From an optimization exercise on the open Yosys and OpenROAD flow, aimed at small area; shortcuts taken in it are not production practice.
RTL that was checked went through simulation tests only; none was proved equivalent to the original.
The series may have gaps, and a smaller design here may also do less where the tests do not look.
No functional check of the RTL was part of run 4.
The flow treats the clock pin as an ideal source, which a real chip does not have.
No activity file was given, so power comes from the tool's default toggle rates.

### Routing congestion, run 1

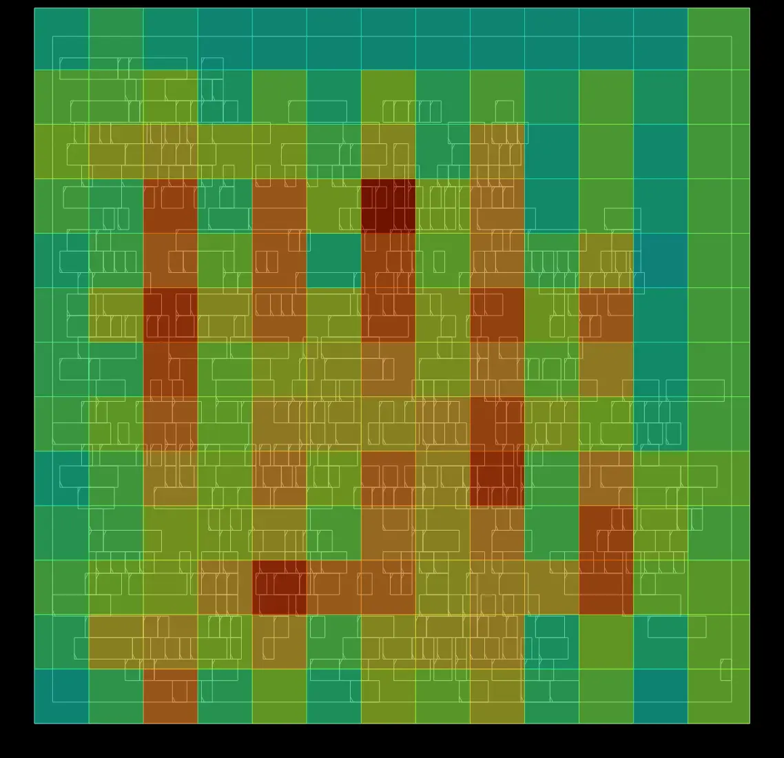
### Routed metal per tile, run 1

(4 px per um) The die is cut into 18 by 18 equal tiles; dark blue is low, red is high, scaled to the fullest tile. Values are wire area over tile area, all layers added.
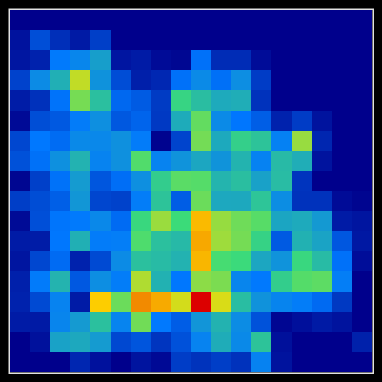
### Sizing map, run 1

(4 px per um)
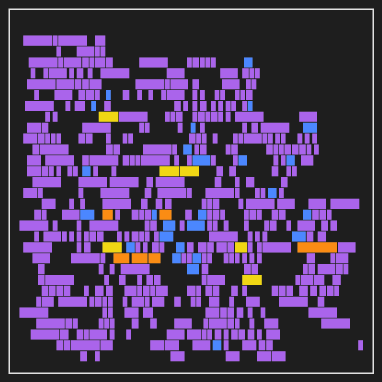
### Routed clock nets over the placement, run 1

(6 px per um)
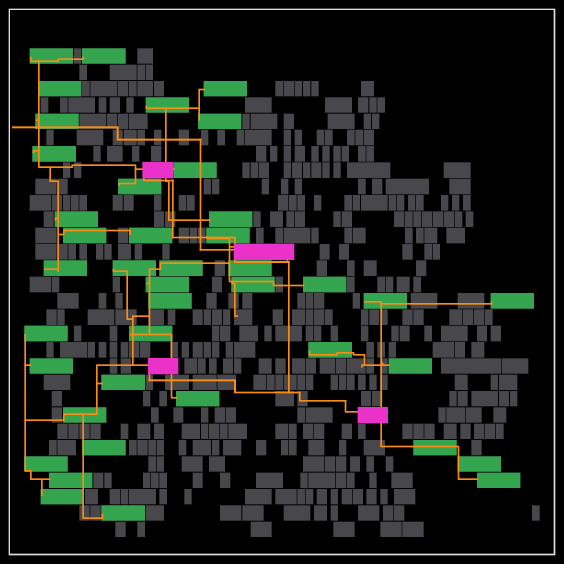
===== flow/design.v =====
`timescale 1ns / 1ps
module Top(CLK, RST, BUTTON_U, BUTTON_L, BUTTON_R, BUTTON_D, RESET_10, RESET_205, an, sseg, dp, LED);
input CLK, RST, BUTTON_U, BUTTON_L, BUTTON_R, BUTTON_D, RESET_10, RESET_205;
output [3:0] an;
output [6:0] sseg;
output dp;
output reg LED;
reg [4:0] u;    
reg [4:0] v;    
wire v5   = (v == 5'd0) | (v == 5'd5) | (v == 5'd10) | (v == 5'd15) | (v == 5'd20);
wire samp = u[0] & v5;
wire tick = (u[2:0] == 3'd1) & (v == 5'd1);
wire madv = (u[1:0] == 2'd2) & (v == 5'd0);
reg [3:0] f1, f2, tq;
wire [3:0] p = f2 & ~tq;    
reg [3:0] d0, d1, d2, d3;
reg [1:0] m;
function [4:0] bcdadd;   
    input [3:0] a;
    input [3:0] b;
    input c;
    reg [4:0] s;
    begin
        s = a + b + c;
        bcdadd = (s > 9) ? {1'b1, s[3:0] + 4'd6} : s;
    end
endfunction
reg [3:0] a1, a2;
always @(*) begin
    a1 = 0; a2 = 0;
    if (p[3])      begin a1 = 1; a2 = 0; end
    else if (p[2]) begin a1 = 8; a2 = 1; end
    else if (p[1]) begin a1 = 0; a2 = 2; end
    else if (p[0]) begin a1 = 5; a2 = 5; end
end
wire [4:0] s1 = bcdadd(d1, a1, 1'b0);
wire [4:0] s2 = bcdadd(d2, a2, s1[4]);
wire [4:0] s3 = bcdadd(d3, 4'd0, s2[4]);
wire sat = s3[4];
wire zero = ({d3, d2, d1, d0} == 16'd0);
wire b0 = (d0 == 0);
wire b1 = b0 & (d1 == 0);
wire b2 = b1 & (d2 == 0);
wire [3:0] m0 = b0 ? 4'd9 : d0 - 4'd1;
wire [3:0] m1 = b0 ? (d1 == 0 ? 4'd9 : d1 - 4'd1) : d1;
wire [3:0] m2 = b1 ? (d2 == 0 ? 4'd9 : d2 - 4'd1) : d2;
wire [3:0] m3 = b2 ? d3 - 4'd1 : d3;
always @(posedge CLK) begin
    if (RST) begin
        u <= 5'd4; v <= 0; f1 <= 0; f2 <= 0; tq <= 0;
        d0 <= 0; d1 <= 0; d2 <= 0; d3 <= 0; LED <= 0; m <= 0;
    end else begin
        u <= u + 1'b1;
        v <= (v == 5'd24) ? 5'd0 : v + 1'b1;
        if (samp) begin f1 <= {BUTTON_U, BUTTON_L, BUTTON_R, BUTTON_D}; f2 <= f1; end
        tq <= f2;
        if (madv) m <= m + 1'b1;
        if (RESET_10 | RESET_205) LED <= 1;
        if (tick) begin
            if (!zero && !RESET_10 && !RESET_205) {d3, d2, d1, d0} <= {m3, m2, m1, m0};
        end else if (RESET_10) {d3, d2, d1, d0} <= 16'h0010;
        else if (RESET_205) {d3, d2, d1, d0} <= 16'h0205;
        else if (sat) {d3, d2, d1, d0} <= 16'h9999;
        else if (|p) {d3, d2, d1} <= {s3[3:0], s2[3:0], s1[3:0]};
    end
end
wire lt200 = (d3 == 0) & (d2 < 2);
wire blank = zero ? m[0] : (lt200 & m[1]);
wire [1:0] k = u[4:3];
reg [3:0] dig;
always @(*) begin
    case (k)
        2'd0: dig = d0;
        2'd1: dig = d1;
        2'd2: dig = d2;
        default: dig = d3;
    endcase
end
reg [6:0] seg;
always @(*) begin
    case (dig)
        4'd0: seg = 7'b0000001;
        4'd1: seg = 7'b1001111;
        4'd2: seg = 7'b0010010;
        4'd3: seg = 7'b0000110;
        4'd4: seg = 7'b1001100;
        4'd5: seg = 7'b0100100;
        4'd6: seg = 7'b0100000;
        4'd7: seg = 7'b0001111;
        4'd8: seg = 7'b0000000;
        default: seg = 7'b0000100;
    endcase
end
assign sseg = blank ? 7'b1111111 : seg;
assign an = ~(4'b0001 << k);
assign dp = 1'b1;
endmodule

===== flow/run.sh =====
#!/bin/bash
# synth_recipe.tcl (not shown) runs the flow's synth.tcl, then flattens the netlist and writes it again
# the make line also repeats each setting of config.mk as NAME=value (left out here)
make -C /OpenROAD-flow-scripts/flow DESIGN_CONFIG=/design/flow/config.mk WORK_HOME=/design/flow/orfs CLKGATE_MAP_FILE= SYNTH_SCRIPT=/design/flow/synth_recipe.tcl finish

===== flow/config.mk =====
export PLATFORM = sky130hd
export DESIGN_NAME = Top
export DESIGN_NICKNAME = Top
export VERILOG_FILES = /design/flow/design.v
export SDC_FILE = /design/flow/constraint.sdc
export NUM_CORES = 4
export LEC_CHECK = 0
export ABC_AREA = 1
export CAP_MARGIN = 20
export CORE_MARGIN = 2
export CORE_UTILIZATION = 40
export PLACE_DENSITY = 0.6
export SLEW_MARGIN = 20

===== flow/constraint.sdc =====
create_clock -name core_clock -period 15.0 [get_ports {CLK}]
set_input_delay 3.0000 -clock core_clock [delete_from_list [all_inputs] [get_ports {CLK}]]
set_output_delay 3.0000 -clock core_clock [all_outputs]
set_load 0.01 [all_outputs]

==> qor.csv, run 1 <==
stage,metric,value,unit
floorplan,coreArea,7250,sq um
worst_setup_path,crit_required,12.00,ns
worst_setup_path,r2r_end,d2[3],
floorplan,fp.dieW,90.6,um
clock_network,cts_resized,0,
yosys,synth_top_cells_by_area,"dfxtp_1 (27%), ha_1 (11%), nand2_1 (9.4%)",
sta,setup_viol,0,
outcome,outcome,no timing/DRC/antenna violations,
finish,antennaDiodeCount,0,
clock_network,clkTransAtPathRegs,0.09,ns
routing,drt-initial-drc-count,118,
yosys,yosysUniqueCellTypes,42,
pwr,p_total,0.000302,W
placed_design,placed_area,3260,sq um
worst_setup_path,max_stage_delay,0.55,ns
grt,globalRoute.totalOverflow,0,
routing,antenna_left,0,
worst_hold_path,holdPathEnd,tq[3],
worst_setup_path,cp-startpoint,u[3],
run,maxCapViolations,0,
pwr,irDropWorstVdd,0.0000501,V
sta,tns,0,ns
sta,worst_pin_slew,0.876,ns
yosys,yosysSeqAreaShare,27.3,%
finish,n_fill_cell,770,
clock_network,cts-buffers-inserted,5,
pwr,power.density,90.0,nW/um^2
grt,track_usage,18.3,%
finish,final_core_util,46.2,%
floorplan,placement_rows,31,
sta,rsz0062_at_grt,no,
grt,grt_pass1_wl,12200,um
placed_design,gp_congestion,0.897,
routing,via_per_inst,4.97,
worst_setup_path,startpoint_type,flip-flop,
worst_setup_path,rr_worst_depth,36,
yosys,yosysTopAreaCell,dfxtp_1,
grt,grt_pass1_vias,2518,
pwr,leakage,1.54,nW
floorplan,die_y,90.6,um
yosys,yosys_warnings,1,
clock_network,cts_root_buf,clkbuf_8,
routing,drc,0,
sta,report.final.slew_viol_count,0,
sta,hold_violations,0,
yosys,syn_area_per_cell,6.69,sq um
clock_network,cts.htree.levels,2,
routing,drt-pass1-iter-count,6,
worst_setup_path,critPathSlowestCell,clkdlybuf4s50_1,
grt,grt_start_max_net_pins,30,
clock_network,clkSinkCount,41,
worst_hold_path,hold_depth,2,
worst_setup_path,worstPathArrival,2.77,ns
finish,layout_common_cells,"nand2_1 (75), inv_1 (72), nor2_1 (50)",
yosys,syn_inst,449,
worst_hold_path,hp-start,f2[3],
finish,drive_above_1_share,8.17,%
worst_setup_path,critPathKind,flip-flop to output pin,
worst_hold_path,hp-class,flip-flop to flip-flop,
finish,final_nets,500,
floorplan,io_pins,21,
worst_setup_path,rrSetupSlack,9.62,ns
clock_network,cts_buffer_depth,2,
sta,fin_crit,5.77,ns
yosys,synth_top_area_share,27.3,%
worst_setup_path,cp_max_fo,9,
floorplan,start_util,41.4,%
placed_design,dp.final_hpwl,5730,um
placed_design,portBuffers,19,
sta,finalCritPeriodShare,38.5,%
clock_network,ctsHoldBuffers,0,
yosys,syn_area,3000,sq um
sta,fmax,0.173,GHz
worst_setup_path,path_cells,nand2_1 > o21ai_0 > inv_1 > ha_1 > nand2_1 > inv_1 > o21ai_0 > clkdlybuf4s50_1,
sta,relSlewSlack,40.8,%
clock_network,post_cts_buffers,0,
worst_setup_path,path_buf_inv,3,
worst_setup_path,crit_path_end_kind,output pin,
yosys,synth_seq_cells,41,
yosys,synth.net_count,485,
grt,antenna_found_initial,0,
worst_setup_path,crit_family,buffers and inverters,
finish,layout_commonest_cell,nand2_1,
clock_network,cts_tree,yes,
floorplan,dieArea,8210,sq um
worst_setup_path,reg2reg_from,f2[1],
About 'Routing congestion':
average wire per standard cell: 12.7 um
GR Layer Usage met2: 29.2%

About 'Routed metal per tile':
The mean over all tiles is 0.14. 24% of the tiles are nearly empty. The emptiest ninth of the die: north-east. The densest ninth of the die: centre. The fullest tile reaches 0.63.
final WL: 7190 um
Vias: 2805

About 'Sizing map':
Key: yellow = _6 and larger [cells 6]; blue = _2 cells [cells 26]; purple = _0 and _1 cells [cells 427]; orange = _3 and _4 cells [cells 6]
final setup margin: 9.23 ns
bufs w/o clock: 19
area grow syn2layout: 11.7%
final instance area: 3350 sq um

About 'Routed clock nets over the placement':
Key: orange = clock wires [length 578 um]; magenta = clock drivers [count 5]; green = flip-flops [count 41]
There are 6 routed clock nets.
Clk power: 0.0000773 W
clk_skew: 0.0103 ns
clock latency (worst-skew pair): 0.31 ns
Clock power frac: 25.6%

==> run 1: Yosys cell counts, drive strengths merged <==
| cell type | n |
|---|---|
| o22ai | 2 |
| o21a | 2 |
| o41ai | 1 |
| o31ai | 1 |
| inv | 77 |
| nor2 | 54 |
| o21bai | 1 |
| a22oi | 1 |
| nand2 | 85 |
| a31oi | 3 |
| or4 | 1 |
| ha | 26 |
| or2 | 3 |
| nor4 | 3 |
| o211ai | 1 |
| conb | 1 |
| clkbuf | 7 |
| nand4 | 2 |
| fa | 2 |
| nor3b | 1 |
| xor2 | 3 |
| dfxtp | 41 |
| a21oi | 35 |
| o221ai | 4 |
| xnor2 | 3 |
| nand3 | 35 |
| buf | 4 |
| nor3 | 2 |
| o21ai | 48 |
==> run 1: worst max-delay path by stage <==
stage / endpoint / slack (ns) / depth (start not counted)
after floorplan: d1[2] / 10.14 / 35
after global placement: sseg[0] / 9.69 / 8
after detailed placement: sseg[3] / 9.62 / 8
after CTS: sseg[3] / 9.27 / 8
after global routing: d3[0] / 8.99 / 35
final: sseg[3] / 9.23 / 8
==> run 1: report_power, final <==
group / switching (W) / internal [W]
registers: 0.0000102 / 0.000117
clock network: 0.0000437 / 0.0000336
logic: 0.0000589 / 0.0000383
total: 0.000113 / 0.000189
==> run 1: final cells by class <==
| cell class | count | area (sq um) | share of cell area (%) |
|---|---|---|---|
| Multi-Input combinational cell | 320 | 1830 | 54.7 |
| Sequential cell | 41 | 821 | 24.5 |
| Inverter | 77 | 289 | 8.62 |
| Timing Repair Buffer | 19 | 190 | 5.67 |
| Tap cell | 99 | 124 | 3.70 |
| Clock buffer | 5 | 68.8 | 2.05 |
| Clock inverter | 3 | 25.0 | 0.747 |
==> run 1: worst reg2reg max path: cells and delay by family, from the launching register on <==
kind / cells / cell delay, ns
XOR/XNOR: 1 / 0.15
AND/OR/NAND/NOR: 19 / 1.93
AO/OA/AOI/OAI: 3 / 0.40
flip-flops: 1 / 0.31
buffers and inverters: 4 / 0.24
adder cells (fa/ha/maj): 9 / 2.23
==> run 1: sequential cells by signal, summed over array words and instances, names as in the netlist <==
name / flops
d0: 4
LED: 1
f1: 4
u: 5
m: 2
v: 5
tq: 4
d2: 4
d1: 4
d3: 4
f2: 4
==> run 1: per-layer routing <==
layer	vias up	global-route usage, %	part of all wire [%]
li1	1480	-	-
met1	1244	24.6	47
met2	69	29.2	46
met3	12	4.67	5.8
met4	0	4.36	1.7
met5	-	0	0
==> run 1: per-stage QoR <==
stage | std cells | hold WS (ns) | worst slack (ns)
after floorplan | 449 | 0.425 | 10.14
after global placement | 556 | 0.436 | 9.69
after detailed placement | 556 | 0.443 | 9.62
after CTS | 564 | 0.440 | 9.27
after global routing | 564 | 0.462 | 8.99
final | 564 | 0.446 | 9.23
==> run 1: cells by family after synthesis <==
kind of cell | after synthesis | synth area share (%)
buffers and inverters | 88 | 11.5
flip-flops | 41 | 27.3
adder cells (fa/ha/maj) | 28 | 12.2
AO/OA/AOI/OAI | 99 | 18.3
AND/OR/NAND/NOR | 186 | 28.2
XOR/XNOR | 6 | 2.38
other | 1 | 0.125
## Run 2: what changed since run 1
==> flow/design.v (replaced) <==
`timescale 1ns / 1ps
module Top(CLK, RST, BUTTON_U, BUTTON_L, BUTTON_R, BUTTON_D, RESET_10, RESET_205, an, sseg, dp, LED);
input CLK, RST, BUTTON_U, BUTTON_L, BUTTON_R, BUTTON_D, RESET_10, RESET_205;
output [3:0] an;
output [6:0] sseg;
output dp;
output reg LED;
localparam [4:0] J0 = 5'b00000, J1 = 5'b00001, J2 = 5'b00011, J5 = 5'b11111, J9 = 5'b10000;
function [4:0] dm; input [4:0] j; dm = {~j[0], j[4:1]}; endfunction             
function [4:0] p1; input [4:0] j; p1 = {j[3:0], ~j[4]}; endfunction             
function [4:0] p2; input [4:0] j; p2 = {j[2:0], ~j[4:3]}; endfunction           
function [4:0] p5; input [4:0] j; p5 = ~j; endfunction                           
function [4:0] p6; input [4:0] j; p6 = {~j[3:0], j[4]}; endfunction             
function [4:0] p8; input [4:0] j; p8 = {~j[1:0], j[4:2]}; endfunction           
function isz; input [4:0] j; isz = ~j[4] & ~j[0]; endfunction
function is9; input [4:0] j; is9 = j[4] & ~j[3]; endfunction
function ge2; input [4:0] j; ge2 = j[4] | j[1]; endfunction
function ge4; input [4:0] j; ge4 = j[4] | j[3]; endfunction
function ge8; input [4:0] j; ge8 = j[4] & ~j[2]; endfunction
function lt2; input [4:0] j; lt2 = ~j[4] & ~j[1]; endfunction
function [6:0] seg; input [4:0] x;
    begin
        seg[0] = (~x[1] & x[2]) | (~x[1] & ~x[4]);
        seg[1] = (~x[1] & x[2]) | (x[0] & ~x[3]);
        seg[2] = (~x[3] & x[4]) | (x[0] & ~x[1]) | (~x[1] & x[2]) | (x[0] & x[2]);
        seg[3] = (x[0] & ~x[1]) | (~x[1] & x[2]) | (x[3] & ~x[4]);
        seg[4] = (x[1] & ~x[2]);
        seg[5] = (x[1] & x[4]);
        seg[6] = (x[0] & ~x[1]) | (x[3] & ~x[4]);
    end
endfunction
reg [4:0] u;
reg [4:0] v;
wire v5   = (v == 5'd0) | (v == 5'd5) | (v == 5'd10) | (v == 5'd15) | (v == 5'd20);
wire samp = u[0] & v5;
wire tick = (u[2:0] == 3'd1) & (v == 5'd1);
wire madv = (u[1:0] == 2'd2) & (v == 5'd0);
reg [3:0] f1, f2, tq;
wire [3:0] p = f2 & ~tq;    
wire pu = p[3];
wire pl = p[2] & ~p[3];
wire pr = p[1] & ~p[2] & ~p[3];
wire pd = p[0] & ~p[1] & ~p[2] & ~p[3];
reg [4:0] d0, d1, d2, d3;
reg [1:0] m;
wire z0 = isz(d0), z1 = isz(d1), z2 = isz(d2), z3 = isz(d3);
wire zero = z0 & z1 & z2 & z3;
wire c1 = pu & is9(d1) | pl & ge2(d1) | pd & d1[4];
wire h1 = pu & c1 | pl & ~c1;
wire h2 = pl & c1 | pr;
wire h5 = pd & ~c1;
wire h6 = pd & c1;
wire c2 = h1 & is9(d2) | h2 & ge8(d2) | h5 & d2[4] | h6 & ge4(d2);
wire sat = c2 & is9(d3);
wire [4:0] a1 = pu ? p1(d1) : pl ? p8(d1) : pd ? p5(d1) : d1;
wire [4:0] a2 = h1 ? p1(d2) : h2 ? p2(d2) : h5 ? p5(d2) : h6 ? p6(d2) : d2;
wire [4:0] a3 = c2 ? p1(d3) : d3;
wire dec0 = tick & ~RESET_10 & ~RESET_205 & ~zero;
wire dec1 = dec0 & z0, dec2 = dec1 & z1, dec3 = dec2 & z2;
always @(posedge CLK) begin
    if (RST) begin
        u <= 5'd4; v <= 0; f1 <= 0; f2 <= 0;
        d0 <= J0; d1 <= J0; d2 <= J0; d3 <= J0; LED <= 0; m <= 0;
    end else begin
        u <= u + 1'b1;
        v <= (v == 5'd24) ? 5'd0 : v + 1'b1;
        if (samp) begin f1 <= {BUTTON_U, BUTTON_L, BUTTON_R, BUTTON_D}; f2 <= f1; end
        if (madv) m <= m + 1'b1;
        if (RESET_10 | RESET_205) LED <= 1;
        if (tick) begin
            if (dec0) d0 <= dm(d0);
            if (dec1) d1 <= dm(d1);
            if (dec2) d2 <= dm(d2);
            if (dec3) d3 <= dm(d3);
        end else if (RESET_10) begin d3 <= J0; d2 <= J0; d1 <= J1; d0 <= J0; end
        else if (RESET_205) begin d3 <= J0; d2 <= J2; d1 <= J0; d0 <= J5; end
        else if (sat) begin d3 <= J9; d2 <= J9; d1 <= J9; d0 <= J9; end
        else begin d1 <= a1; d2 <= a2; d3 <= a3; end
    end
end
always @(posedge CLK) tq <= f2;
wire lt200 = z3 & lt2(d2);
wire blank = zero ? m[0] : (lt200 & m[1]);
wire [1:0] k = u[4:3];
reg [4:0] dig;
always @(*) begin
    case (k)
        2'd0: dig = d0;
        2'd1: dig = d1;
        2'd2: dig = d2;
        default: dig = d3;
    endcase
end
assign sseg = blank ? 7'b1111111 : seg(dig);
assign an = ~(4'b0001 << k);
assign dp = 1'b1;
endmodule
### Routed clock nets over the placement, run 2

(6 px per um)
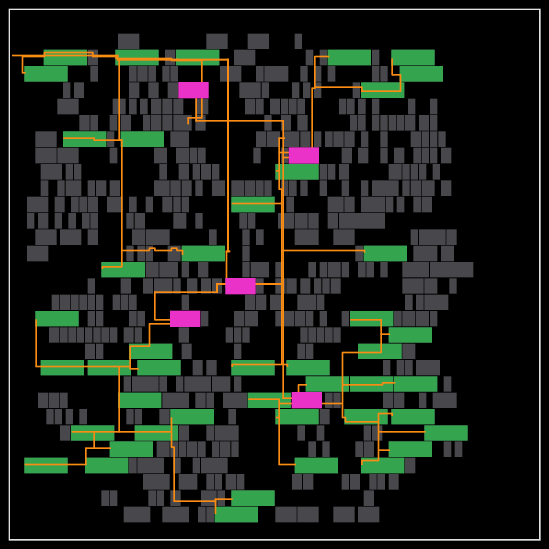
Key: magenta = clock drivers [count 5]; green = flip-flops [count 45]; orange = clock wires [length 627 um]
Position of the flops: widely spread. There are 6 routed clock nets.
Clk power: 0.0000761 W
clk_skew: 0.00663 ns
Clock power frac: 25.5%

==> qor.csv, run 2 <==
stage,metric,value,unit,change
finish,final_nets,464,,was 500
yosys,ys_top_cells_by_count,"nand2_1 (95), nor2_1 (68), inv_1 (51), dfxtp_1 (45), o21ai_0 (33)",,"was nand2_1 (75), inv_1 (72), nor2_1 (50), o21ai_0 (42), dfxtp_1 (41)"
worst_setup_path,max_stage_delay,0.49,ns,was 0.55 ns
routing,via_per_inst,5.00,,was 4.97
floorplan,die_y,88.2,um,was 90.6 um
sta,relSlewSlack,50.9,%,was 40.8%
worst_hold_path,hp-class,flip-flop to flip-flop,,unchanged
clock_network,cts_tree,yes,,unchanged
yosys,synth_top_flop_cell,dfxtp_1,,unchanged
sta,fmax,0.184,GHz,was 0.173 GHz
sta,finalCritPeriodShare,36.2,%,was 38.5%
finish,antennaDiodeCount,0,,unchanged
clock_network,clkTransAtPathRegs,0.09,ns,about the same
finish,multi_input_area,1650,sq um,was 1830 sq um
floorplan,placement_rows,30,,was 31
clock_network,cts_buffer_depth,2,,unchanged
floorplan,start_util,41.5,%,was 41.4%
finish,layout_commonest_cell,nand2_1,,unchanged
worst_setup_path,startpoint_type,flip-flop,,unchanged
clock_network,cts-buffers-inserted,5,,unchanged
pwr,irDropWorstVdd,0.0000451,V,was 0.0000501 V
placed_design,place_ws,9.95,ns,was 9.62 ns
worst_setup_path,rr_worst_depth,12,,was 36
grt,antenna_found_initial,0,,unchanged
sta,fin_ws,9.56,ns,was 9.23 ns
worst_setup_path,crit_family,compound AO/OA/AOI/OAI gates,,was buffers and inverters
grt,use_met2,30.6,%,was 29.2%
floorplan,coreArea,6830,sq um,was 7250 sq um
grt,grt_pass1_wl,11300,um,was 12200 um
yosys,yosysUniqueCellTypes,40,,was 42
yosys,yosysSeqAreaShare,31.8,%,was 27.3%
outcome,outcome,no timing/DRC/antenna violations,,unchanged
yosys,yosysTopAreaCell,dfxtp_1,,unchanged
grt,met3_usage,3.86,%,was 4.67%
clock_network,post_cts_buffers,0,,unchanged
floorplan,dieArea,7770,sq um,was 8210 sq um
placed_design,placed_area,3080,sq um,was 3260 sq um
yosys,syn_area,2830,sq um,was 3000 sq um
grt,grt_pass1_vias,2477,,was 2518
worst_setup_path,crit_path_end_kind,output pin,,unchanged
finish,regArea,901,sq um,was 821 sq um
floorplan,io_pins,21,,unchanged
worst_hold_path,hp-start,f2[0],,was f2[3]
worst_setup_path,path_buf_inv,2,,was 3
worst_hold_path,holdPathEnd,tq[0],,was tq[3]
yosys,syn_area_per_cell,6.54,sq um,was 6.69 sq um
yosys,synth_top_cells_by_area,"dfxtp_1 (32%), nand2_1 (13%), nor2_1 (9.0%)",,"was dfxtp_1 (27%), ha_1 (11%), nand2_1 (9.4%)"
worst_hold_path,hold_depth,0,,was 2
worst_setup_path,path_cells,inv_1 > nand3_1 > nand3b_1 > o21ai_0 > o21a_1 > o21ai_0 > clkdlybuf4s50_1,,was nand2_1 > o21ai_0 > inv_1 > ha_1 > nand2_1 > inv_1 > o21ai_0 > clkdlybuf4s50_1
pwr,leakage,1.39,nW,was 1.54 nW
sta,tns,0,ns,unchanged
worst_setup_path,critPathKind,flip-flop to output pin,,unchanged
yosys,syn_inst,433,,was 449
finish,drive_above_1_share,8.48,%,was 8.17%
yosys,yosys_warnings,1,,unchanged
finish,layout_common_cells,"nand2_1 (95), nor2_1 (68), inv_1 (51)",,"was nand2_1 (75), inv_1 (72), nor2_1 (50)"
pwr,p_total,0.000298,W,was 0.000302 W
finish,n_fill_cell,745,,was 770
routing,drt-pass1-iter-count,5,,was 6
routing,drc,0,,unchanged
finish,fin_area,3160,sq um,was 3350 sq um
pwr,power.density,94.3,nW/um^2,was 90.0 nW/um^2
clock_network,ctsHoldBuffers,0,,unchanged
routing,drt-initial-drc-count,161,,was 118
placed_design,portBuffers,19,,unchanged
floorplan,fp.dieW,88.2,um,was 90.6 um
clock_network,cts_resized,0,,unchanged
clock_network,clkSinkCount,45,,was 41
sta,rsz0062_at_grt,no,,unchanged
clock_network,cts.htree.levels,2,,unchanged
worst_setup_path,r2r_end,d3[1],,was d2[3]
worst_setup_path,reg2reg_from,v[1],,was f2[1]
placed_design,gp_congestion,0.898,,was 0.897
sta,report.final.slew_viol_count,0,,unchanged
yosys,synth_top_area_share,31.8,%,was 27.3%
clock_network,insertion_delay,0.31,ns,about the same
grt,grt_start_max_net_pins,29,,was 30
grt,grt-busiest-layer,met2,,unchanged
worst_setup_path,rrSetupSlack,12.66,ns,was 9.62 ns
sta,setup_viol,0,,unchanged
finish,syn_to_final_growth,11.6,%,was 11.7%
worst_setup_path,crit_required,12.00,ns,about the same
worst_setup_path,cp_max_fo,7,,was 9
worst_setup_path,critPathSlowestCell,clkdlybuf4s50_1,,unchanged
placed_design,dp.final_hpwl,4970,um,was 5730 um
routing,antenna_left,0,,unchanged
yosys,async_flop_share,0,%,unchanged
sta,worst_pin_slew,0.732,ns,was 0.876 ns
clock_network,cts_root_buf,clkbuf_8,,unchanged
grt,globalRoute.totalOverflow,0,,unchanged
yosys,synth.net_count,449,,was 485
worst_setup_path,worstPathArrival,2.44,ns,was 2.77 ns
yosys,synth_seq_cells,45,,was 41
worst_setup_path,crit_path_frequent_cell,o21ai_0,,
yosys,synth_edf_count,0,,unchanged
sta,fin_crit,5.44,ns,was 5.77 ns
grt,gr-usage-met1,23.7,%,was 24.6%
sta,hold_violations,0,,unchanged
finish,final_core_util,46.3,%,was 46.2%
run,maxCapViolations,0,,unchanged
yosys,yosysMostFrequentCell,nand2_1,,unchanged
### Routed metal per tile, run 2

(4 px per um) The die is cut into 18 by 18 equal tiles; dark blue is low, red is high, scaled to the fullest tile. Values are wire area over tile area, all layers added.
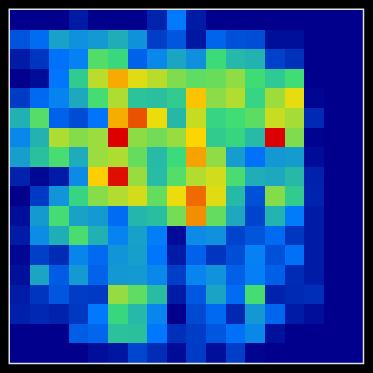
20% of the tiles are over half the peak. The fullest tile reaches 0.50. The mean over all tiles is 0.13. The emptiest ninth of the die: south-east.
Vias: 2722
average wire per standard cell: 12.4 um
overall routing resource usage: 18.4%
final WL: 6740 um

-- run 2: how the worst max path moves through the flow --
stage | startpoint | end | cells past startpoint
4_1_cts | d2[4] | sseg[0] | 7
3_3_place_gp | d2[4] | sseg[0] | 7
3_5_place_dp | d2[4] | sseg[0] | 7
2_1_floorplan | d2[4] | sseg[0] | 6
6_report | d2[4] | sseg[0] | 7
5_1_grt | d2[4] | sseg[2] | 7
-- run 2: area by class of cell --
cell class	instances	area share (%)
clock buffer	5	2.18
tap	96	3.80
inverter	57	6.76
sequential	45	28.5
timing repair buffer	19	6.01
multi-input combinational	320	52.3
clock inverter	2	0.514
-- run 2: power by group --
| part | internal, W | switching (W) |
|---|---|---|
| sequential | 0.000129 | 0.00000859 |
| combinational | 0.0000331 | 0.0000517 |
| clock | 0.0000322 | 0.0000439 |
| total | 0.000194 | 0.000104 |
-- run 2: through the flow --
step	hold WS, ns	std cells
after floorplan	0.331	433
after detailed placement	0.339	537
after global placement	0.336	537
final	0.353	544
after global routing	0.361	544
after CTS	0.355	544
-- run 2: cells by family (layout without fill, tap and decap cells) --
family	count (synthesis)	after routing	share of synthesized area (%)
AOI/OAI and AO/OA	86	86	16.9
xor gates and xnor gates	2	2	0.618
adders and majority gates	8	8	3.53
buffers and inverters	68	83	9.89
DFF	45	45	31.8
other	1	1	0.132
and+or+nand+nor	223	223	37.1
-- run 2: per-layer routing --
metal,share of wire (%),vias up
met4,1.5,0
met3,2.7,8
met1,50,1248
met5,0,-
met2,46,37
li1,-,1429
## Run 3: what changed since run 2
==> flow/flow/run.sh (new file) <==
#!/bin/bash
# Own layout flow: the standard flow (standard.sh) with two changes:
#  - Yosys's ABC technology mapping uses the area-oriented script flow/abc_area.script
#    instead of ORFS's (which maps for delay, then buffers and upsizes);
#  - the port buffers are sky130_fd_sc_hd__buf_1 cells.
# Synthesis is otherwise synth_recipe.tcl unchanged, so the registers and their names are
# the standard synthesis's. Each tool's log: orfs/logs/..., make's output: flow_standard.log.
set -euo pipefail
W=$(pwd)
{
  head -n 1 synth_recipe.tcl
  echo "proc abc {args} { set i [lsearch -exact \$args -script]; if {\$i >= 0} { lset args [expr {\$i + 1}] $W/flow/abc_area.script }; yosys abc {*}\$args }"
  tail -n +2 synth_recipe.tcl
} > flow_synth.tcl
sed "s#$W/synth_recipe.tcl#$W/flow_synth.tcl#g" standard.sh > flow_standard.sh
grep -q flow_synth.tcl flow_standard.sh
export BUFFER_PORTS_ARGS="-buffer_cell sky130_fd_sc_hd__buf_1"
bash flow_standard.sh > flow_standard.log 2>&1
==> flow/flow/abc_area.script (new file) <==
strash
dch
amap
topo
==> flow/standard.sh (new file) <==
#!/bin/bash
# synth_recipe.tcl (not shown) runs the flow's synth.tcl, then flattens the netlist and writes it again
# the make line also repeats each setting of config.mk as NAME=value (left out here)
make -C /OpenROAD-flow-scripts/flow DESIGN_CONFIG=/design/flow/config.mk WORK_HOME=/design/flow/orfs CLKGATE_MAP_FILE= SYNTH_SCRIPT=/design/flow/synth_recipe.tcl "${@:-finish}"
removed: flow/run.sh
### Sizing map, run 3

(6 px per um)
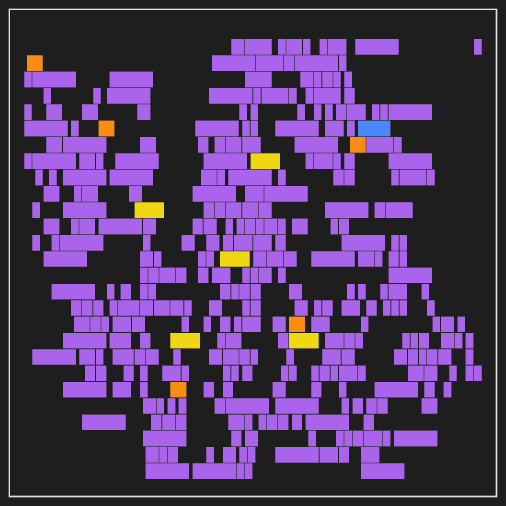
Key: blue = _2 cells [cells 1]; yellow = _6 and larger [cells 5]; purple = _0 and _1 cells [cells 328]; orange = _3 and _4 cells [cells 5]
final setup margin: 9.40 ns
area grow syn2layout: 11.6%
bufs w/o clock: 22

==> qor.csv, run 3 <==
stage,metric,value,unit,change
outcome,outcome,no timing/DRC/antenna violations,,unchanged
clock_network,cts_tree,yes,,unchanged
floorplan,fp.dieW,81.0,um,was 88.2 um
clock_network,cts_root_buf,clkbuf_8,,unchanged
yosys,synth.net_count,326,,was 449
placed_design,gp_congestion,0.857,,was 0.898
placed_design,portBuffers,19,,unchanged
worst_hold_path,holdPathEnd,tq[3],,was tq[0]
floorplan,placement_rows,28,,was 30
sta,finalCritPeriodShare,37.4,%,was 36.2%
floorplan,io_pins,21,,unchanged
grt,gr-usage-met1,27.2,%,was 23.7%
worst_setup_path,critPathKind,flip-flop to output pin,,unchanged
finish,layout_commonest_cell,clkinv_1,,was nand2_1
yosys,ys_top_cells_by_count,"clkinv_1 (49), dfxtp_1 (45), nor2_1 (37), o21ai_0 (27), a21oi_1 (22)",,"was nand2_1 (95), nor2_1 (68), inv_1 (51), dfxtp_1 (45), o21ai_0 (33)"
finish,multi_input_area,1280,sq um,was 1650 sq um
sta,finClkSkew,0.00878,ns,was 0.00663 ns
sta,tns,0,ns,unchanged
pwr,leakage,0.879,nW,was 1.39 nW
yosys,yosysMostFrequentCell,clkinv_1,,was nand2_1
yosys,syn_inst,310,,was 433
worst_setup_path,worstPathArrival,2.60,ns,was 2.44 ns
pwr,irDropWorstVdd,0.0000466,V,was 0.0000451 V
yosys,synth-simple-area-share,16.6,%,was 37.1%
sta,worst_pin_slew,0.898,ns,was 0.732 ns
finish,drive_above_1_share,3.24,%,was 8.48%
yosys,synth_top_flop_cell,dfxtp_1,,unchanged
run,maxCapViolations,0,,unchanged
finish,layout_common_cells,"clkinv_1 (49), dfxtp_1 (45), nor2_1 (37)",,"was nand2_1 (95), nor2_1 (68), inv_1 (51)"
grt,grt_pass1_vias,2094,,was 2477
pwr,p_int,0.000175,W,was 0.000194 W
pwr,p_clk_share,29.8,%,was 25.5%
worst_setup_path,crit_path_end_kind,output pin,,unchanged
grt,antenna_found_initial,0,,unchanged
yosys,yosysUniqueCellTypes,32,,was 40
routing,drt-initial-drc-count,178,,was 161
grt,grt_pass1_wl,10100,um,was 11300 um
yosys,synth_top_cells_by_area,"dfxtp_1 (38%), clkinv_1 (7.8%), nor2_1 (5.9%)",,"was dfxtp_1 (32%), nand2_1 (13%), nor2_1 (9.0%)"
finish,fin_area,2640,sq um,was 3160 sq um
sta,fmax,0.178,GHz,was 0.184 GHz
yosys,synth_seq_cells,45,,unchanged
grt,grt_start_max_net_pins,24,,was 29
routing,drt-pass1-iter-count,4,,was 5
yosys,synth_compound_area_share,32.9,%,was 16.9%
pwr,sequentialPowerShare,52.6,%,was 46.1%
sta,report.final.slew_viol_count,0,,unchanged
clock_network,post_cts_buffers,0,,unchanged
floorplan,coreArea,5820,sq um,was 6830 sq um
worst_hold_path,hp-start,f2[3],,was f2[0]
yosys,yosys_warnings,1,,unchanged
clock_network,cts.htree.levels,2,,unchanged
worst_setup_path,crit_required,12.00,ns,about the same
yosys,yosysSeqAreaShare,38.0,%,was 31.8%
floorplan,die_y,81.0,um,was 88.2 um
clock_network,cts_buffer_depth,2,,unchanged
routing,via_per_inst,5.77,,was 5.00
worst_hold_path,hp-class,flip-flop to flip-flop,,unchanged
placed_design,dp.final_hpwl,4490,um,was 4970 um
clock_network,insertion_delay,0.30,ns,was 0.31 ns
yosys,synth_adder_area_share,4.23,%,was 3.53%
clock_network,cts-buffers-inserted,5,,unchanged
routing,drc,0,,unchanged
sta,setup_viol,0,,unchanged
grt,grt-busiest-layer,met2,,unchanged
worst_setup_path,rr_worst_depth,15,,was 12
yosys,synth_edf_count,0,,unchanged
floorplan,dieArea,6550,sq um,was 7770 sq um
yosys,syn_area_per_cell,7.64,sq um,was 6.54 sq um
clock_network,cts_resized,0,,unchanged
worst_setup_path,startpoint_type,flip-flop,,unchanged
finish,antennaDiodeCount,0,,unchanged
grt,use_met2,31.0,%,was 30.6%
yosys,async_flop_share,0,%,unchanged
sta,relSlewSlack,39.3,%,was 50.9%
yosys,synth.area.mux_share,0,%,unchanged
pwr,swShare,30.7,%,was 34.9%
clock_network,clkTransAtPathRegs,0.09,ns,about the same
yosys,yosysTopAreaCell,dfxtp_1,,unchanged
worst_setup_path,rrSetupSlack,10.22,ns,was 12.66 ns
sta,fin_crit,5.60,ns,was 5.44 ns
floorplan,start_util,40.7,%,was 41.5%
routing,antenna_left,0,,unchanged
pwr,switchingPower,0.0000775,W,was 0.000104 W
sta,hold_violations,0,,unchanged
worst_setup_path,r2r_end,d0[0],,was d3[1]
worst_setup_path,cp_max_fo,8,,was 7
pwr,p_comb_share,17.7,%,was 28.4%
clock_network,clkSinkCount,45,,unchanged
finish,final_nets,354,,was 464
grt,met3_usage,3.56,%,was 3.86%
yosys,synth_top_area_share,38.0,%,was 31.8%
yosys,syn_area,2370,sq um,was 2830 sq um
placed_design,placed_area,2550,sq um,was 3080 sq um
finish,n_fill_cell,627,,was 745
finish,regArea,901,sq um,unchanged
worst_setup_path,reg2reg_from,f2[3],,was v[1]
clock_network,ctsHoldBuffers,0,,unchanged
sta,rsz0062_at_grt,no,,unchanged
worst_hold_path,hold_depth,0,,unchanged
pwr,power.density,95.7,nW/um^2,was 94.3 nW/um^2
yosys,synth_top_family_by_area,compound AO/OA/AOI/OAI gates,,was simple AND/OR/NAND/NOR gates
grt,globalRoute.totalOverflow,0,,unchanged
yosys,synth-xor-area-share,0,%,was 0.618%
### Routed metal per tile, run 3

(4 px per um) The die is cut into 16 by 16 equal tiles; dark blue is low, red is high, scaled to the fullest tile. Values are wire area over tile area, all layers added.
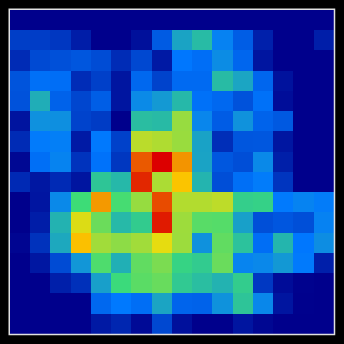
The mean over all tiles is 0.15. 24% of the tiles are nearly empty. The densest ninth of the die: centre. The emptiest ninth of the die: north-east. The fullest tile reaches 0.64. 14% of the tiles are over half the peak.
overall routing resource usage: 19.8%
final WL: 6050 um
Vias: 2387
average wire per standard cell: 14.6 um

-- run 3: cell types whose count changed after synthesis, sizes merged, moves of 7 or more --
cell and delta:
a211oi +8, inv -56, o22ai +7, a22oi +12
nor3 +7, nor2 -37, nand2 -89, o21ai -9
a221oi +11, nand4 -7, a21oi -9, nand3 -24
clkinv +48
-- run 3: how the worst max path moves through the flow --
stage / from / endpoint / slack [ns] / cells after the start
global route: u[3] / sseg[0] / 9.06 / 8
finish: u[3] / sseg[1] / 9.40 / 8
CTS: u[3] / sseg[1] / 9.39 / 8
detailed placement: RESET_10 / d2[1] / 9.53 / 9
global placement: RESET_10 / d2[0] / 9.64 / 9
floorplan: RESET_10 / d2[0] / 10.03 / 8
-- run 3: cells by family after synthesis --
group,Yosys count
simple gates,87
other cells,1
fa+ha+maj,8
compound gates,119
flops,45
buf+inv,50
-- run 3: per-layer routing --
layer | wire length [um] | share of wire [%] | vias to the layer above
met5 | 0 | 0 | -
met4 | 132 | 2.2 | 0
met3 | 383 | 6.3 | 15
met2 | 2630 | 43 | 97
met1 | 2910 | 48 | 1066
li1 | - | - | 1209
-- run 3: area by class of cell --
cell class | count | share of cell area, %
Clock inverter | 2 | 0.568
Multi-Input combinational cell | 215 | 48.5
Sequential cell | 45 | 34.1
Inverter | 49 | 6.96
Tap cell | 75 | 3.55
Timing Repair Buffer | 22 | 3.55
Clock buffer | 6 | 2.75
-- run 3: power groups by stage --
stage	Clock [W]	Combinational [W]	Sequential, W
2_1_floorplan	0	0.0000318	0.000134
3_3_place_gp	0	0.0000439	0.000136
3_5_place_dp	0	0.0000440	0.000136
4_1_cts	0.0000786	0.0000443	0.000133
5_1_grt	0.0000837	0.0000506	0.000134
6_report	0.0000753	0.0000446	0.000133
-- run 3: through the flow --
step | setup slack, ns | total power, W | util [%] | hold slack [ns] | instances
6_report | 9.40 | 0.000253 | 45.4 | 0.366 | 414
5_1_grt | 9.06 | 0.000268 | 45.4 | 0.379 | 414
4_1_cts | 9.39 | 0.000256 | 45.4 | 0.370 | 414
3_5_place_dp | 9.53 | 0.000180 | 43.9 | 0.357 | 406
3_3_place_gp | 9.64 | 0.000179 | 43.9 | 0.357 | 406
2_1_floorplan | 10.03 | 0.000165 | - | 0.344 | 310
-- run 3: critical path, cell delays in order, from the launching register on --
cell and delay (ns):
dfxtp_1 0.36, clkinv_1 0.19, nor2_1 0.37, clkinv_1 0.26, o32ai_1 0.27, clkinv_1 0.19, o21ai_0 0.33, o21bai_1 0.17
buf_1 0.16
## Run 4: what changed since run 3
--- a/flow/design.v
+++ b/flow/design.v
@@ -30,10 +30,13 @@
     end
 endfunction
-reg [4:0] u;
-reg [4:0] v;
-wire v5   = (v == 5'd0) | (v == 5'd5) | (v == 5'd10) | (v == 5'd15) | (v == 5'd20);
+reg [4:0] u;    
+reg [4:0] v;    
+wire vfb  = (~v[2] & ~v[3] & ~v[4]) | (v[0] & v[1] & ~v[3] & ~v[4]) | (v[3] & v[4]) | (~v[0] & ~v[1] & v[4]);
+wire v5   = v[0] & ~v[1] & (~v[2] | v[4]);         
+wire v0   = ~v[1] & ~v[2] & ~v[3] & ~v[4];         
+wire v1   = v[0] & v[1] & ~v[2] & ~v[4];           
 wire samp = u[0] & v5;
-wire tick = (u[2:0] == 3'd1) & (v == 5'd1);
-wire madv = (u[1:0] == 2'd2) & (v == 5'd0);
+wire tick = (u[2:0] == 3'd1) & v1;
+wire madv = (u[1:0] == 2'd2) & v0;
 reg [3:0] f1, f2, tq;
 wire [3:0] p = f2 & ~tq;    
@@ -60,9 +63,9 @@
 always @(posedge CLK) begin
     if (RST) begin
-        u <= 5'd4; v <= 0; f1 <= 0; f2 <= 0;
+        u <= 5'd4; v <= 5'd1; f1 <= 0; f2 <= 0;
         d0 <= J0; d1 <= J0; d2 <= J0; d3 <= J0; LED <= 0; m <= 0;
     end else begin
         u <= u + 1'b1;
-        v <= (v == 5'd24) ? 5'd0 : v + 1'b1;
+        v <= {v[3:0], vfb};
         if (samp) begin f1 <= {BUTTON_U, BUTTON_L, BUTTON_R, BUTTON_D}; f2 <= f1; end
         if (madv) m <= m + 1'b1;
--- a/flow/config.mk
+++ b/flow/config.mk
@@ -10,4 +10,7 @@
 export CORE_MARGIN = 2
 export CORE_UTILIZATION = 40
+export CTS_BUF_LIST = sky130_fd_sc_hd__clkbuf_8
+export CTS_CLUSTER_DIAMETER = 500
+export CTS_CLUSTER_SIZE = 50
 export PLACE_DENSITY = 0.6
 export SLEW_MARGIN = 20
### Routed clock nets over the placement, run 4

(8 px per um)
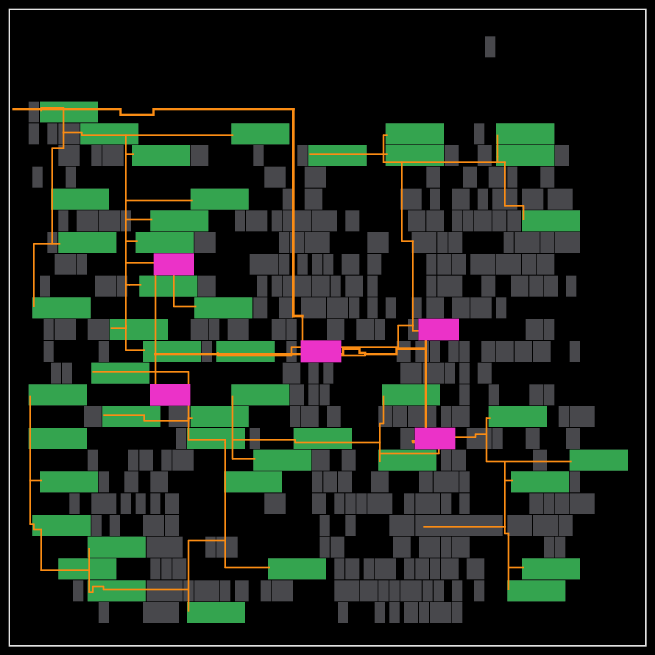
Key: orange = clock wires [length 579 um]; green = flip-flops [count 45]; magenta = clock drivers [count 5]
There are 6 routed clock nets.
Clk power: 0.0000911 W
clock latency (worst-skew pair): 0.29 ns

==> qor.csv, run 4 <==
stage,metric,value,unit,change
floorplan,dieArea,6300,sq um,was 6550 sq um
sta,finalCritPeriodShare,36.6,%,was 37.4%
pwr,p_int,0.000189,W,was 0.000175 W
clock_network,cts_buffer_depth,2,,unchanged
yosys,yosys_warnings,1,,unchanged
finish,layout_common_cells,"clkinv_1 (46), dfxtp_1 (45), nor2_1 (42)",,"was clkinv_1 (49), dfxtp_1 (45), nor2_1 (37)"
placed_design,place_ws,9.62,ns,was 9.53 ns
yosys,synth_top_cells_by_area,"dfxtp_1 (40%), clkinv_1 (7.6%), nor2_1 (6.9%)",,"was dfxtp_1 (38%), clkinv_1 (7.8%), nor2_1 (5.9%)"
clock_network,clkTransAtPathRegs,0.08,ns,was 0.09 ns
worst_setup_path,path_cells,clkinv_1 > nand2_1 > nor2_1 > o32ai_1 > clkinv_1 > o21bai_1 > a21oi_1 > o21ai_0 > buf_1,,was clkinv_1 > nor2_1 > clkinv_1 > o32ai_1 > clkinv_1 > o21ai_0 > o21bai_1 > buf_1
clock_network,cts.htree.levels,2,,unchanged
worst_setup_path,startpoint_type,flip-flop,,unchanged
grt,antenna_found_initial,0,,unchanged
routing,via_per_inst,5.68,,was 5.77
worst_setup_path,crit_required,12.00,ns,about the same
yosys,synth_seq_cells,45,,unchanged
grt,globalRoute.totalOverflow,0,,unchanged
floorplan,die_y,79.4,um,was 81.0 um
worst_setup_path,r2r_end,d1[0],,was d0[0]
pwr,leakage,0.848,nW,was 0.879 nW
routing,met2_length,2640,um,was 2630 um
sta,setup_viol,0,,unchanged
finish,regArea,901,sq um,unchanged
worst_setup_path,cp_max_fo,7,,was 8
worst_hold_path,hp-start,f2[2],,was f2[3]
worst_setup_path,reg2reg_from,f2[3],,unchanged
yosys,syn_area,2270,sq um,was 2370 sq um
worst_setup_path,crit_family,compound AO/OA/AOI/OAI gates,,was buffers and inverters
pwr,power.density,103,nW/um^2,was 95.7 nW/um^2
sta,hold_violations,0,,unchanged
clock_network,clkSinkCount,45,,unchanged
yosys,yosysTopAreaCell,dfxtp_1,,unchanged
yosys,syn_area_per_cell,7.58,sq um,was 7.64 sq um
worst_setup_path,crit_path_frequent_cell,clkinv_1,,unchanged
clock_network,cts_resized,0,,unchanged
floorplan,fp.dieW,79.4,um,was 81.0 um
worst_setup_path,worstPathArrival,2.48,ns,was 2.60 ns
floorplan,coreArea,5510,sq um,was 5820 sq um
worst_setup_path,rrSetupSlack,10.26,ns,was 10.22 ns
floorplan,start_util,41.3,%,was 40.7%
finish,final_nets,338,,was 354
sta,fin_crit,5.48,ns,was 5.60 ns
worst_hold_path,holdPathEnd,tq[2],,was tq[3]
finish,fin_area,2550,sq um,was 2640 sq um
worst_setup_path,max_stage_delay,0.45,ns,was 0.37 ns
clock_network,cts-buffers-inserted,5,,unchanged
sta,report.final.slew_viol_count,0,,unchanged
floorplan,placement_rows,27,,was 28
routing,wl_met3,280,um,was 383 um
finish,layout_commonest_cell,clkinv_1,,unchanged
worst_hold_path,hp-class,flip-flop to flip-flop,,unchanged
placed_design,portBuffers,19,,unchanged
sta,rsz0062_at_grt,no,,unchanged
routing,wl_per_cell,14.4,um,was 14.6 um
grt,grt_pass1_vias,2024,,was 2094
worst_setup_path,critPathKind,flip-flop to output pin,,unchanged
sta,fin_ws,9.52,ns,was 9.40 ns
routing,top_layer,met4,,unchanged
placed_design,dp.final_hpwl,4190,um,was 4490 um
outcome,outcome,no timing/DRC/antenna violations,,unchanged
yosys,syn_inst,300,,was 310
yosys,synth.net_count,311,,was 326
finish,multi_input_area,1190,sq um,was 1280 sq um
yosys,yosysUniqueCellTypes,32,,unchanged
sta,fmax,0.182,GHz,was 0.178 GHz
clock_network,cts_root_buf,clkbuf_8,,unchanged
yosys,ys_top_cells_by_count,"clkinv_1 (46), dfxtp_1 (45), nor2_1 (42), o21ai_0 (25)",,"was clkinv_1 (49), dfxtp_1 (45), nor2_1 (37), o21ai_0 (27), a21oi_1 (22)"
sta,worst_pin_slew,0.930,ns,was 0.898 ns
routing,drt-initial-drc-count,195,,was 178
yosys,synth_top_area_share,39.6,%,was 38.0%
clock_network,post_cts_buffers,0,,unchanged
routing,antenna_left,0,,unchanged
clock_network,cts_tree,yes,,unchanged
worst_setup_path,rr_worst_depth,16,,was 15
grt,grt_pass1_wl,9520,um,was 10100 um
routing,wl,5740,um,was 6050 um
worst_setup_path,path_buf_inv,3,,was 4
yosys,synth_edf_count,0,,unchanged
pwr,sequentialPowerShare,50.2,%,was 52.6%
finish,antennaDiodeCount,0,,unchanged
grt,grt_start_max_net_pins,31,,was 24
pwr,irDropWorstVdd,0.0000620,V,was 0.0000466 V
worst_hold_path,hold_depth,0,,unchanged
routing,drc,0,,unchanged
sta,finClkSkew,0.00416,ns,was 0.00878 ns
finish,syn_to_final_growth,12.2,%,was 11.6%
pwr,p_comb_share,15.1,%,was 17.7%
worst_setup_path,critPathSlowestCell,o32ai_1,,was nor2_1
finish,n_fill_cell,564,,was 627
pwr,swShare,27.8,%,was 30.7%
placed_design,placed_area,2440,sq um,was 2550 sq um
pwr,switchingPower,0.0000730,W,was 0.0000775 W
routing,wl_met1,2780,um,was 2910 um
yosys,yosysSeqAreaShare,39.6,%,was 38.0%
routing,vias,2268,,was 2387
yosys,synth_top_flop_cell,dfxtp_1,,unchanged
clock_network,ctsHoldBuffers,0,,unchanged
yosys,async_flop_share,0,%,unchanged
yosys,yosysMostFrequentCell,clkinv_1,,unchanged
finish,drive_above_1_share,2.75,%,was 3.24%
sta,relSlewSlack,37.6,%,was 39.3%
placed_design,gp_congestion,0.927,,was 0.857
routing,drt-pass1-iter-count,5,,was 4
pwr,p_clk_share,34.7,%,was 29.8%
run,maxCapViolations,0,,unchanged
worst_setup_path,crit_path_end_kind,output pin,,unchanged
sta,tns,0,ns,unchanged
floorplan,io_pins,21,,unchanged
### Routing congestion, run 4

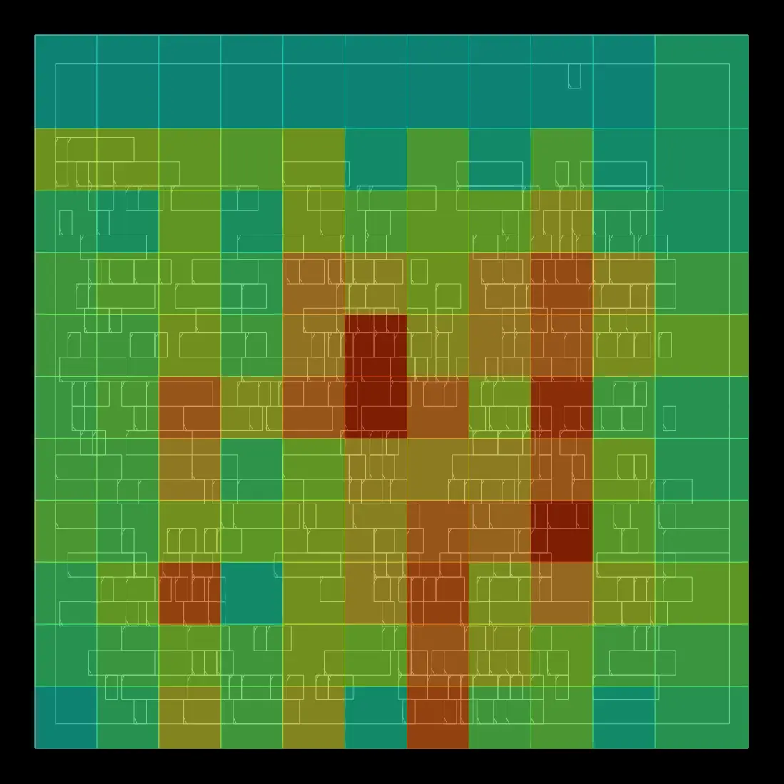
GR Layer Usage met2: 30.6%
Global Route met1 Usage: 26.7%
met3 Track Usage GR: 3.51%
utilization after layout: 46.3%
overall routing resource usage: 19.2%

run 4: cell count changes in the layout (fill, tap and decap cells not counted), sizes merged, moves of 3 or more:
cell     before  now
o221ai        2    6
nor2         37   42
a2111oi       4    1
ha            8    3
a221oi       11    8
clkinv       49   46
a21oi        22   19
nand3         7    4
run 4: cell families (layout without fill, tap and decap cells):
logic type	after synthesis	count (layout)	synth area share, %
AOI/OAI and AO/OA	115	115	33.4
DFF	45	45	39.6
buffers and inverters	47	74	7.93
adders and majority gates	3	3	1.65
other	1	1	0.165
and+or+nand+nor	89	89	17.3
run 4: area by class of cell:
class / count / area share (%)
Multi-Input combinational cell: 208 / 46.8
Sequential cell: 45 / 35.3
Inverter: 46 / 6.77
Tap cell: 72 / 3.53
Timing Repair Buffer: 21 / 3.39
Clock buffer: 5 / 2.70
Clock inverter: 2 / 1.52
run 4: worst max path at each step:
stage	to	startpoint	cells after the start
floorplan	d2[1]	RESET_10	8
global placement	d2[1]	RESET_10	9
detailed placement	d2[1]	RESET_10	9
CTS	sseg[2]	u[3]	9
global route	sseg[0]	u[3]	8
finish	sseg[2]	u[3]	9
run 4: power by group through the flow:
stage,sequential (W),clock [W],combinational (W)
4_1_cts,0.000132,0.0000944,0.0000396
2_1_floorplan,0.000133,0,0.0000286
3_5_place_dp,0.000134,0,0.0000394
5_1_grt,0.000133,0.0000984,0.0000449
3_3_place_gp,0.000134,0,0.0000393
6_report,0.000132,0.0000911,0.0000397
run 4: routing by layer:
layer / GRT usage (%) / vias up
met5: 0 / -
met4: 5.00 / 0
met3: 3.51 / 5
met2: 30.6 / 68
met1: 26.7 / 1034
li1: - / 1161
run 4: metrics by stage:
| step | instances | utilization (%) | hold slack, ns | total power [W] |
|---|---|---|---|---|
| after floorplan | 300 | - | 0.344 | 0.000161 |
| after global placement | 392 | 44.4 | 0.357 | 0.000174 |
| after detailed placement | 392 | 44.4 | 0.364 | 0.000174 |
| after CTS | 399 | 46.3 | 0.376 | 0.000266 |
| after global routing | 399 | 46.3 | 0.383 | 0.000276 |
| final | 399 | 46.3 | 0.371 | 0.000263 |
--- run 5 (changed files replaced; the others as in run 4) ---
==> flow/design.v <==
`timescale 1ns / 1ps
module Top(CLK, RST, BUTTON_U, BUTTON_L, BUTTON_R, BUTTON_D, RESET_10, RESET_205, an, sseg, dp, LED);
input CLK, RST, BUTTON_U, BUTTON_L, BUTTON_R, BUTTON_D, RESET_10, RESET_205;
output [3:0] an;
output [6:0] sseg;
output dp;
output reg LED;
localparam [3:0] J0 = 4'b0000, J1 = 4'b0001, J2 = 4'b0011, J5 = 4'b1000, J9 = 4'b1100;
function [2:0] li; input [2:0] l; li = {l[1:0], ~(l[2] | l[1])}; endfunction     
function [2:0] ld; input [2:0] l; ld = {~(l[0] | l[1]), l[2:1]}; endfunction     
function wu; input [3:0] x; wu = x[2] & ~x[1]; endfunction                      
function wd; input [3:0] x; wd = ~x[2] & ~x[0]; endfunction                     
function [3:0] dm; input [3:0] x; dm = {x[3] ^ wd(x), ld(x[2:0])}; endfunction              
function [3:0] p1; input [3:0] x; p1 = {x[3] ^ wu(x), li(x[2:0])}; endfunction              
function [3:0] p2; input [3:0] x; p2 = {x[3] ^ x[2], li(li(x[2:0]))}; endfunction           
function [3:0] p5; input [3:0] x; p5 = {~x[3], x[2:0]}; endfunction                         
function [3:0] p6; input [3:0] x; p6 = {~(x[3] ^ wu(x)), li(x[2:0])}; endfunction           
function [3:0] p8; input [3:0] x; p8 = {x[3] ^ (~x[2] & ~x[1]), ld(ld(x[2:0]))}; endfunction  
function isz; input [3:0] x; isz = ~x[3] & wd(x); endfunction
function is9; input [3:0] x; is9 = x[3] & wu(x); endfunction
function ge2; input [3:0] x; ge2 = x[3] | x[2] | x[1]; endfunction
function ge4; input [3:0] x; ge4 = x[3] | wu(x); endfunction
function ge8; input [3:0] x; ge8 = x[3] & x[2]; endfunction
function lt2; input [3:0] x; lt2 = ~x[3] & ~x[2] & ~x[1]; endfunction
function [6:0] seg; input [3:0] x;
    begin
        seg[0] = (~x[1] & ~x[2] & ~x[3]) | (x[1] & ~x[2] & x[3]);
        seg[1] = (x[0] & ~x[3]) | (x[1] & ~x[3]) | (x[1] & ~x[2]);
        seg[2] = (x[0] & ~x[1] & ~x[3]) | (x[2] & ~x[3]) | (~x[0] & ~x[1] & x[3]) | (x[1] & ~x[2] & x[3]);
        seg[3] = (x[0] & ~x[1] & ~x[3]) | (~x[1] & x[2] & ~x[3]) | (x[1] & ~x[2] & x[3]);
        seg[4] = (x[1] & ~x[2] & ~x[3]);
        seg[5] = (~x[1] & ~x[2] & x[3]);
        seg[6] = (x[0] & ~x[1] & ~x[3]) | (~x[1] & x[2] & ~x[3]);
    end
endfunction
reg [4:0] u;    
reg [4:0] v;    
wire vfb  = (~v[2] & ~v[3] & ~v[4]) | (v[0] & v[1] & ~v[3] & ~v[4]) | (v[3] & v[4]) | (~v[0] & ~v[1] & v[4]);
wire v5   = v[0] & ~v[1] & (~v[2] | v[4]);         
wire v0   = ~v[1] & ~v[2] & ~v[3] & ~v[4];         
wire v1   = v[0] & v[1] & ~v[2] & ~v[4];           
wire samp = u[0] & v5;
wire tick = (u[2:0] == 3'd1) & v1;
wire madv = (u[1:0] == 2'd2) & v0;
reg [3:0] f1, f2, tq;
wire [3:0] p = f2 & ~tq;    
wire pu = p[3];
wire pl = p[2] & ~p[3];
wire pr = p[1] & ~p[2] & ~p[3];
wire pd = p[0] & ~p[1] & ~p[2] & ~p[3];
reg [3:0] d0, d1, d2, d3;
reg [1:0] m;
wire z0 = isz(d0), z1 = isz(d1), z2 = isz(d2), z3 = isz(d3);
wire zero = z0 & z1 & z2 & z3;
wire c1 = pu & is9(d1) | pl & ge2(d1) | pd & d1[3];
wire h1 = pu & c1 | pl & ~c1;
wire h2 = pl & c1 | pr;
wire h5 = pd & ~c1;
wire h6 = pd & c1;
wire c2 = h1 & is9(d2) | h2 & ge8(d2) | h5 & d2[3] | h6 & ge4(d2);
wire sat = c2 & is9(d3);
wire [3:0] a1 = pu ? p1(d1) : pl ? p8(d1) : pd ? p5(d1) : d1;
wire [3:0] a2 = h1 ? p1(d2) : h2 ? p2(d2) : h5 ? p5(d2) : h6 ? p6(d2) : d2;
wire [3:0] a3 = c2 ? p1(d3) : d3;
wire dec0 = tick & ~RESET_10 & ~RESET_205 & ~zero;
wire dec1 = dec0 & z0, dec2 = dec1 & z1, dec3 = dec2 & z2;
always @(posedge CLK) begin
    if (RST) begin
        u <= 5'd4; v <= 5'd1; f1 <= 0; f2 <= 0;
        d0 <= J0; d1 <= J0; d2 <= J0; d3 <= J0; LED <= 0; m <= 0;
    end else begin
        u <= u + 1'b1;
        v <= {v[3:0], vfb};
        if (samp) begin f1 <= {BUTTON_U, BUTTON_L, BUTTON_R, BUTTON_D}; f2 <= f1; end
        if (madv) m <= m + 1'b1;
        if (RESET_10 | RESET_205) LED <= 1;
        if (tick) begin
            if (dec0) d0 <= dm(d0);
            if (dec1) d1 <= dm(d1);
            if (dec2) d2 <= dm(d2);
            if (dec3) d3 <= dm(d3);
        end else if (RESET_10) begin d3 <= J0; d2 <= J0; d1 <= J1; d0 <= J0; end
        else if (RESET_205) begin d3 <= J0; d2 <= J2; d1 <= J0; d0 <= J5; end
        else if (sat) begin d3 <= J9; d2 <= J9; d1 <= J9; d0 <= J9; end
        else begin d1 <= a1; d2 <= a2; d3 <= a3; end
    end
end
always @(posedge CLK) tq <= f2;
wire lt200 = z3 & lt2(d2);
wire blank = zero ? m[0] : (lt200 & m[1]);
wire [1:0] k = u[4:3];
reg [3:0] dig;
always @(*) begin
    case (k)
        2'd0: dig = d0;
        2'd1: dig = d1;
        2'd2: dig = d2;
        default: dig = d3;
    endcase
end
assign sseg = blank ? 7'b1111111 : seg(dig);
assign an = ~(4'b0001 << k);
assign dp = 1'b1;
endmodule
==> flow/config.mk <==
export PLATFORM = sky130hd
export DESIGN_NAME = Top
export DESIGN_NICKNAME = Top
export VERILOG_FILES = /design/flow/design.v
export SDC_FILE = /design/flow/constraint.sdc
export NUM_CORES = 4
export LEC_CHECK = 0
export ABC_AREA = 1
export CAP_MARGIN = 20
export CORE_MARGIN = 2
export CORE_UTILIZATION = 65
export CTS_BUF_LIST = sky130_fd_sc_hd__clkbuf_8
export CTS_CLUSTER_DIAMETER = 500
export CTS_CLUSTER_SIZE = 50
export PLACE_DENSITY = 0.8
export SLEW_MARGIN = 20
### Routed metal per tile, run 5

(6 px per um) The die is cut into 12 by 12 equal tiles; dark blue is low, red is high, scaled to the fullest tile. Values are wire area over tile area, all layers added.
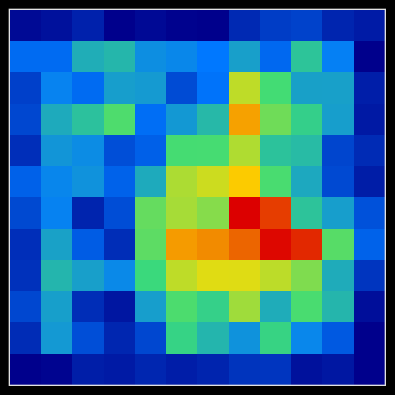
6.2% of the tiles are nearly empty. The fullest tile reaches 0.68. The emptiest ninth of the die: south-west. The mean over all tiles is 0.22.
final WL: 5070 um
overall routing resource usage: 28.0%

==> qor.csv, run 5 <==
stage,metric,value,unit,change
floorplan,placement_rows,21,,was 27
routing,drt-initial-drc-count,243,,was 195
grt,antenna_found_initial,0,,unchanged
floorplan,coreArea,3310,sq um,was 5510 sq um
yosys,yosysTopAreaCell,dfxtp_1,,unchanged
sta,rsz0062_at_grt,no,,unchanged
clock_network,clkSinkCount,41,,was 45
yosys,synth_top_area_share,37.0,%,was 39.6%
worst_setup_path,crit_path_end_kind,output pin,,unchanged
placed_design,dp.final_hpwl,3870,um,was 4190 um
worst_setup_path,cp-startpoint,d1[3],,was u[3]
finish,layout_commonest_cell,nor2_1,,was clkinv_1
clock_network,cts_resized,0,,unchanged
yosys,yosysMostFrequentCell,nor2_1,,was clkinv_1
clock_network,cts_buffer_depth,2,,unchanged
yosys,synth_top_flop_cell,dfxtp_1,,unchanged
yosys,yosys_warnings,1,,unchanged
outcome,outcome,no timing/DRC/antenna violations,,unchanged
worst_setup_path,reg2reg_from,f2[1],,was f2[3]
finish,layout_common_cells,"nor2_1 (59), clkinv_1 (44), dfxtp_1 (41)",,"was clkinv_1 (46), dfxtp_1 (45), nor2_1 (42)"
clock_network,cts_root_buf,clkbuf_8,,unchanged
clock_network,post_cts_buffers,0,,unchanged
grt,met3_usage,7.21,%,was 3.51%
finish,drive_above_1_share,2.50,%,was 2.75%
finish,final_cells,366,,was 399
floorplan,io_pins,21,,unchanged
grt,globalRoute.totalOverflow,0,,unchanged
sta,report.final.slew_viol_count,0,,unchanged
grt,use_met2,46.6,%,was 30.6%
grt,grt_pass1_wl,8800,um,was 9520 um
yosys,synth.net_count,314,,was 311
yosys,yosysUniqueCellTypes,35,,was 32
pwr,power.density,92.3,nW/um^2,was 103 nW/um^2
placed_design,portBuffers,19,,unchanged
sta,hold_violations,0,,unchanged
placed_design,dpl.cell_count,358,,was 392
sta,setup_viol,0,,unchanged
routing,wl_per_cell,13.8,um,was 14.4 um
worst_setup_path,crit_required,12.00,ns,about the same
pwr,irDropWorstVdd,0.0000710,V,was 0.0000620 V
sta,fin_crit,5.62,ns,was 5.48 ns
pwr,leakage,0.885,nW,was 0.848 nW
sta,finalCritPeriodShare,37.5,%,was 36.6%
routing,antenna_left,0,,unchanged
placed_design,gp_congestion,0.926,,was 0.927
sta,worst_pin_slew,0.782,ns,was 0.930 ns
worst_setup_path,startpoint_type,flip-flop,,unchanged
clock_network,cts-buffers-inserted,5,,unchanged
sta,relSlewSlack,47.3,%,was 37.6%
worst_hold_path,hp-start,f2[2],,unchanged
floorplan,start_util,67.0,%,was 41.3%
clock_network,insertion_delay,0.29,ns,about the same
floorplan,die_y,62.4,um,was 79.4 um
yosys,ys_top_cells_by_count,"nor2_1 (59), clkinv_1 (44), dfxtp_1 (41), o21ai_0 (23), a21oi_1 (15)",,"was clkinv_1 (46), dfxtp_1 (45), nor2_1 (42), o21ai_0 (25)"
sta,fmax,0.178,GHz,was 0.182 GHz
yosys,async_flop_share,0,%,unchanged
yosys,syn_inst,293,,was 300
yosys,synth_edf_count,0,,unchanged
yosys,syn_area,2220,sq um,was 2270 sq um
worst_setup_path,critPathKind,flip-flop to output pin,,unchanged
### Sizing map, run 5

(8 px per um)
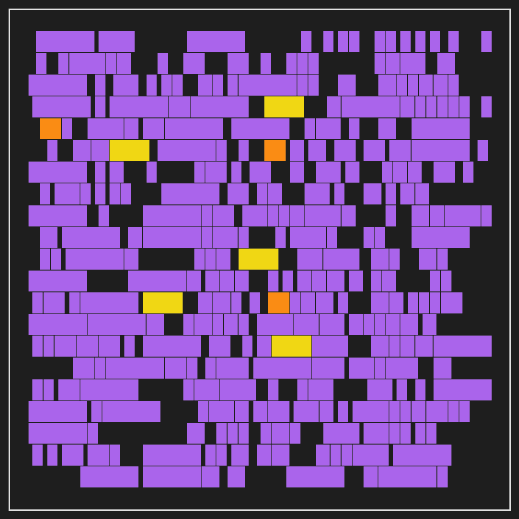
Key: orange = _3 and _4 cells [cells 3]; yellow = _6 and larger [cells 5]; purple = _0 and _1 cells [cells 312]
final setup margin: 9.38 ns
area grow syn2layout: 9.75%
final instance area: 2440 sq um
bufs w/o clock: 20

## run 5: cell types whose count changed after synthesis, sizes merged, moves of 3 or more
| cell | delta |
|---|---|
| ha | +10 |
| dfxtp | -4 |
| a21oi | -4 |
| a221oi | -3 |
| o221ai | -3 |
| o22ai | -7 |
| nor2 | +17 |
| nand2 | -6 |
| o21bai | -3 |
| o221a | +3 |
## run 5: stage by stage
stage | setup slack, ns | utilization, % | hold WS [ns] | cell area, sq um | power [W]
2_1_floorplan | 10.05 | - | 0.344 | 2220 | 0.000146
3_3_place_gp | 9.83 | 70.9 | 0.358 | 2350 | 0.000156
3_5_place_dp | 9.70 | 70.9 | 0.363 | 2350 | 0.000157
4_1_cts | 9.40 | 73.6 | 0.373 | 2440 | 0.000226
5_1_grt | 9.15 | 73.6 | 0.384 | 2440 | 0.000236
6_report | 9.38 | 73.6 | 0.368 | 2440 | 0.000225
## run 5: final timing paths
| path | end | slack [ns] | cells after the start |
|---|---|---|---|
| setup / recovery | sseg[3] | 9.38 | 11 |
| hold reg to reg | tq[2] | 0.37 | 0 |
| hold / removal | tq[2] | 0.37 | 0 |
| setup reg to reg | d1[3] | 11.08 | 18 |
## run 5: layout make-up
type / instances / area [sq um] / share of cell area, %
inverter: 44 / 165 / 6.78
tap: 46 / 57.6 / 2.36
multi-input combinational: 207 / 1230 / 50.3
sequential: 41 / 821 / 33.7
clock buffer: 5 / 68.8 / 2.82
clock inverter: 3 / 18.8 / 0.770
timing repair buffer: 20 / 78.8 / 3.24
## run 5: cell families (layout without fill, tap and decap cells)
logic type      after synthesis  count (layout)  synth area share (%)
simple gates                 98              98                  19.1
compound gates               95              95                  28.7
buf+inv                      45              72                  7.78
flops                        41              41                  37.0
fa+ha+maj                    13              13                  7.33
other cells                   1               1                 0.169
## run 5: routing by layer
metal / wire length (um) / share of wire, %
met2: 2330 / 46
met3: 346 / 6.8
met5: 0 / 0
met4: 150 / 3.0
met1: 2240 / 44
## run 5: worst max-delay path, cell delays in order, from the launching register on
cell,delay [ns]
dfxtp_1,0.39
clkinv_1,0.18
ha_1,0.26
and2_0,0.16
nand3_1,0.11
clkinv_1,0.09
o22ai_1,0.39
nor2_1,0.11
a21oi_1,0.21
o21a_1,0.17
or2_0,0.11
buf_1,0.14
## run 5: report_power, final
part / total, W / leakage, nW / internal (W) / switching [W]
clock: 0.0000702 / 0.0416 / 0.0000321 / 0.0000381
combinational: 0.0000369 / 0.509 / 0.0000136 / 0.0000234
sequential: 0.000118 / 0.335 / 0.000114 / 0.00000414
total: 0.000225 / 0.885 / 0.000159 / 0.0000657
## Run 6: what changed since run 5
--- a/flow/config.mk
+++ b/flow/config.mk
@@ -9,8 +9,8 @@
 export CAP_MARGIN = 20
 export CORE_MARGIN = 2
-export CORE_UTILIZATION = 65
+export CORE_UTILIZATION = 40
 export CTS_BUF_LIST = sky130_fd_sc_hd__clkbuf_8
 export CTS_CLUSTER_DIAMETER = 500
 export CTS_CLUSTER_SIZE = 50
-export PLACE_DENSITY = 0.8
+export PLACE_DENSITY = 0.6
 export SLEW_MARGIN = 20
### Logic cells by family, run 6

(6 px per um)
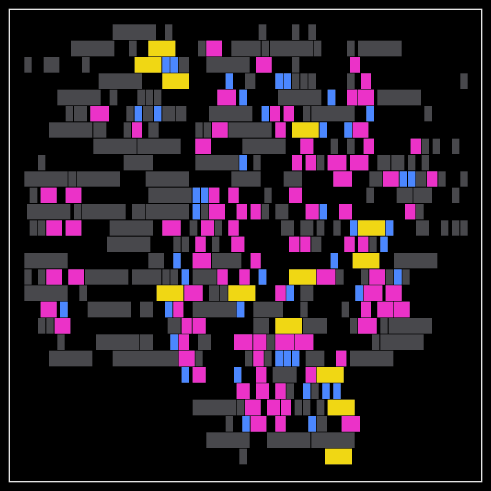
Key: yellow = fa/ha/maj cells [cells 13]; blue = inv cells [cells 44]; magenta = aoi and oai cells [cells 88]
commonest non-fill, non-tap cell in the layout: nor2_1
Post-Layout Cell Count: 392
fraction of standard cell area in multi-input logic: 49.0%

==> qor.csv, run 6 <==
stage,metric,value,unit,change
floorplan,placement_rows,27,,was 21
finish,n_fill_cell,551,,was 286
yosys,synth_edf_count,0,,unchanged
floorplan,die_y,78.5,um,was 62.4 um
floorplan,fp.dieW,78.5,um,was 62.4 um
clock_network,cts_root_buf,clkbuf_8,,unchanged
floorplan,coreArea,5440,sq um,was 3310 sq um
yosys,syn_inst,293,,unchanged
yosys,synth.net_count,314,,unchanged
placed_design,portBuffers,19,,unchanged
worst_hold_path,holdPathEnd,tq[3],,was tq[2]
finish,top_regs,"u: 5 flops, v: 5 flops",,unchanged
worst_setup_path,cp_max_fo,6,,unchanged
pwr,irDropWorstVdd,0.0000543,V,was 0.0000710 V
sta,fin_crit,5.60,ns,was 5.62 ns
sta,tns,0,ns,unchanged
worst_setup_path,r2r_end,d1[3],,unchanged
finish,antennaDiodeCount,0,,unchanged
yosys,synth_top_cells_by_area,"dfxtp_1 (37%), nor2_1 (10%), clkinv_1 (7.4%)",,unchanged
grt,grt_start_max_net_pins,33,,unchanged
pwr,leakage,0.901,nW,was 0.885 nW
yosys,synth_top_area_share,37.0,%,unchanged
finish,drive_above_1_share,2.81,%,was 2.50%
routing,via_per_inst,5.45,,was 5.93
sta,worst_pin_slew,0.803,ns,was 0.782 ns
run,maxCapViolations,0,,unchanged
finish,regArea,821,sq um,unchanged
routing,drt-initial-drc-count,223,,was 243
floorplan,start_util,40.8,%,was 67.0%
clock_network,cts.htree.levels,2,,unchanged
routing,drc,0,,unchanged
grt,globalRoute.totalOverflow,0,,unchanged
yosys,yosysUniqueCellTypes,35,,unchanged
yosys,yosysMostFrequentCell,nor2_1,,unchanged
clock_network,insertion_delay,0.29,ns,about the same
finish,syn_to_final_growth,12.7,%,was 9.75%
worst_hold_path,hold_depth,0,,unchanged
floorplan,dieArea,6160,sq um,was 3900 sq um
sta,rsz0062_at_grt,no,,unchanged
yosys,yosys_warnings,1,,unchanged
clock_network,clkSinkCount,41,,unchanged
clock_network,post_cts_buffers,0,,unchanged
worst_hold_path,hp-start,f2[3],,was f2[2]
worst_setup_path,crit_path_end_kind,output pin,,unchanged
yosys,yosysTopAreaCell,dfxtp_1,,unchanged
clock_network,cts_resized,0,,unchanged
floorplan,io_pins,21,,unchanged
worst_setup_path,rrSetupSlack,11.01,ns,was 11.08 ns
yosys,synth_top_flop_cell,dfxtp_1,,unchanged
yosys,syn_area,2220,sq um,unchanged
worst_hold_path,hp-class,flip-flop to flip-flop,,unchanged
routing,drt-pass1-iter-count,4,,was 5
clock_network,cts-buffers-inserted,5,,unchanged
sta,report.final.slew_viol_count,0,,unchanged
placed_design,dp.final_hpwl,3980,um,was 3870 um
sta,fmax,0.179,GHz,was 0.178 GHz
worst_setup_path,worstPathArrival,2.60,ns,was 2.62 ns
grt,track_usage,18.0,%,was 28.0%
sta,relSlewSlack,45.9,%,was 47.3%
clock_network,cts_tree,yes,,unchanged
placed_design,gp_congestion,0.912,,was 0.926
clock_network,ctsHoldBuffers,0,,unchanged
routing,antenna_left,0,,unchanged
finish,multi_input_area,1230,sq um,unchanged
pwr,power.density,99.1,nW/um^2,was 92.3 nW/um^2
sta,hold_violations,0,,unchanged
yosys,ys_top_cells_by_count,"nor2_1 (59), clkinv_1 (44), dfxtp_1 (41), o21ai_0 (23), a21oi_1 (15)",,unchanged
worst_setup_path,rr_worst_depth,16,,was 18
grt,grt_pass1_vias,1955,,was 2065
sta,setup_viol,0,,unchanged
yosys,yosysSeqAreaShare,37.0,%,unchanged
sta,finalCritPeriodShare,37.3,%,was 37.5%
routing,wl_per_cell,13.3,um,was 13.8 um
grt,grt_pass1_wl,8860,um,was 8800 um
clock_network,cts_buffer_depth,2,,unchanged
yosys,synth_seq_cells,41,,unchanged
clock_network,clkTransAtPathRegs,0.08,ns,about the same
finish,final_nets,340,,unchanged
worst_setup_path,startpoint_type,flip-flop,,unchanged
routing,wl,5220,um,was 5070 um
worst_setup_path,crit_required,12.00,ns,about the same
pwr,p_total,0.000248,W,was 0.000225 W
routing,vias,2136,,was 2171
grt,antenna_found_initial,0,,unchanged
yosys,async_flop_share,0,%,unchanged
outcome,outcome,no timing/DRC/antenna violations,,unchanged
worst_setup_path,reg2reg_from,tq[1],,was f2[1]
finish,layout_common_cells,"nor2_1 (59), clkinv_1 (44), dfxtp_1 (41)",,unchanged
yosys,syn_area_per_cell,7.58,sq um,unchanged
worst_setup_path,critPathKind,flip-flop to output pin,,unchanged
### Routed clock nets over the placement, run 6

(8 px per um)
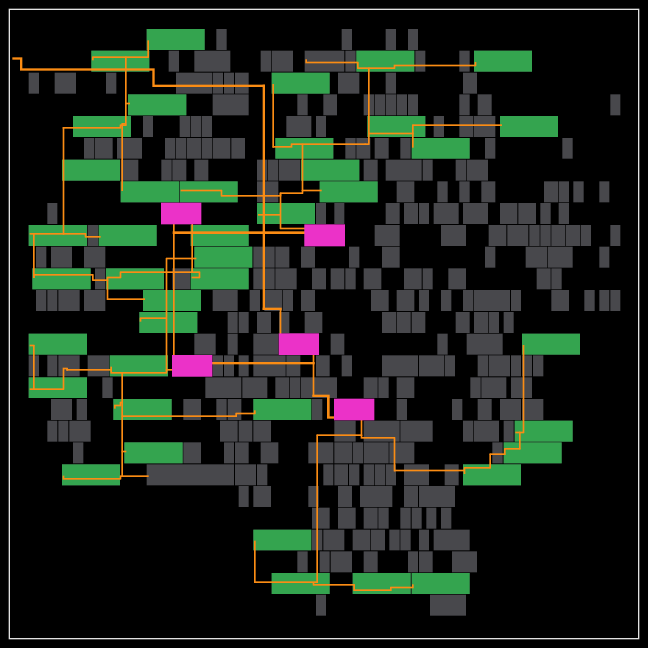
Key: green = flip-flops [count 41]; magenta = clock drivers [count 5]; orange = clock wires [length 542 um]
Position of the flops: widely spread. There are 6 routed clock nets.
Clock power frac: 37.9%
clk_skew: 0.00652 ns

## run 6: power breakdown
part	leakage [nW]	switching, W	internal, W
Combinational	0.509	0.0000229	0.0000135
Sequential	0.335	0.00000407	0.000114
Clock	0.0574	0.0000397	0.0000541
## run 6: worst max path at each step
stage                          to  slack (ns)      start
after floorplan           sseg[3]       10.05      d2[3]
after detailed placement    d1[3]        9.60  RESET_205
final                     sseg[3]        9.40      d2[3]
after CTS                 sseg[3]        9.37      d2[3]
after global placement      d1[3]        9.76  RESET_205
after global routing      sseg[3]        9.12      d2[3]
## run 6: worst max-delay path: stages, from the launching register on
cell	delay [ns]
dfxtp_1	0.39
clkinv_1	0.20
ha_1	0.25
and2_0	0.17
nand3_1	0.11
clkinv_1	0.09
o22ai_1	0.39
nor2_1	0.11
a21oi_1	0.20
o21a_1	0.17
or2_0	0.10
buf_1	0.15
## run 6: layout make-up
type / instances / area share, %
clock buffers: 6 / 3.30
well taps: 72 / 3.60
multi-input cells: 207 / 49.0
repair buffers: 20 / 3.15
flip-flops and latches: 41 / 32.8
inverters: 44 / 6.60
clock inverters: 2 / 1.50
## run 6: cells by family after synthesis
kind of cell | synth area share (%)
other | 0.169
buffers and inverters | 7.78
flip-flops | 37.0
AO/OA/AOI/OAI | 28.7
adder cells (fa/ha/maj) | 7.33
AND/OR/NAND/NOR | 19.1
## run 6: per-layer routing
layer / routed length, um / GRT usage, %
met1: 2430 / 23.0
met2: 2430 / 29.9
met3: 233 / 3.68
met4: 129 / 6.84
met5: 0 / 0
## run 6: per-stage QoR
stage | hold slack [ns] | instance area, sq um | setup slack [ns] | std cells | util (%)
final | 0.370 | 2500 | 9.40 | 392 | 46.0
after global routing | 0.391 | 2500 | 9.12 | 392 | 46.0
after CTS | 0.376 | 2500 | 9.37 | 392 | 46.0
after detailed placement | 0.365 | 2380 | 9.60 | 384 | 43.8
after global placement | 0.359 | 2380 | 9.76 | 384 | 43.8
after floorplan | 0.344 | 2220 | 10.05 | 293 | -
## Run 7: what changed since run 6
--- a/flow/design.v
+++ b/flow/design.v
@@ -60,13 +60,26 @@
 wire c2 = h1 & is9(d2) | h2 & ge8(d2) | h5 & d2[3] | h6 & ge4(d2);
 wire sat = c2 & is9(d3);
-wire [3:0] a1 = pu ? p1(d1) : pl ? p8(d1) : pd ? p5(d1) : d1;
-wire [3:0] a2 = h1 ? p1(d2) : h2 ? p2(d2) : h5 ? p5(d2) : h6 ? p6(d2) : d2;
-wire [3:0] a3 = c2 ? p1(d3) : d3;
+wire ld10 = ~tick & RESET_10;                 
+wire ld205 = ~tick & ~RESET_10 & RESET_205;   
 wire dec0 = tick & ~RESET_10 & ~RESET_205 & ~zero;
 wire dec1 = dec0 & z0, dec2 = dec1 & z1, dec3 = dec2 & z2;
+wire nold = ~RST & ~ld10 & ~ld205;             
+wire s9 = nold & sat;                           
+wire add = nold & ~sat;                         
+wire k0 = nold & ~sat & ~dec0;
+wire e0 = ~RST & dec0;
+wire k1 = nold & ~sat & ~dec1 & ~pu & ~pl & ~pd;
+wire e1 = ~RST & dec1;
+wire u1 = add & pu, l1 = add & pl, q1 = add & pd;
+wire k2 = nold & ~sat & ~dec2 & ~h1 & ~h2 & ~h5 & ~h6;
+wire e2 = ~RST & dec2;
+wire g1 = add & h1, g2 = add & h2, g5 = add & h5, g6 = add & h6;
+wire k3 = nold & ~sat & ~dec3 & ~c2;
+wire e3 = ~RST & dec3;
+wire g3 = add & c2;
+wire r10 = ~RST & ld10, r205 = ~RST & ld205;
 always @(posedge CLK) begin
     if (RST) begin
-        u <= 5'd4; v <= 5'd1; f1 <= 0; f2 <= 0;
-        d0 <= J0; d1 <= J0; d2 <= J0; d3 <= J0; LED <= 0; m <= 0;
+        u <= 5'd4; v <= 5'd1; f1 <= 0; f2 <= 0; LED <= 0; m <= 0;
     end else begin
         u <= u + 1'b1;
@@ -75,14 +88,9 @@
         if (madv) m <= m + 1'b1;
         if (RESET_10 | RESET_205) LED <= 1;
-        if (tick) begin
-            if (dec0) d0 <= dm(d0);
-            if (dec1) d1 <= dm(d1);
-            if (dec2) d2 <= dm(d2);
-            if (dec3) d3 <= dm(d3);
-        end else if (RESET_10) begin d3 <= J0; d2 <= J0; d1 <= J1; d0 <= J0; end
-        else if (RESET_205) begin d3 <= J0; d2 <= J2; d1 <= J0; d0 <= J5; end
-        else if (sat) begin d3 <= J9; d2 <= J9; d1 <= J9; d0 <= J9; end
-        else begin d1 <= a1; d2 <= a2; d3 <= a3; end
     end
+    d0 <= {4{k0}} & d0 | {4{e0}} & dm(d0) | {4{r205}} & J5 | {4{s9}} & J9;
+    d1 <= {4{k1}} & d1 | {4{e1}} & dm(d1) | {4{u1}} & p1(d1) | {4{l1}} & p8(d1) | {4{q1}} & p5(d1) | {4{r10}} & J1 | {4{s9}} & J9;
+    d2 <= {4{k2}} & d2 | {4{e2}} & dm(d2) | {4{g1}} & p1(d2) | {4{g2}} & p2(d2) | {4{g5}} & p5(d2) | {4{g6}} & p6(d2) | {4{r205}} & J2 | {4{s9}} & J9;
+    d3 <= {4{k3}} & d3 | {4{e3}} & dm(d3) | {4{g3}} & p1(d3) | {4{s9}} & J9;
 end
 always @(posedge CLK) tq <= f2;
==> flow/flow/run.sh (replaced) <==
#!/bin/bash
# Own layout flow: the standard flow (standard.sh) with these changes:
#  - synthesis is synth_recipe.tcl with Yosys's extract_fa pass skipped and ABC mapping with the
#    script flow/abc_area.script (ABC's &deepsyn AIG optimisation for a fixed time, then
#    area-oriented mapping); registers and their names are unchanged;
#  - the port buffers are sky130_fd_sc_hd__buf_1 cells;
#  - CTS without dummy loads, then flow/post_cts.tcl downsizes clock buffers while the
#    estimated clock slew at the flip-flops stays small.
# Logs: make's output in flow_standard.log, each ORFS step's in orfs/logs/.
set -euo pipefail
W=$(pwd)
{
  head -n 1 synth_recipe.tcl
  echo 'proc extract_fa {args} {}'
  echo "proc abc {args} { set i [lsearch -exact \$args -script]; if {\$i >= 0} { lset args [expr {\$i + 1}] $W/flow/abc_area.script }; yosys abc {*}\$args }"
  tail -n +2 synth_recipe.tcl
} > flow_synth.tcl
sed "s#$W/synth_recipe.tcl#$W/flow_synth.tcl#g" standard.sh > flow_standard.sh
grep -q flow_synth.tcl flow_standard.sh
export BUFFER_PORTS_ARGS="-buffer_cell sky130_fd_sc_hd__buf_1"
export CTS_ARGS="-sink_clustering_enable -repair_clock_nets -sink_clustering_size 50 -sink_clustering_max_diameter 500 -buf_list sky130_fd_sc_hd__clkbuf_8 -dont_use_dummy_load"
export POST_CTS_TCL=$W/flow/post_cts.tcl
bash flow_standard.sh > flow_standard.log 2>&1
==> flow/flow/abc_area.script (replaced) <==
strash
&get -n
&deepsyn -T 150
&put
dch
amap
topo
==> flow/flow/post_cts.tcl (new file) <==
# Post-CTS: downsize each clock buffer that TritonCTS inserted to the smallest
# clkbuf whose estimated clock slew at every flip-flop stays under 0.10 ns.
proc my_worst_clk_slew {} {
  estimate_parasitics -placement
  set w 0.0
  foreach pin [get_pins -hierarchical */CLK] {
    set s [get_property $pin slew_max]
    if { $s > $w } { set w $s }
  }
  return $w
}
set target 0.10
set db [ord::get_db]
set block [ord::get_db_block]
set sizes {sky130_fd_sc_hd__clkbuf_1 sky130_fd_sc_hd__clkbuf_2 sky130_fd_sc_hd__clkbuf_4 sky130_fd_sc_hd__clkbuf_8 sky130_fd_sc_hd__clkbuf_16}
set bufs {}
foreach inst [$block getInsts] {
  if { [string match "sky130_fd_sc_hd__clkbuf_*" [[$inst getMaster] getName]] && [string match "clkbuf_*" [$inst getName]] } {
    lappend bufs $inst
  }
}
puts "clock buffer sizing: start worst slew [my_worst_clk_slew]"
foreach inst $bufs {
  set orig [[$inst getMaster] getName]
  foreach m $sizes {
    if { $m eq $orig } { break }
    $inst swapMaster [$db findMaster $m]
    if { [my_worst_clk_slew] <= $target } { break }
    $inst swapMaster [$db findMaster $orig]
  }
  puts "clock buffer sizing: [$inst getName] $orig -> [[$inst getMaster] getName]"
}
puts "clock buffer sizing: end worst slew [my_worst_clk_slew]"
detailed_placement
check_placement
==> flow/config.mk (replaced) <==
export PLATFORM = sky130hd
export DESIGN_NAME = Top
export DESIGN_NICKNAME = Top
export VERILOG_FILES = /design/flow/design.v
export SDC_FILE = /design/flow/constraint.sdc
export NUM_CORES = 4
export LEC_CHECK = 0
export ABC_AREA = 1
export CAP_MARGIN = 20
export CORE_MARGIN = 2
export CORE_UTILIZATION = 85
export PLACE_DENSITY = 0.92
export SLEW_MARGIN = 20
==> qor.csv, run 7 <==
stage,metric,value,unit,change
yosys,syn_area,1940,sq um,was 2220 sq um
yosys,async_flop_share,0,%,unchanged
outcome,error,[ERROR GPL-0301] Utilization 102.858 % exceeds 100%.,,
yosys,syn_area_per_cell,7.18,sq um,was 7.58 sq um
yosys,yosysUniqueCellTypes,33,,was 35
yosys,ys_top_cells_by_count,"clkinv_1 (53), nor2_1 (53), dfxtp_1 (41), nand2_1 (26), o22ai_1 (18)",,"was nor2_1 (59), clkinv_1 (44), dfxtp_1 (41), o21ai_0 (23), a21oi_1 (15)"
yosys,syn_inst,270,,was 293
yosys,yosysSeqAreaShare,42.3,%,was 37.0%
yosys,synth_seq_cells,41,,unchanged
outcome,outcome,aborted with a tool error,,was no timing/DRC/antenna violations
yosys,synth.net_count,278,,was 314
yosys,synth_top_cells_by_area,"dfxtp_1 (42%), clkinv_1 (10%), nor2_1 (10%)",,"was dfxtp_1 (37%), nor2_1 (10%), clkinv_1 (7.4%)"
yosys,synth_top_area_share,42.3,%,was 37.0%
yosys,synth_edf_count,0,,unchanged
outcome,lastStage,3_1_place_gp_skip_io,,
yosys,yosysTopAreaCell,dfxtp_1,,unchanged
floorplan,fp.dieW,51.8,um,was 78.5 um
floorplan,die_y,51.8,um,was 78.5 um
yosys,yosys_warnings,1,,unchanged
yosys,synth_top_flop_cell,dfxtp_1,,unchanged
floorplan,placement_rows,17,,was 27
floorplan,start_util,88.5,%,was 40.8%
-- run 7: cells by family after synthesis --
| family | synth area share, % |
|---|---|
| flip-flops | 42.4 |
| AO/OA/AOI/OAI | 22.8 |
| other | 0.193 |
| AND/OR/NAND/NOR | 24.0 |
| buffers and inverters | 10.7 |
## Run 8: what changed since run 7
--- a/flow/flow/run.sh
+++ b/flow/flow/run.sh
@@ -2,6 +2,5 @@
 # Own layout flow: the standard flow (standard.sh) with these changes:
 #  - synthesis is synth_recipe.tcl with Yosys's extract_fa pass skipped and ABC mapping with the
-#    script flow/abc_area.script (ABC's &deepsyn AIG optimisation for a fixed time, then
-#    area-oriented mapping); registers and their names are unchanged;
+#    area-oriented script flow/abc_area.script (registers and their names are unchanged);
 #  - the port buffers are sky130_fd_sc_hd__buf_1 cells;
 #  - CTS without dummy loads, then flow/post_cts.tcl downsizes clock buffers while the
==> flow/flow/abc_area.script (replaced) <==
strash
dch
amap
topo
--- a/flow/flow/post_cts.tcl
+++ b/flow/flow/post_cts.tcl
@@ -1,4 +1,4 @@
 # Post-CTS: downsize each clock buffer that TritonCTS inserted to the smallest
-# clkbuf whose estimated clock slew at every flip-flop stays under 0.10 ns.
+# clkbuf whose estimated clock slew at every flip-flop stays under CLK_SLEW_TARGET (ns).
 proc my_worst_clk_slew {} {
   estimate_parasitics -placement
--- a/flow/config.mk
+++ b/flow/config.mk
@@ -9,5 +9,5 @@
 export CAP_MARGIN = 20
 export CORE_MARGIN = 2
-export CORE_UTILIZATION = 85
-export PLACE_DENSITY = 0.92
+export CORE_UTILIZATION = 65
+export PLACE_DENSITY = 0.8
 export SLEW_MARGIN = 20
### Routed clock nets over the placement, run 8

(10 px per um)
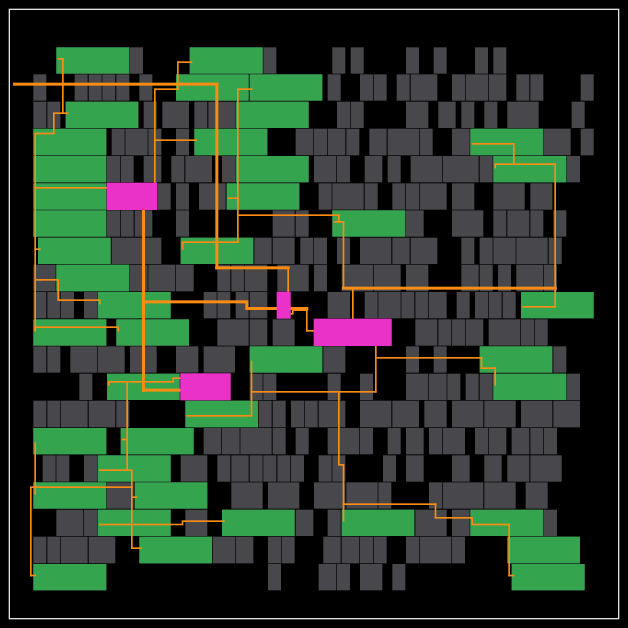
Key: orange = clock wires [length 442 um]; magenta = clock drivers [count 5]; green = flip-flops [count 41]
Position of the flops: widely spread.
clock latency (worst-skew pair): 0.49 ns
Clock power frac: 29.6%
Clk power: 0.0000554 W
clk_skew: 0.0362 ns

==> qor.csv, run 8 <==
stage,metric,value,unit,change
yosys,synth_seq_cells,41,,unchanged
worst_setup_path,path_buf_inv,2,,
floorplan,fp.dieW,60.8,um,was 51.8 um
worst_setup_path,crit_path_frequent_cell,nor2_1,,
yosys,yosysUniqueCellTypes,34,,was 33
worst_setup_path,crit_required,12.00,ns,
worst_setup_path,critPathSlowestCell,o21ai_0,,
pwr,leakage,0.775,nW,
worst_setup_path,worstPathArrival,2.92,ns,
finish,regArea,821,sq um,
worst_setup_path,critPathKind,flip-flop to output pin,,
routing,wl_per_cell,14.1,um,
routing,vias,2160,,
yosys,ys_top_cells_by_count,"nor2_1 (65), clkinv_1 (42), dfxtp_1 (41), nand2_1 (20), o21ai_0 (14)",,"was clkinv_1 (53), nor2_1 (53), dfxtp_1 (41), nand2_1 (26), o22ai_1 (18)"
yosys,syn_inst,286,,was 270
sta,setup_viol,0,,
worst_setup_path,startpoint_type,flip-flop,,
sta,finalCritPeriodShare,39.5,%,
yosys,yosys_warnings,1,,unchanged
grt,antenna_found_initial,0,,
worst_setup_path,path_cells,nor2_1 > nand4_1 > nor3_1 > clkinv_1 > o21ai_0 > nor2_1 > o221ai_1 > buf_1,,
routing,antenna_left,0,,
yosys,yosysTopAreaCell,dfxtp_1,,unchanged
yosys,synth_top_flop_cell,dfxtp_1,,unchanged
worst_hold_path,hp-class,flip-flop to flip-flop,,
sta,report.final.slew_viol_count,0,,
grt,grt_pass1_wl,8000,um,
routing,drt-pass1-iter-count,5,,
worst_setup_path,cp_max_fo,6,,
finish,antennaDiodeCount,0,,
pwr,irDropWorstVdd,0.0000871,V,
sta,tns,0,ns,
run,maxCapViolations,0,,
finish,syn_to_final_growth,8.17,%,
sta,hold_violations,0,,
finish,layout_commonest_cell,nor2_1,,
floorplan,dieArea,3700,sq um,
grt,grt_pass1_vias,1957,,
outcome,outcome,no timing/DRC/antenna violations,,was aborted with a tool error
grt,grt_start_max_net_pins,23,,
finish,multi_input_area,1110,sq um,
yosys,synth_top_cells_by_area,"dfxtp_1 (39%), nor2_1 (12%), clkinv_1 (7.5%)",,"was dfxtp_1 (42%), clkinv_1 (10%), nor2_1 (10%)"
placed_design,dp.final_hpwl,3810,um,
pwr,power.density,82.6,nW/um^2,
yosys,yosysSeqAreaShare,39.1,%,was 42.3%
finish,drive_above_1_share,1.29,%,
floorplan,placement_rows,20,,was 17
yosys,yosysMostFrequentCell,nor2_1,,
sta,relSlewSlack,41.5,%,
worst_setup_path,crit_family,simple AND/OR/NAND/NOR gates,,
yosys,synth_top_area_share,39.1,%,was 42.3%
sta,rsz0062_at_grt,no,,
worst_setup_path,crit_path_end_kind,output pin,,
placed_design,gp_congestion,1.00,,
grt,globalRoute.totalOverflow,0,,
yosys,synth_edf_count,0,,unchanged
yosys,async_flop_share,0,%,unchanged
routing,drc,0,,
worst_setup_path,max_stage_delay,0.52,ns,
routing,wl,4990,um,
clock_network,clkSinkCount,41,,
placed_design,place_ws,9.46,ns,
floorplan,coreArea,3050,sq um,
routing,drt-initial-drc-count,313,,
finish,layout_common_cells,"nor2_1 (65), clkinv_1 (42), dfxtp_1 (41)",,
finish,top_regs,"u: 5 flops, v: 5 flops",,
finish,n_fill_cell,254,,
routing,via_per_inst,6.12,,
placed_design,portBuffers,19,,
floorplan,start_util,68.7,%,was 88.5%
clock_network,clkTransAtPathRegs,0.10,ns,
sta,fin_crit,5.92,ns,
floorplan,io_pins,21,,
yosys,syn_area_per_cell,7.33,sq um,was 7.18 sq um
clock_network,cts_tree,yes,,
yosys,synth.net_count,294,,was 278
finish,final_nets,319,,
yosys,syn_area,2100,sq um,was 1940 sq um
sta,fmax,0.169,GHz,
sta,worst_pin_slew,0.878,ns,
sta,fin_ws,9.08,ns,
floorplan,die_y,60.8,um,was 51.8 um
### Routing congestion, run 8

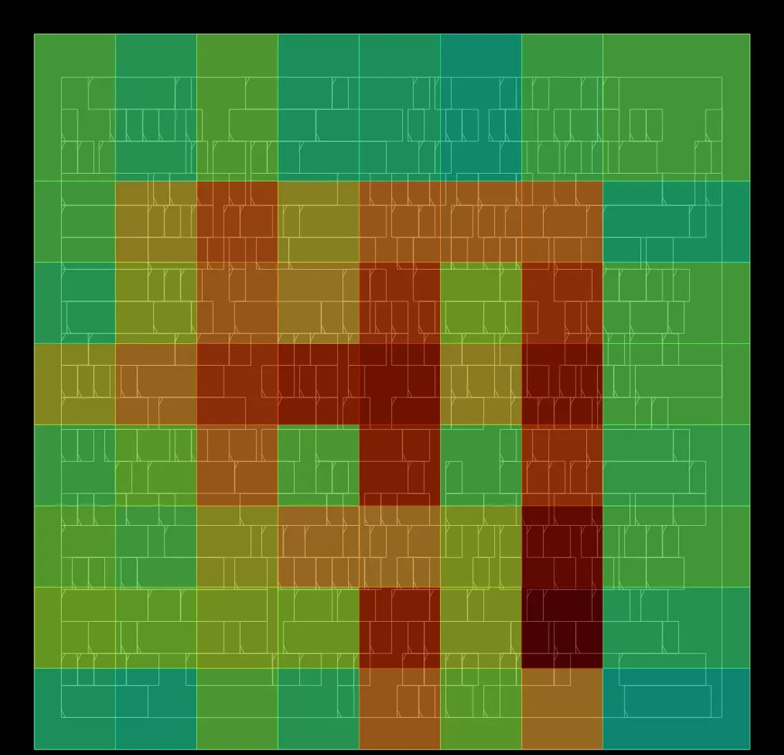
met3 Track Usage GR: 7.04%
Global Route met1 Usage: 34.4%
GR peak layer: met2
overall routing resource usage: 28.5%

## run 8: layout make-up
type                            count  area share (%)
Clock buffer                        5            2.32
Timing Repair Buffer               19            3.14
Inverter                           42            6.95
Sequential cell                    41            36.2
Multi-Input combinational cell    202            49.0
Tap cell                           44            2.43
## run 8: metal layers
metal	up-vias	GRT usage, %	part of all wire, %
li1	1075	-	-
met1	965	34.4	42
met2	101	47.8	47
met3	19	7.04	8.5
met4	0	13.0	2.6
met5	-	0	0
## run 8: worst reg2reg max path: cells and delay by family, from the launching register on
family	cells	cell delay (ns)
buffers and inverters	1	0.15
and+or+nand+nor	11	2.36
AOI/OAI and AO/OA	4	0.76
DFF	1	0.32
## run 8: through the flow
stage,area [sq um],hold slack [ns],util (%),instances,power (W)
after floorplan,2100,0.344,-,286,0.000128
after global placement,2220,0.355,72.6,348,0.000134
after detailed placement,2220,0.362,72.6,348,0.000134
after global routing,2270,0.381,74.3,353,0.000193
final,2270,0.371,74.3,353,0.000187
## run 8: power by group
part	internal, W	leakage, nW	switching, W
logic	0.00000562	0.414	0.0000122
registers	0.000112	0.334	0.00000220
clock network	0.0000217	0.0274	0.0000337
## run 8: worst paths after layout
kind	from	endpoint	slack (ns)	depth (start not counted)
worst min-delay path	f2[1]	tq[1]	0.37	0
worst max register to register	f2[1]	d2[3]	11.36	16
worst max-delay path	d2[3]	sseg[2]	9.08	8
worst min register to register	f2[1]	tq[1]	0.37	0
## run 8: logic make-up after synthesis
logic type | share of synthesized area (%)
AO/OA/AOI/OAI | 26.2
buffers and inverters | 7.88
flip-flops | 39.1
other | 0.179
AND/OR/NAND/NOR | 26.6
## Run 9: what changed since run 8
--- a/flow/design.v
+++ b/flow/design.v
@@ -43,10 +43,11 @@
 wire tick = (u[2:0] == 3'd1) & v1;
 wire madv = (u[1:0] == 2'd2) & v0;
-reg [3:0] f1, f2, tq;
-wire [3:0] p = f2 & ~tq;    
-wire pu = p[3];
-wire pl = p[2] & ~p[3];
-wire pr = p[1] & ~p[2] & ~p[3];
-wire pd = p[0] & ~p[1] & ~p[2] & ~p[3];
+reg [3:0] f1, f2;           
+reg [2:0] sel;
+wire [3:0] r = f1 & ~f2;     
+wire pu = sel[2];
+wire pl = sel[1] & ~sel[0];
+wire pr = ~sel[1] & sel[0];
+wire pd = sel[1] & sel[0];
 reg [3:0] d0, d1, d2, d3;
 reg [1:0] m;
@@ -81,9 +82,10 @@
 always @(posedge CLK) begin
     if (RST) begin
-        u <= 5'd4; v <= 5'd1; f1 <= 0; f2 <= 0; LED <= 0; m <= 0;
+        u <= 5'd4; v <= 5'd1; f1 <= 0; f2 <= 0; sel <= 0; LED <= 0; m <= 0;
     end else begin
         u <= u + 1'b1;
         v <= {v[3:0], vfb};
         if (samp) begin f1 <= {BUTTON_U, BUTTON_L, BUTTON_R, BUTTON_D}; f2 <= f1; end
+        sel <= samp ? {r[3], ~r[3] & (r[2] | ~r[1] & r[0]), ~r[3] & ~r[2] & (r[1] | r[0])} : 3'b000;
         if (madv) m <= m + 1'b1;
         if (RESET_10 | RESET_205) LED <= 1;
@@ -94,5 +96,4 @@
     d3 <= {4{k3}} & d3 | {4{e3}} & dm(d3) | {4{g3}} & p1(d3) | {4{s9}} & J9;
 end
-always @(posedge CLK) tq <= f2;
 wire lt200 = z3 & lt2(d2);
 wire blank = zero ? m[0] : (lt200 & m[1]);
--- a/flow/flow/run.sh
+++ b/flow/flow/run.sh
@@ -2,5 +2,6 @@
 # Own layout flow: the standard flow (standard.sh) with these changes:
 #  - synthesis is synth_recipe.tcl with Yosys's extract_fa pass skipped and ABC mapping with the
-#    area-oriented script flow/abc_area.script (registers and their names are unchanged);
+#    script flow/abc_area.script (ABC's &deepsyn AIG optimisation for a fixed time, then
+#    area-oriented mapping); registers and their names are unchanged;
 #  - the port buffers are sky130_fd_sc_hd__buf_1 cells;
 #  - CTS without dummy loads, then flow/post_cts.tcl downsizes clock buffers while the
==> flow/flow/abc_area.script (replaced) <==
strash
&get -n
&deepsyn -T 150
&put
dch
amap
topo
--- a/flow/flow/post_cts.tcl
+++ b/flow/flow/post_cts.tcl
@@ -1,4 +1,4 @@
 # Post-CTS: downsize each clock buffer that TritonCTS inserted to the smallest
-# clkbuf whose estimated clock slew at every flip-flop stays under CLK_SLEW_TARGET (ns).
+# clkbuf whose estimated clock slew at every flip-flop stays under 0.10 ns.
 proc my_worst_clk_slew {} {
   estimate_parasitics -placement
--- a/flow/config.mk
+++ b/flow/config.mk
@@ -8,6 +8,6 @@
 export ABC_AREA = 1
 export CAP_MARGIN = 20
-export CORE_MARGIN = 2
-export CORE_UTILIZATION = 65
+export CORE_AREA = 2.3 2.72 59.34 58.48
+export DIE_AREA = 0 0 61.5 61.5
 export PLACE_DENSITY = 0.8
 export SLEW_MARGIN = 20
### Sizing map, run 9

(8 px per um)
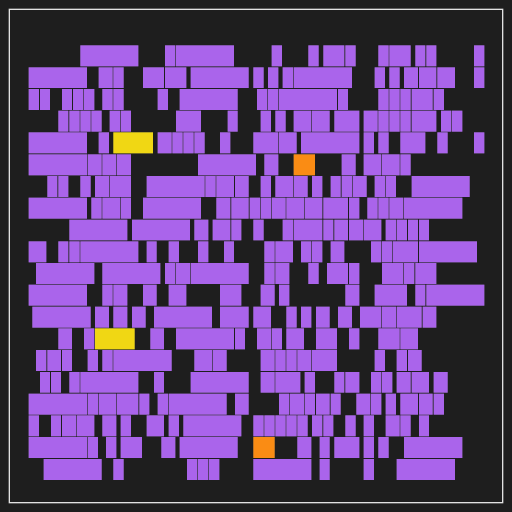
Key: yellow = _6 and larger [cells 2]; purple = _0 and _1 cells [cells 306]; orange = _3 and _4 cells [cells 2]
final instance area: 2160 sq um
area grow syn2layout: 8.26%
bufs w/o clock: 19
final setup margin: 9.31 ns

==> qor.csv, run 9 <==
stage,metric,value,unit,change
outcome,outcome,no timing/DRC/antenna violations,,unchanged
routing,via_per_inst,5.69,,was 6.12
finish,final_nets,320,,was 319
sta,fmax,0.176,GHz,was 0.169 GHz
grt,globalRoute.totalOverflow,0,,unchanged
sta,report.final.slew_viol_count,0,,unchanged
routing,drt-initial-drc-count,257,,was 313
yosys,synth_top_family_by_area,simple AND/OR/NAND/NOR gates,,unchanged
worst_setup_path,critPathSlowestCell,o41ai_1,,was o21ai_0
placed_design,gp_congestion,0.985,,was 1.00
worst_setup_path,startpoint_type,flip-flop,,unchanged
worst_setup_path,worstPathArrival,2.69,ns,was 2.92 ns
yosys,synth_compound_area_share,22.8,%,was 26.2%
sta,hold_violations,0,,unchanged
sta,relSlewSlack,39.8,%,was 41.5%
worst_setup_path,r2r_end,d2[2],,was d2[3]
worst_hold_path,hp-start,f2[3],,was f2[1]
worst_setup_path,rrSetupSlack,11.25,ns,was 11.36 ns
worst_setup_path,cp-startpoint,d1[3],,was d2[3]
yosys,yosysUniqueCellTypes,32,,was 34
routing,drc,0,,unchanged
finish,layout_common_cells,"nor2_1 (54), clkinv_1 (48), dfxtp_1 (40)",,"was nor2_1 (65), clkinv_1 (42), dfxtp_1 (41)"
worst_setup_path,max_stage_delay,0.82,ns,was 0.52 ns
routing,antenna_left,0,,unchanged
yosys,synth-simple-area-share,27.5,%,was 26.6%
grt,grt_pass1_wl,7550,um,was 8000 um
grt,antenna_found_initial,0,,unchanged
sta,worst_pin_slew,0.892,ns,was 0.878 ns
yosys,yosys_warnings,1,,unchanged
clock_network,cts_tree,yes,,unchanged
worst_setup_path,crit_path_end_kind,output pin,,unchanged
sta,fin_crit,5.69,ns,was 5.92 ns
routing,wl_met3,229,um,was 425 um
yosys,synth_top_area_share,40.1,%,was 39.1%
finish,layout_commonest_cell,nor2_1,,unchanged
yosys,synth_top_cells_by_area,"dfxtp_1 (40%), nor2_1 (10%), clkinv_1 (9.0%)",,"was dfxtp_1 (39%), nor2_1 (12%), clkinv_1 (7.5%)"
worst_hold_path,hold_depth,1,,was 0
routing,met2_length,2230,um,was 2360 um
pwr,irDropWorstVdd,0.0000823,V,was 0.0000871 V
worst_setup_path,cp_max_fo,6,,unchanged
worst_hold_path,hp-class,flip-flop to flip-flop,,unchanged
yosys,yosysTopAreaCell,dfxtp_1,,unchanged
sta,holdWs,0.427,ns,was 0.371 ns
floorplan,coreArea,3100,sq um,was 3050 sq um
yosys,syn_inst,287,,was 286
floorplan,fp.dieW,61.5,um,was 60.8 um
floorplan,placement_rows,20,,unchanged
placed_design,dp.final_hpwl,3550,um,was 3810 um
worst_setup_path,path_buf_inv,2,,unchanged
floorplan,io_pins,21,,unchanged
yosys,synth.area.mux_share,0,%,unchanged
worst_setup_path,critPathKind,flip-flop to output pin,,unchanged
grt,grt_pass1_vias,1747,,was 1957
yosys,synth_top_flop_cell,dfxtp_1,,unchanged
yosys,synth_edf_count,0,,unchanged
pwr,leakage,0.776,nW,was 0.775 nW
routing,vias,2013,,was 2160
finish,top_regs,"u: 5 flops, v: 5 flops",,unchanged
yosys,syn_area,2000,sq um,was 2100 sq um
routing,drt-pass1-iter-count,4,,was 5
placed_design,portBuffers,19,,unchanged
yosys,synth-xor-area-share,0,%,unchanged
sta,finalCritPeriodShare,38.0,%,was 39.5%
routing,wl_per_cell,13.0,um,was 14.1 um
finish,drive_above_1_share,1.29,%,about the same
yosys,yosysMostFrequentCell,nor2_1,,unchanged
yosys,synth.net_count,295,,was 294
yosys,yosysSeqAreaShare,40.1,%,was 39.1%
worst_setup_path,crit_required,12.00,ns,about the same
floorplan,die_y,61.5,um,was 60.8 um
worst_setup_path,reg2reg_from,d1[2],,was f2[1]
finish,antennaDiodeCount,0,,unchanged
worst_setup_path,path_cells,clkinv_1 > nand3_1 > nor4_1 > o41ai_1 > or3_1 > a211o_1 > buf_1,,was nor2_1 > nand4_1 > nor3_1 > clkinv_1 > o21ai_0 > nor2_1 > o221ai_1 > buf_1
sta,rsz0062_at_grt,no,,unchanged
yosys,async_flop_share,0,%,unchanged
floorplan,dieArea,3780,sq um,was 3700 sq um
sta,tns,0,ns,unchanged
clock_network,clkSinkCount,40,,was 41
worst_setup_path,crit_family,compound AO/OA/AOI/OAI gates,,was simple AND/OR/NAND/NOR gates
yosys,ys_top_cells_by_count,"nor2_1 (54), clkinv_1 (48), dfxtp_1 (40), nand2_1 (32), o21ai_0 (21)",,"was nor2_1 (65), clkinv_1 (42), dfxtp_1 (41), nand2_1 (20), o21ai_0 (14)"
grt,track_usage,27.4,%,was 28.5%
grt,grt_start_max_net_pins,17,,was 23
routing,wl,4620,um,was 4990 um
floorplan,start_util,64.4,%,was 68.7%
yosys,synth_seq_cells,40,,was 41
clock_network,clkTransAtPathRegs,0.09,ns,was 0.10 ns
yosys,synth_adder_area_share,0,%,unchanged
pwr,power.density,82.8,nW/um^2,was 82.6 nW/um^2
routing,top_layer,met4,,unchanged
routing,wl_met1,2070,um,was 2080 um
run,maxCapViolations,0,,unchanged
worst_setup_path,rr_worst_depth,17,,was 16
worst_hold_path,holdPathEnd,sel[2],,was tq[1]
yosys,syn_area_per_cell,6.97,sq um,was 7.33 sq um
sta,setup_viol,0,,unchanged
### Routed clock nets over the placement, run 9

(10 px per um)
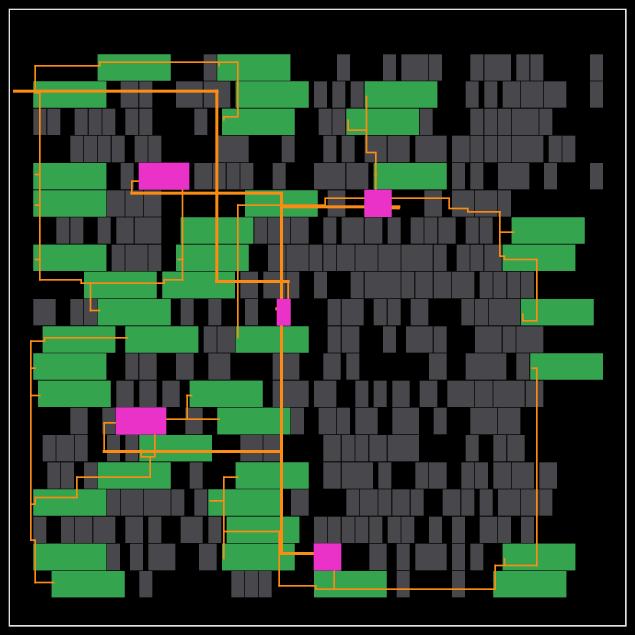
Key: orange = clock wires [length 442 um]; magenta = clock drivers [count 5]; green = flip-flops [count 40]
Position of the flops: widely spread.
Clk power: 0.0000501 W
Clock power frac: 28.0%
clock latency (worst-skew pair): 0.53 ns
clk_skew: 0.0325 ns

-- run 9: cell count changes after synthesis, sizes merged, moves of 4 or more --
cell | previous run | this run
o2111ai | 7 | 0
nor3 | 8 | 16
o21ai | 14 | 21
clkinv | 42 | 48
o221ai | 9 | 5
a31oi | 0 | 5
nor2 | 65 | 54
o22ai | 5 | 10
nand3 | 6 | 10
nand2 | 20 | 32
a22oi | 8 | 2
-- run 9: worst max path at each step --
stage | to | slack (ns) | cells after the start
2_1_floorplan | d2[1] | 9.75 | 10
3_3_place_gp | d2[1] | 9.27 | 11
3_5_place_dp | d2[1] | 9.19 | 11
5_1_grt | sseg[2] | 9.04 | 7
6_report | sseg[2] | 9.31 | 7
-- run 9: metrics by stage --
step | cell area (sq um) | setup WS, ns | instances | utilization (%) | total power (W)
2_1_floorplan | 2000 | 9.75 | 287 | - | 0.000126
3_3_place_gp | 2120 | 9.27 | 349 | 68.3 | 0.000131
3_5_place_dp | 2120 | 9.19 | 349 | 68.3 | 0.000131
5_1_grt | 2160 | 9.04 | 354 | 69.8 | 0.000189
6_report | 2160 | 9.31 | 354 | 69.8 | 0.000179
-- run 9: area by class of cell --
class	count	area (sq um)
Clock buffer	5	46.3
Multi-Input combinational cell	198	1010
Inverter	48	180
Tap cell	44	55.1
Fill cell	306	938
Sequential cell	40	801
Timing Repair Buffer	19	71.3
-- run 9: routing by layer --
layer | track usage (%) | vias up
met3 | 6.93 | 12
met1 | 33.3 | 904
met5 | 0 | -
met4 | 10.9 | 0
met2 | 46.2 | 59
li1 | - | 1038
-- run 9: report_power, final --
part / leakage (nW) / switching (W) / internal (W)
logic: 0.426 / 0.0000117 / 0.00000596
clock network: 0.0248 / 0.0000313 / 0.0000188
registers: 0.326 / 0.00000215 / 0.000109
-- run 9: cell families (layout without fill, tap and decap cells) --
kind of cell / after synthesis / count (layout)
AOI/OAI and AO/OA: 70 / 70
and+or+nand+nor: 127 / 127
DFF: 40 / 40
other: 1 / 1
buffers and inverters: 49 / 72
## Run 10: what changed since run 9
--- a/flow/flow/run.sh
+++ b/flow/flow/run.sh
@@ -3,5 +3,5 @@
 #  - synthesis is synth_recipe.tcl with Yosys's extract_fa pass skipped and ABC mapping with the
 #    script flow/abc_area.script (ABC's &deepsyn AIG optimisation for a fixed time, then
-#    area-oriented mapping); registers and their names are unchanged;
+#    area-oriented mapping with &nf); registers and their names are unchanged;
 #  - the port buffers are sky130_fd_sc_hd__buf_1 cells;
 #  - CTS without dummy loads, then flow/post_cts.tcl downsizes clock buffers while the
==> flow/flow/abc_area.script (replaced) <==
strash
&get -n
&deepsyn -T 300
&dch -f
&nf -R 1000
&put
topo
### Logic cells by family, run 10

(8 px per um)
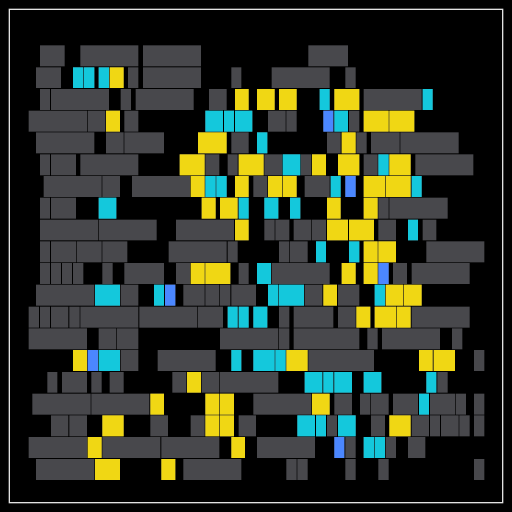
Key: cyan = nand cells [cells 47]; yellow = aoi and oai cells [cells 57]; blue = inv cells [cells 6]
fraction of standard cell area in multi-input logic: 52.5%
Post-Layout Cell Count: 307
commonest non-fill, non-tap cell in the layout: dfxtp_1

==> qor.csv, run 10 <==
stage,metric,value,unit,change
outcome,outcome,no timing/DRC/antenna violations,,unchanged
sta,hold_violations,0,,unchanged
yosys,yosys_warnings,1,,unchanged
finish,drive_above_1_share,2.28,%,was 1.29%
sta,tns,0,ns,unchanged
worst_hold_path,hp-start,f2[3],,unchanged
pwr,p_comb_share,10.9,%,was 9.9%
floorplan,start_util,62.7,%,was 64.4%
worst_setup_path,max_stage_delay,0.42,ns,was 0.82 ns
floorplan,die_y,61.5,um,unchanged
yosys,syn_area,1950,sq um,was 2000 sq um
yosys,synth.net_count,248,,was 295
sta,fin_crit,5.62,ns,was 5.69 ns
worst_setup_path,worstPathArrival,2.62,ns,was 2.69 ns
yosys,yosysMostFrequentCell,dfxtp_1,,was nor2_1
pwr,sequentialPowerShare,59.2,%,was 62.2%
routing,antenna_left,0,,unchanged
yosys,synth_top_area_share,41.2,%,was 40.1%
grt,grt_pass1_wl,7130,um,was 7550 um
worst_setup_path,crit_family,simple AND/OR/NAND/NOR gates,,was compound AO/OA/AOI/OAI gates
floorplan,placement_rows,20,,unchanged
worst_setup_path,cp_max_fo,10,,was 6
yosys,yosysSeqAreaShare,41.2,%,was 40.1%
placed_design,dpl.cell_count,302,,was 349
sta,worst_pin_slew,0.576,ns,was 0.892 ns
grt,grt_pass1_vias,1677,,was 1747
worst_setup_path,path_cells,nor3_1 > nand4b_1 > o211ai_1 > nand2_1 > or2_0 > a211o_1 > buf_1,,was clkinv_1 > nand3_1 > nor4_1 > o41ai_1 > or3_1 > a211o_1 > buf_1
yosys,yosysTopAreaCell,dfxtp_1,,unchanged
placed_design,dp.final_hpwl,2990,um,was 3550 um
pwr,swShare,25.7,%,was 25.2%
worst_setup_path,rrSetupSlack,11.39,ns,was 11.25 ns
clock_network,insertion_delay,0.50,ns,was 0.53 ns
routing,via_per_inst,6.13,,was 5.69
sta,report.final.slew_viol_count,0,,unchanged
finish,final_nets,273,,was 320
worst_setup_path,r2r_end,d2[2],,unchanged
floorplan,dieArea,3780,sq um,unchanged
yosys,synth_seq_cells,40,,unchanged
worst_hold_path,holdPathEnd,sel[2],,unchanged
clock_network,clkSinkCount,40,,unchanged
worst_hold_path,hp-class,flip-flop to flip-flop,,unchanged
run,maxCapViolations,0,,unchanged
finish,n_fill_cell,274,,was 306
yosys,synth_top_cells_by_area,"dfxtp_1 (41%), nand2_1 (5.8%), nor2_1 (5.4%)",,"was dfxtp_1 (40%), nor2_1 (10%), clkinv_1 (9.0%)"
yosys,async_flop_share,0,%,unchanged
yosys,synth_edf_count,0,,unchanged
worst_hold_path,hold_depth,1,,unchanged
finish,layout_common_cells,"dfxtp_1 (40), nand2_1 (30), nor2_1 (28)",,"was nor2_1 (54), clkinv_1 (48), dfxtp_1 (40)"
worst_setup_path,critPathSlowestCell,dfxtp_1,,was o41ai_1
placed_design,portBuffers,19,,unchanged
sta,finalCritPeriodShare,37.5,%,was 38.0%
sta,setup_viol,0,,unchanged
pwr,power.density,90.3,nW/um^2,was 82.8 nW/um^2
worst_setup_path,critPathKind,flip-flop to output pin,,unchanged
routing,wl_per_cell,13.8,um,was 13.0 um
worst_setup_path,path_buf_inv,1,,was 2
yosys,synth_top_flop_cell,dfxtp_1,,unchanged
clock_network,cts_tree,yes,,unchanged
finish,syn_to_final_growth,9.13,%,was 8.26%
sta,relSlewSlack,61.6,%,was 39.8%
worst_setup_path,reg2reg_from,sel[1],,was d1[2]
clock_network,clkTransAtPathRegs,0.07,ns,was 0.09 ns
worst_setup_path,rr_worst_depth,14,,was 17
yosys,yosysUniqueCellTypes,39,,was 32
yosys,syn_area_per_cell,8.11,sq um,was 6.97 sq um
worst_setup_path,crit_required,12.00,ns,about the same
grt,grt_start_max_net_pins,16,,was 17
routing,wl,4230,um,was 4620 um
finish,antennaDiodeCount,0,,unchanged
sta,rsz0062_at_grt,no,,unchanged
floorplan,coreArea,3100,sq um,unchanged
worst_setup_path,crit_path_end_kind,output pin,,unchanged
pwr,switchingPower,0.0000493,W,was 0.0000452 W
pwr,leakage,0.761,nW,was 0.776 nW
floorplan,fp.dieW,61.5,um,unchanged
routing,drc,0,,unchanged
pwr,p_int,0.000142,W,was 0.000134 W
worst_setup_path,startpoint_type,flip-flop,,unchanged
routing,drt-initial-drc-count,211,,was 257
pwr,p_clk_share,29.9,%,was 28.0%
placed_design,gp_congestion,0.967,,was 0.985
sta,fmax,0.178,GHz,was 0.176 GHz
grt,globalRoute.totalOverflow,0,,unchanged
yosys,ys_top_cells_by_count,"dfxtp_1 (40), nand2_1 (30), nor2_1 (28), o21ai_0 (18), nor3_1 (15)",,"was nor2_1 (54), clkinv_1 (48), dfxtp_1 (40), nand2_1 (32), o21ai_0 (21)"
pwr,irDropWorstVdd,0.0000630,V,was 0.0000823 V
floorplan,io_pins,21,,unchanged
grt,antenna_found_initial,0,,unchanged
yosys,syn_inst,240,,was 287
routing,drt-pass1-iter-count,6,,was 4
finish,final_core_util,68.4,%,was 69.8%
sta,holdWs,0.431,ns,was 0.427 ns
finish,top_regs,"u: 5 flops, v: 5 flops",,unchanged
pwr,p_total,0.000192,W,was 0.000179 W
sta,finClkSkew,0.00707,ns,was 0.0325 ns
### Routed metal per tile, run 10

(6 px per um) The die is cut into 12 by 12 equal tiles; dark blue is low, red is high, scaled to the fullest tile. Values are wire area over tile area, all layers added.
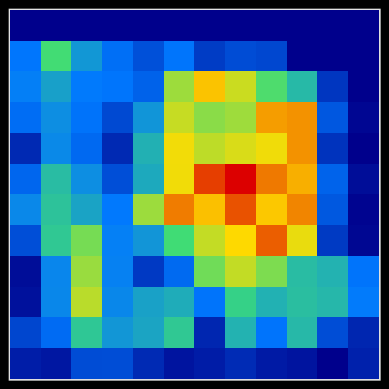
26% of the tiles are over half the peak. The mean over all tiles is 0.18. The densest ninth of the die: centre. The fullest tile reaches 0.56. 15% of the tiles are nearly empty.
Vias: 1883
overall routing resource usage: 25.1%

run 10: through the flow:
step | instance area [sq um] | setup WS, ns
6_report | 2120 | 9.38
5_1_grt | 2120 | 9.14
3_5_place_dp | 2060 | 9.22
3_3_place_gp | 2060 | 9.29
2_1_floorplan | 1950 | 9.83
run 10: cells by family (layout without fill, tap and decap cells):
group	count (synthesis)	count (layout)	share of synthesized area, %
flip-flops	40	40	41.2
XOR/XNOR	1	1	0.450
buffers and inverters	7	30	1.54
multiplexers	2	2	2.31
AND/OR/NAND/NOR	118	118	29.8
other	1	1	0.193
AO/OA/AOI/OAI	71	71	24.6
run 10: power groups by stage:
stage          registers [W]  clock network [W]  logic (W)
2_1_floorplan       0.000115                  0  0.0000150
3_3_place_gp        0.000116                  0  0.0000206
3_5_place_dp        0.000116                  0  0.0000208
5_1_grt             0.000114          0.0000632  0.0000239
6_report            0.000113          0.0000573  0.0000210
run 10: worst reg2reg max path: cells and delay by family (launching register included):
family          cells  cell delay (ns)
buf+inv             1             0.14
simple gates        8             1.79
compound gates      5             1.14
flops               1             0.43
run 10: how the worst max path moves through the flow:
stage	slack, ns	cells past startpoint	to	startpoint
global placement	9.29	11	d2[2]	RST
detailed placement	9.22	11	d2[2]	RST
finish	9.38	7	sseg[2]	d1[3]
floorplan	9.83	10	d2[2]	RST
global route	9.14	7	sseg[2]	d1[3]
run 10: layout make-up:
| cell class | count | area (sq um) | share of cell area, % |
|---|---|---|---|
| multi-input cells | 193 | 1110 | 52.5 |
| flip-flops and latches | 40 | 801 | 37.7 |
| repair buffers | 19 | 71.3 | 3.36 |
| clock buffers | 5 | 58.8 | 2.77 |
| well taps | 44 | 55.1 | 2.59 |
| inverters | 6 | 22.5 | 1.06 |
run 10: layer usage:
layer  GRT usage [%]  part of all wire, %  wire [um]
met5               0                    0          0
met3            4.62                  7.8        330
met2            40.3                   44       1870
met1            32.8                   47       1980
met4            11.2                  1.2         51

==> notes/layouts.md <==
Pictures saved along the way, in no particular order.

Routed clock nets over the placement.
picture 1
(8 px per um)
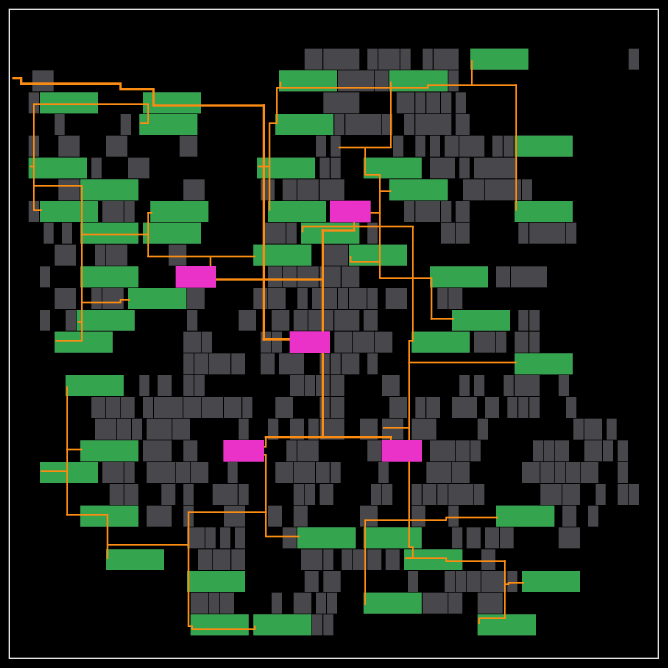
picture 2
(10 px per um)
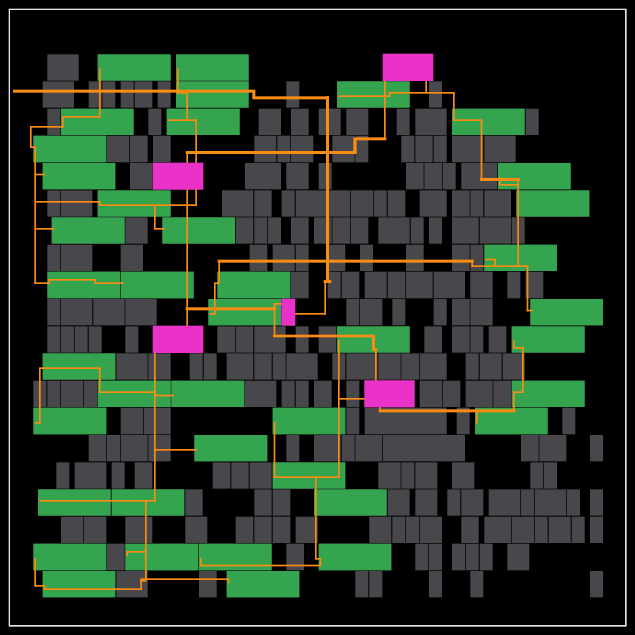
picture 3
(10 px per um)
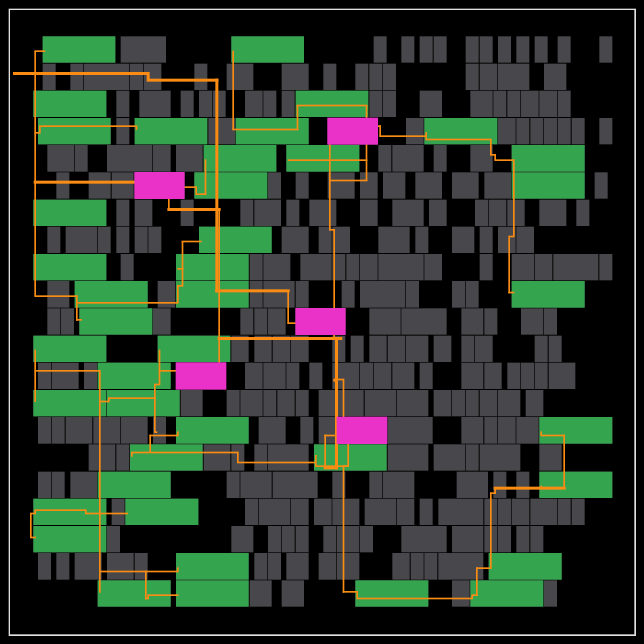
Of these, largest die: picture 1
Picture 1 is run 3.
Picture 3 is run 5.
Picture 2 is run 10.


## Gallery

Logic cells by family.
Plate I
(6 px per um)
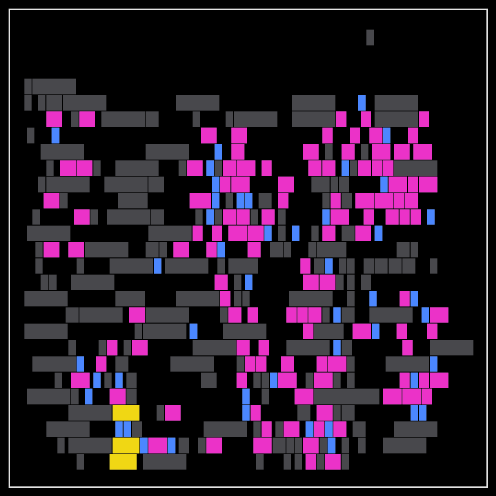
Plate II
(8 px per um)
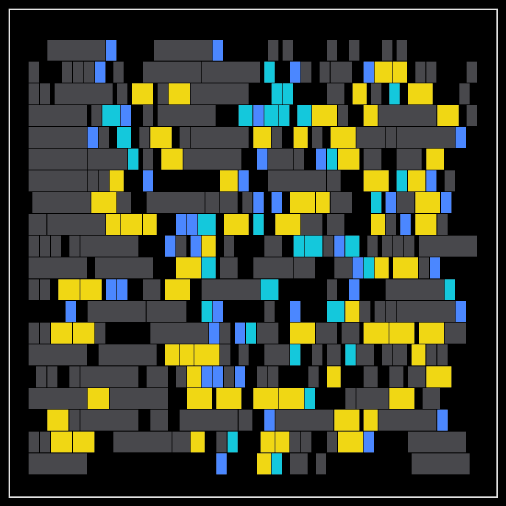
Plate III
(8 px per um)
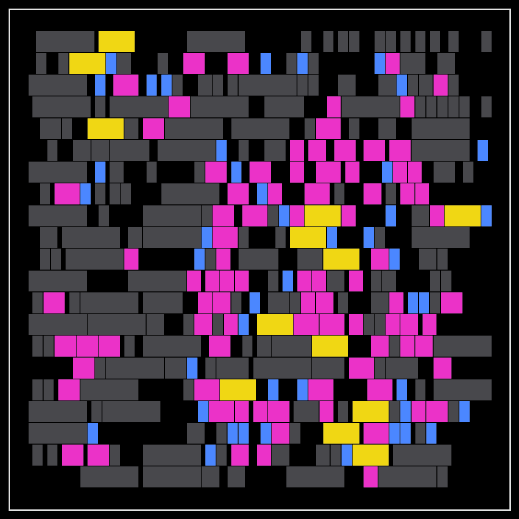
Plate IV
(4 px per um)
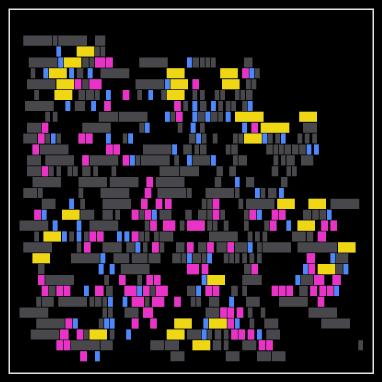
Plate V
(6 px per um)
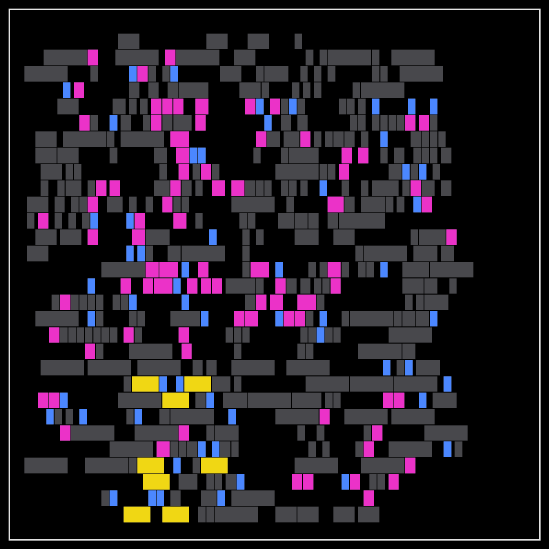
Plate VI
(8 px per um)
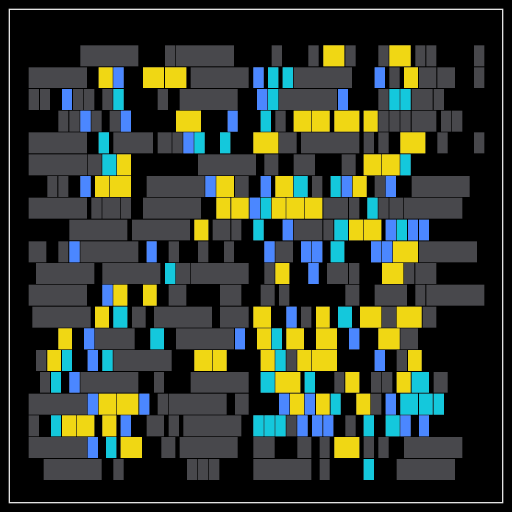
run 9 -> Plate VI
run 5 -> Plate III
run 1 -> Plate IV
run 4 -> Plate I
run 8 -> Plate II
run 2 -> Plate V

[re-timing with driven ports]
No port has a modelled driver above. Below, the same layouts with a new extraction and two added sets of constraints.
Step 1, drivers: a clkbuf_16 drives CLK and a buf_2 each remaining input, both assumed.
Step 2, shift: input delay + t, output delay - t, t = (earliest + latest rising clock arrival at the registers) / 2. This alone moves slack from input paths to output paths.
Slacks: no drivers / after step 1 / after step 2; pairs: no drivers / after step 1.
run | shift t [ns] | setup WS [ns] | worst hold slack (ns) | slew at the worst register clock pin (ns)
run 1 | 0.333 | 9.229 / 9.200 / 9.533 | 0.446 / 0.446 / 0.446 | 0.09 / 0.09
run 2 | 0.334 | 9.563 / 9.534 / 9.868 | 0.353 / 0.353 / 0.353 | 0.09 / 0.09
run 3 | 0.325 | 9.397 / 9.368 / 9.470 | 0.366 / 0.366 / 0.366 | 0.09 / 0.09
run 4 | 0.320 | 9.515 / 9.488 / 9.559 | 0.371 / 0.371 / 0.371 | 0.09 / 0.09
run 5 | 0.316 | 9.376 / 9.350 / 9.558 | 0.368 / 0.368 / 0.368 | 0.08 / 0.08
run 6 | 0.317 | 9.400 / 9.371 / 9.519 | 0.370 / 0.370 / 0.370 | 0.08 / 0.08
run 8 | 0.498 | 9.076 / 9.053 / 9.386 | 0.371 / 0.371 / 0.371 | 0.10 / 0.10
run 9 | 0.534 | 9.306 / 9.283 / 9.148 | 0.427 / 0.427 / 0.427 | 0.10 / 0.10
run 10 | 0.526 | 9.380 / 9.355 / 9.140 | 0.431 / 0.431 / 0.431 | 0.08 / 0.08
After both steps every run listed still meets setup and hold. The setup slack of run 10, which loses most, moves by -0.025 ns with the drivers and by -0.240 ns with both steps.
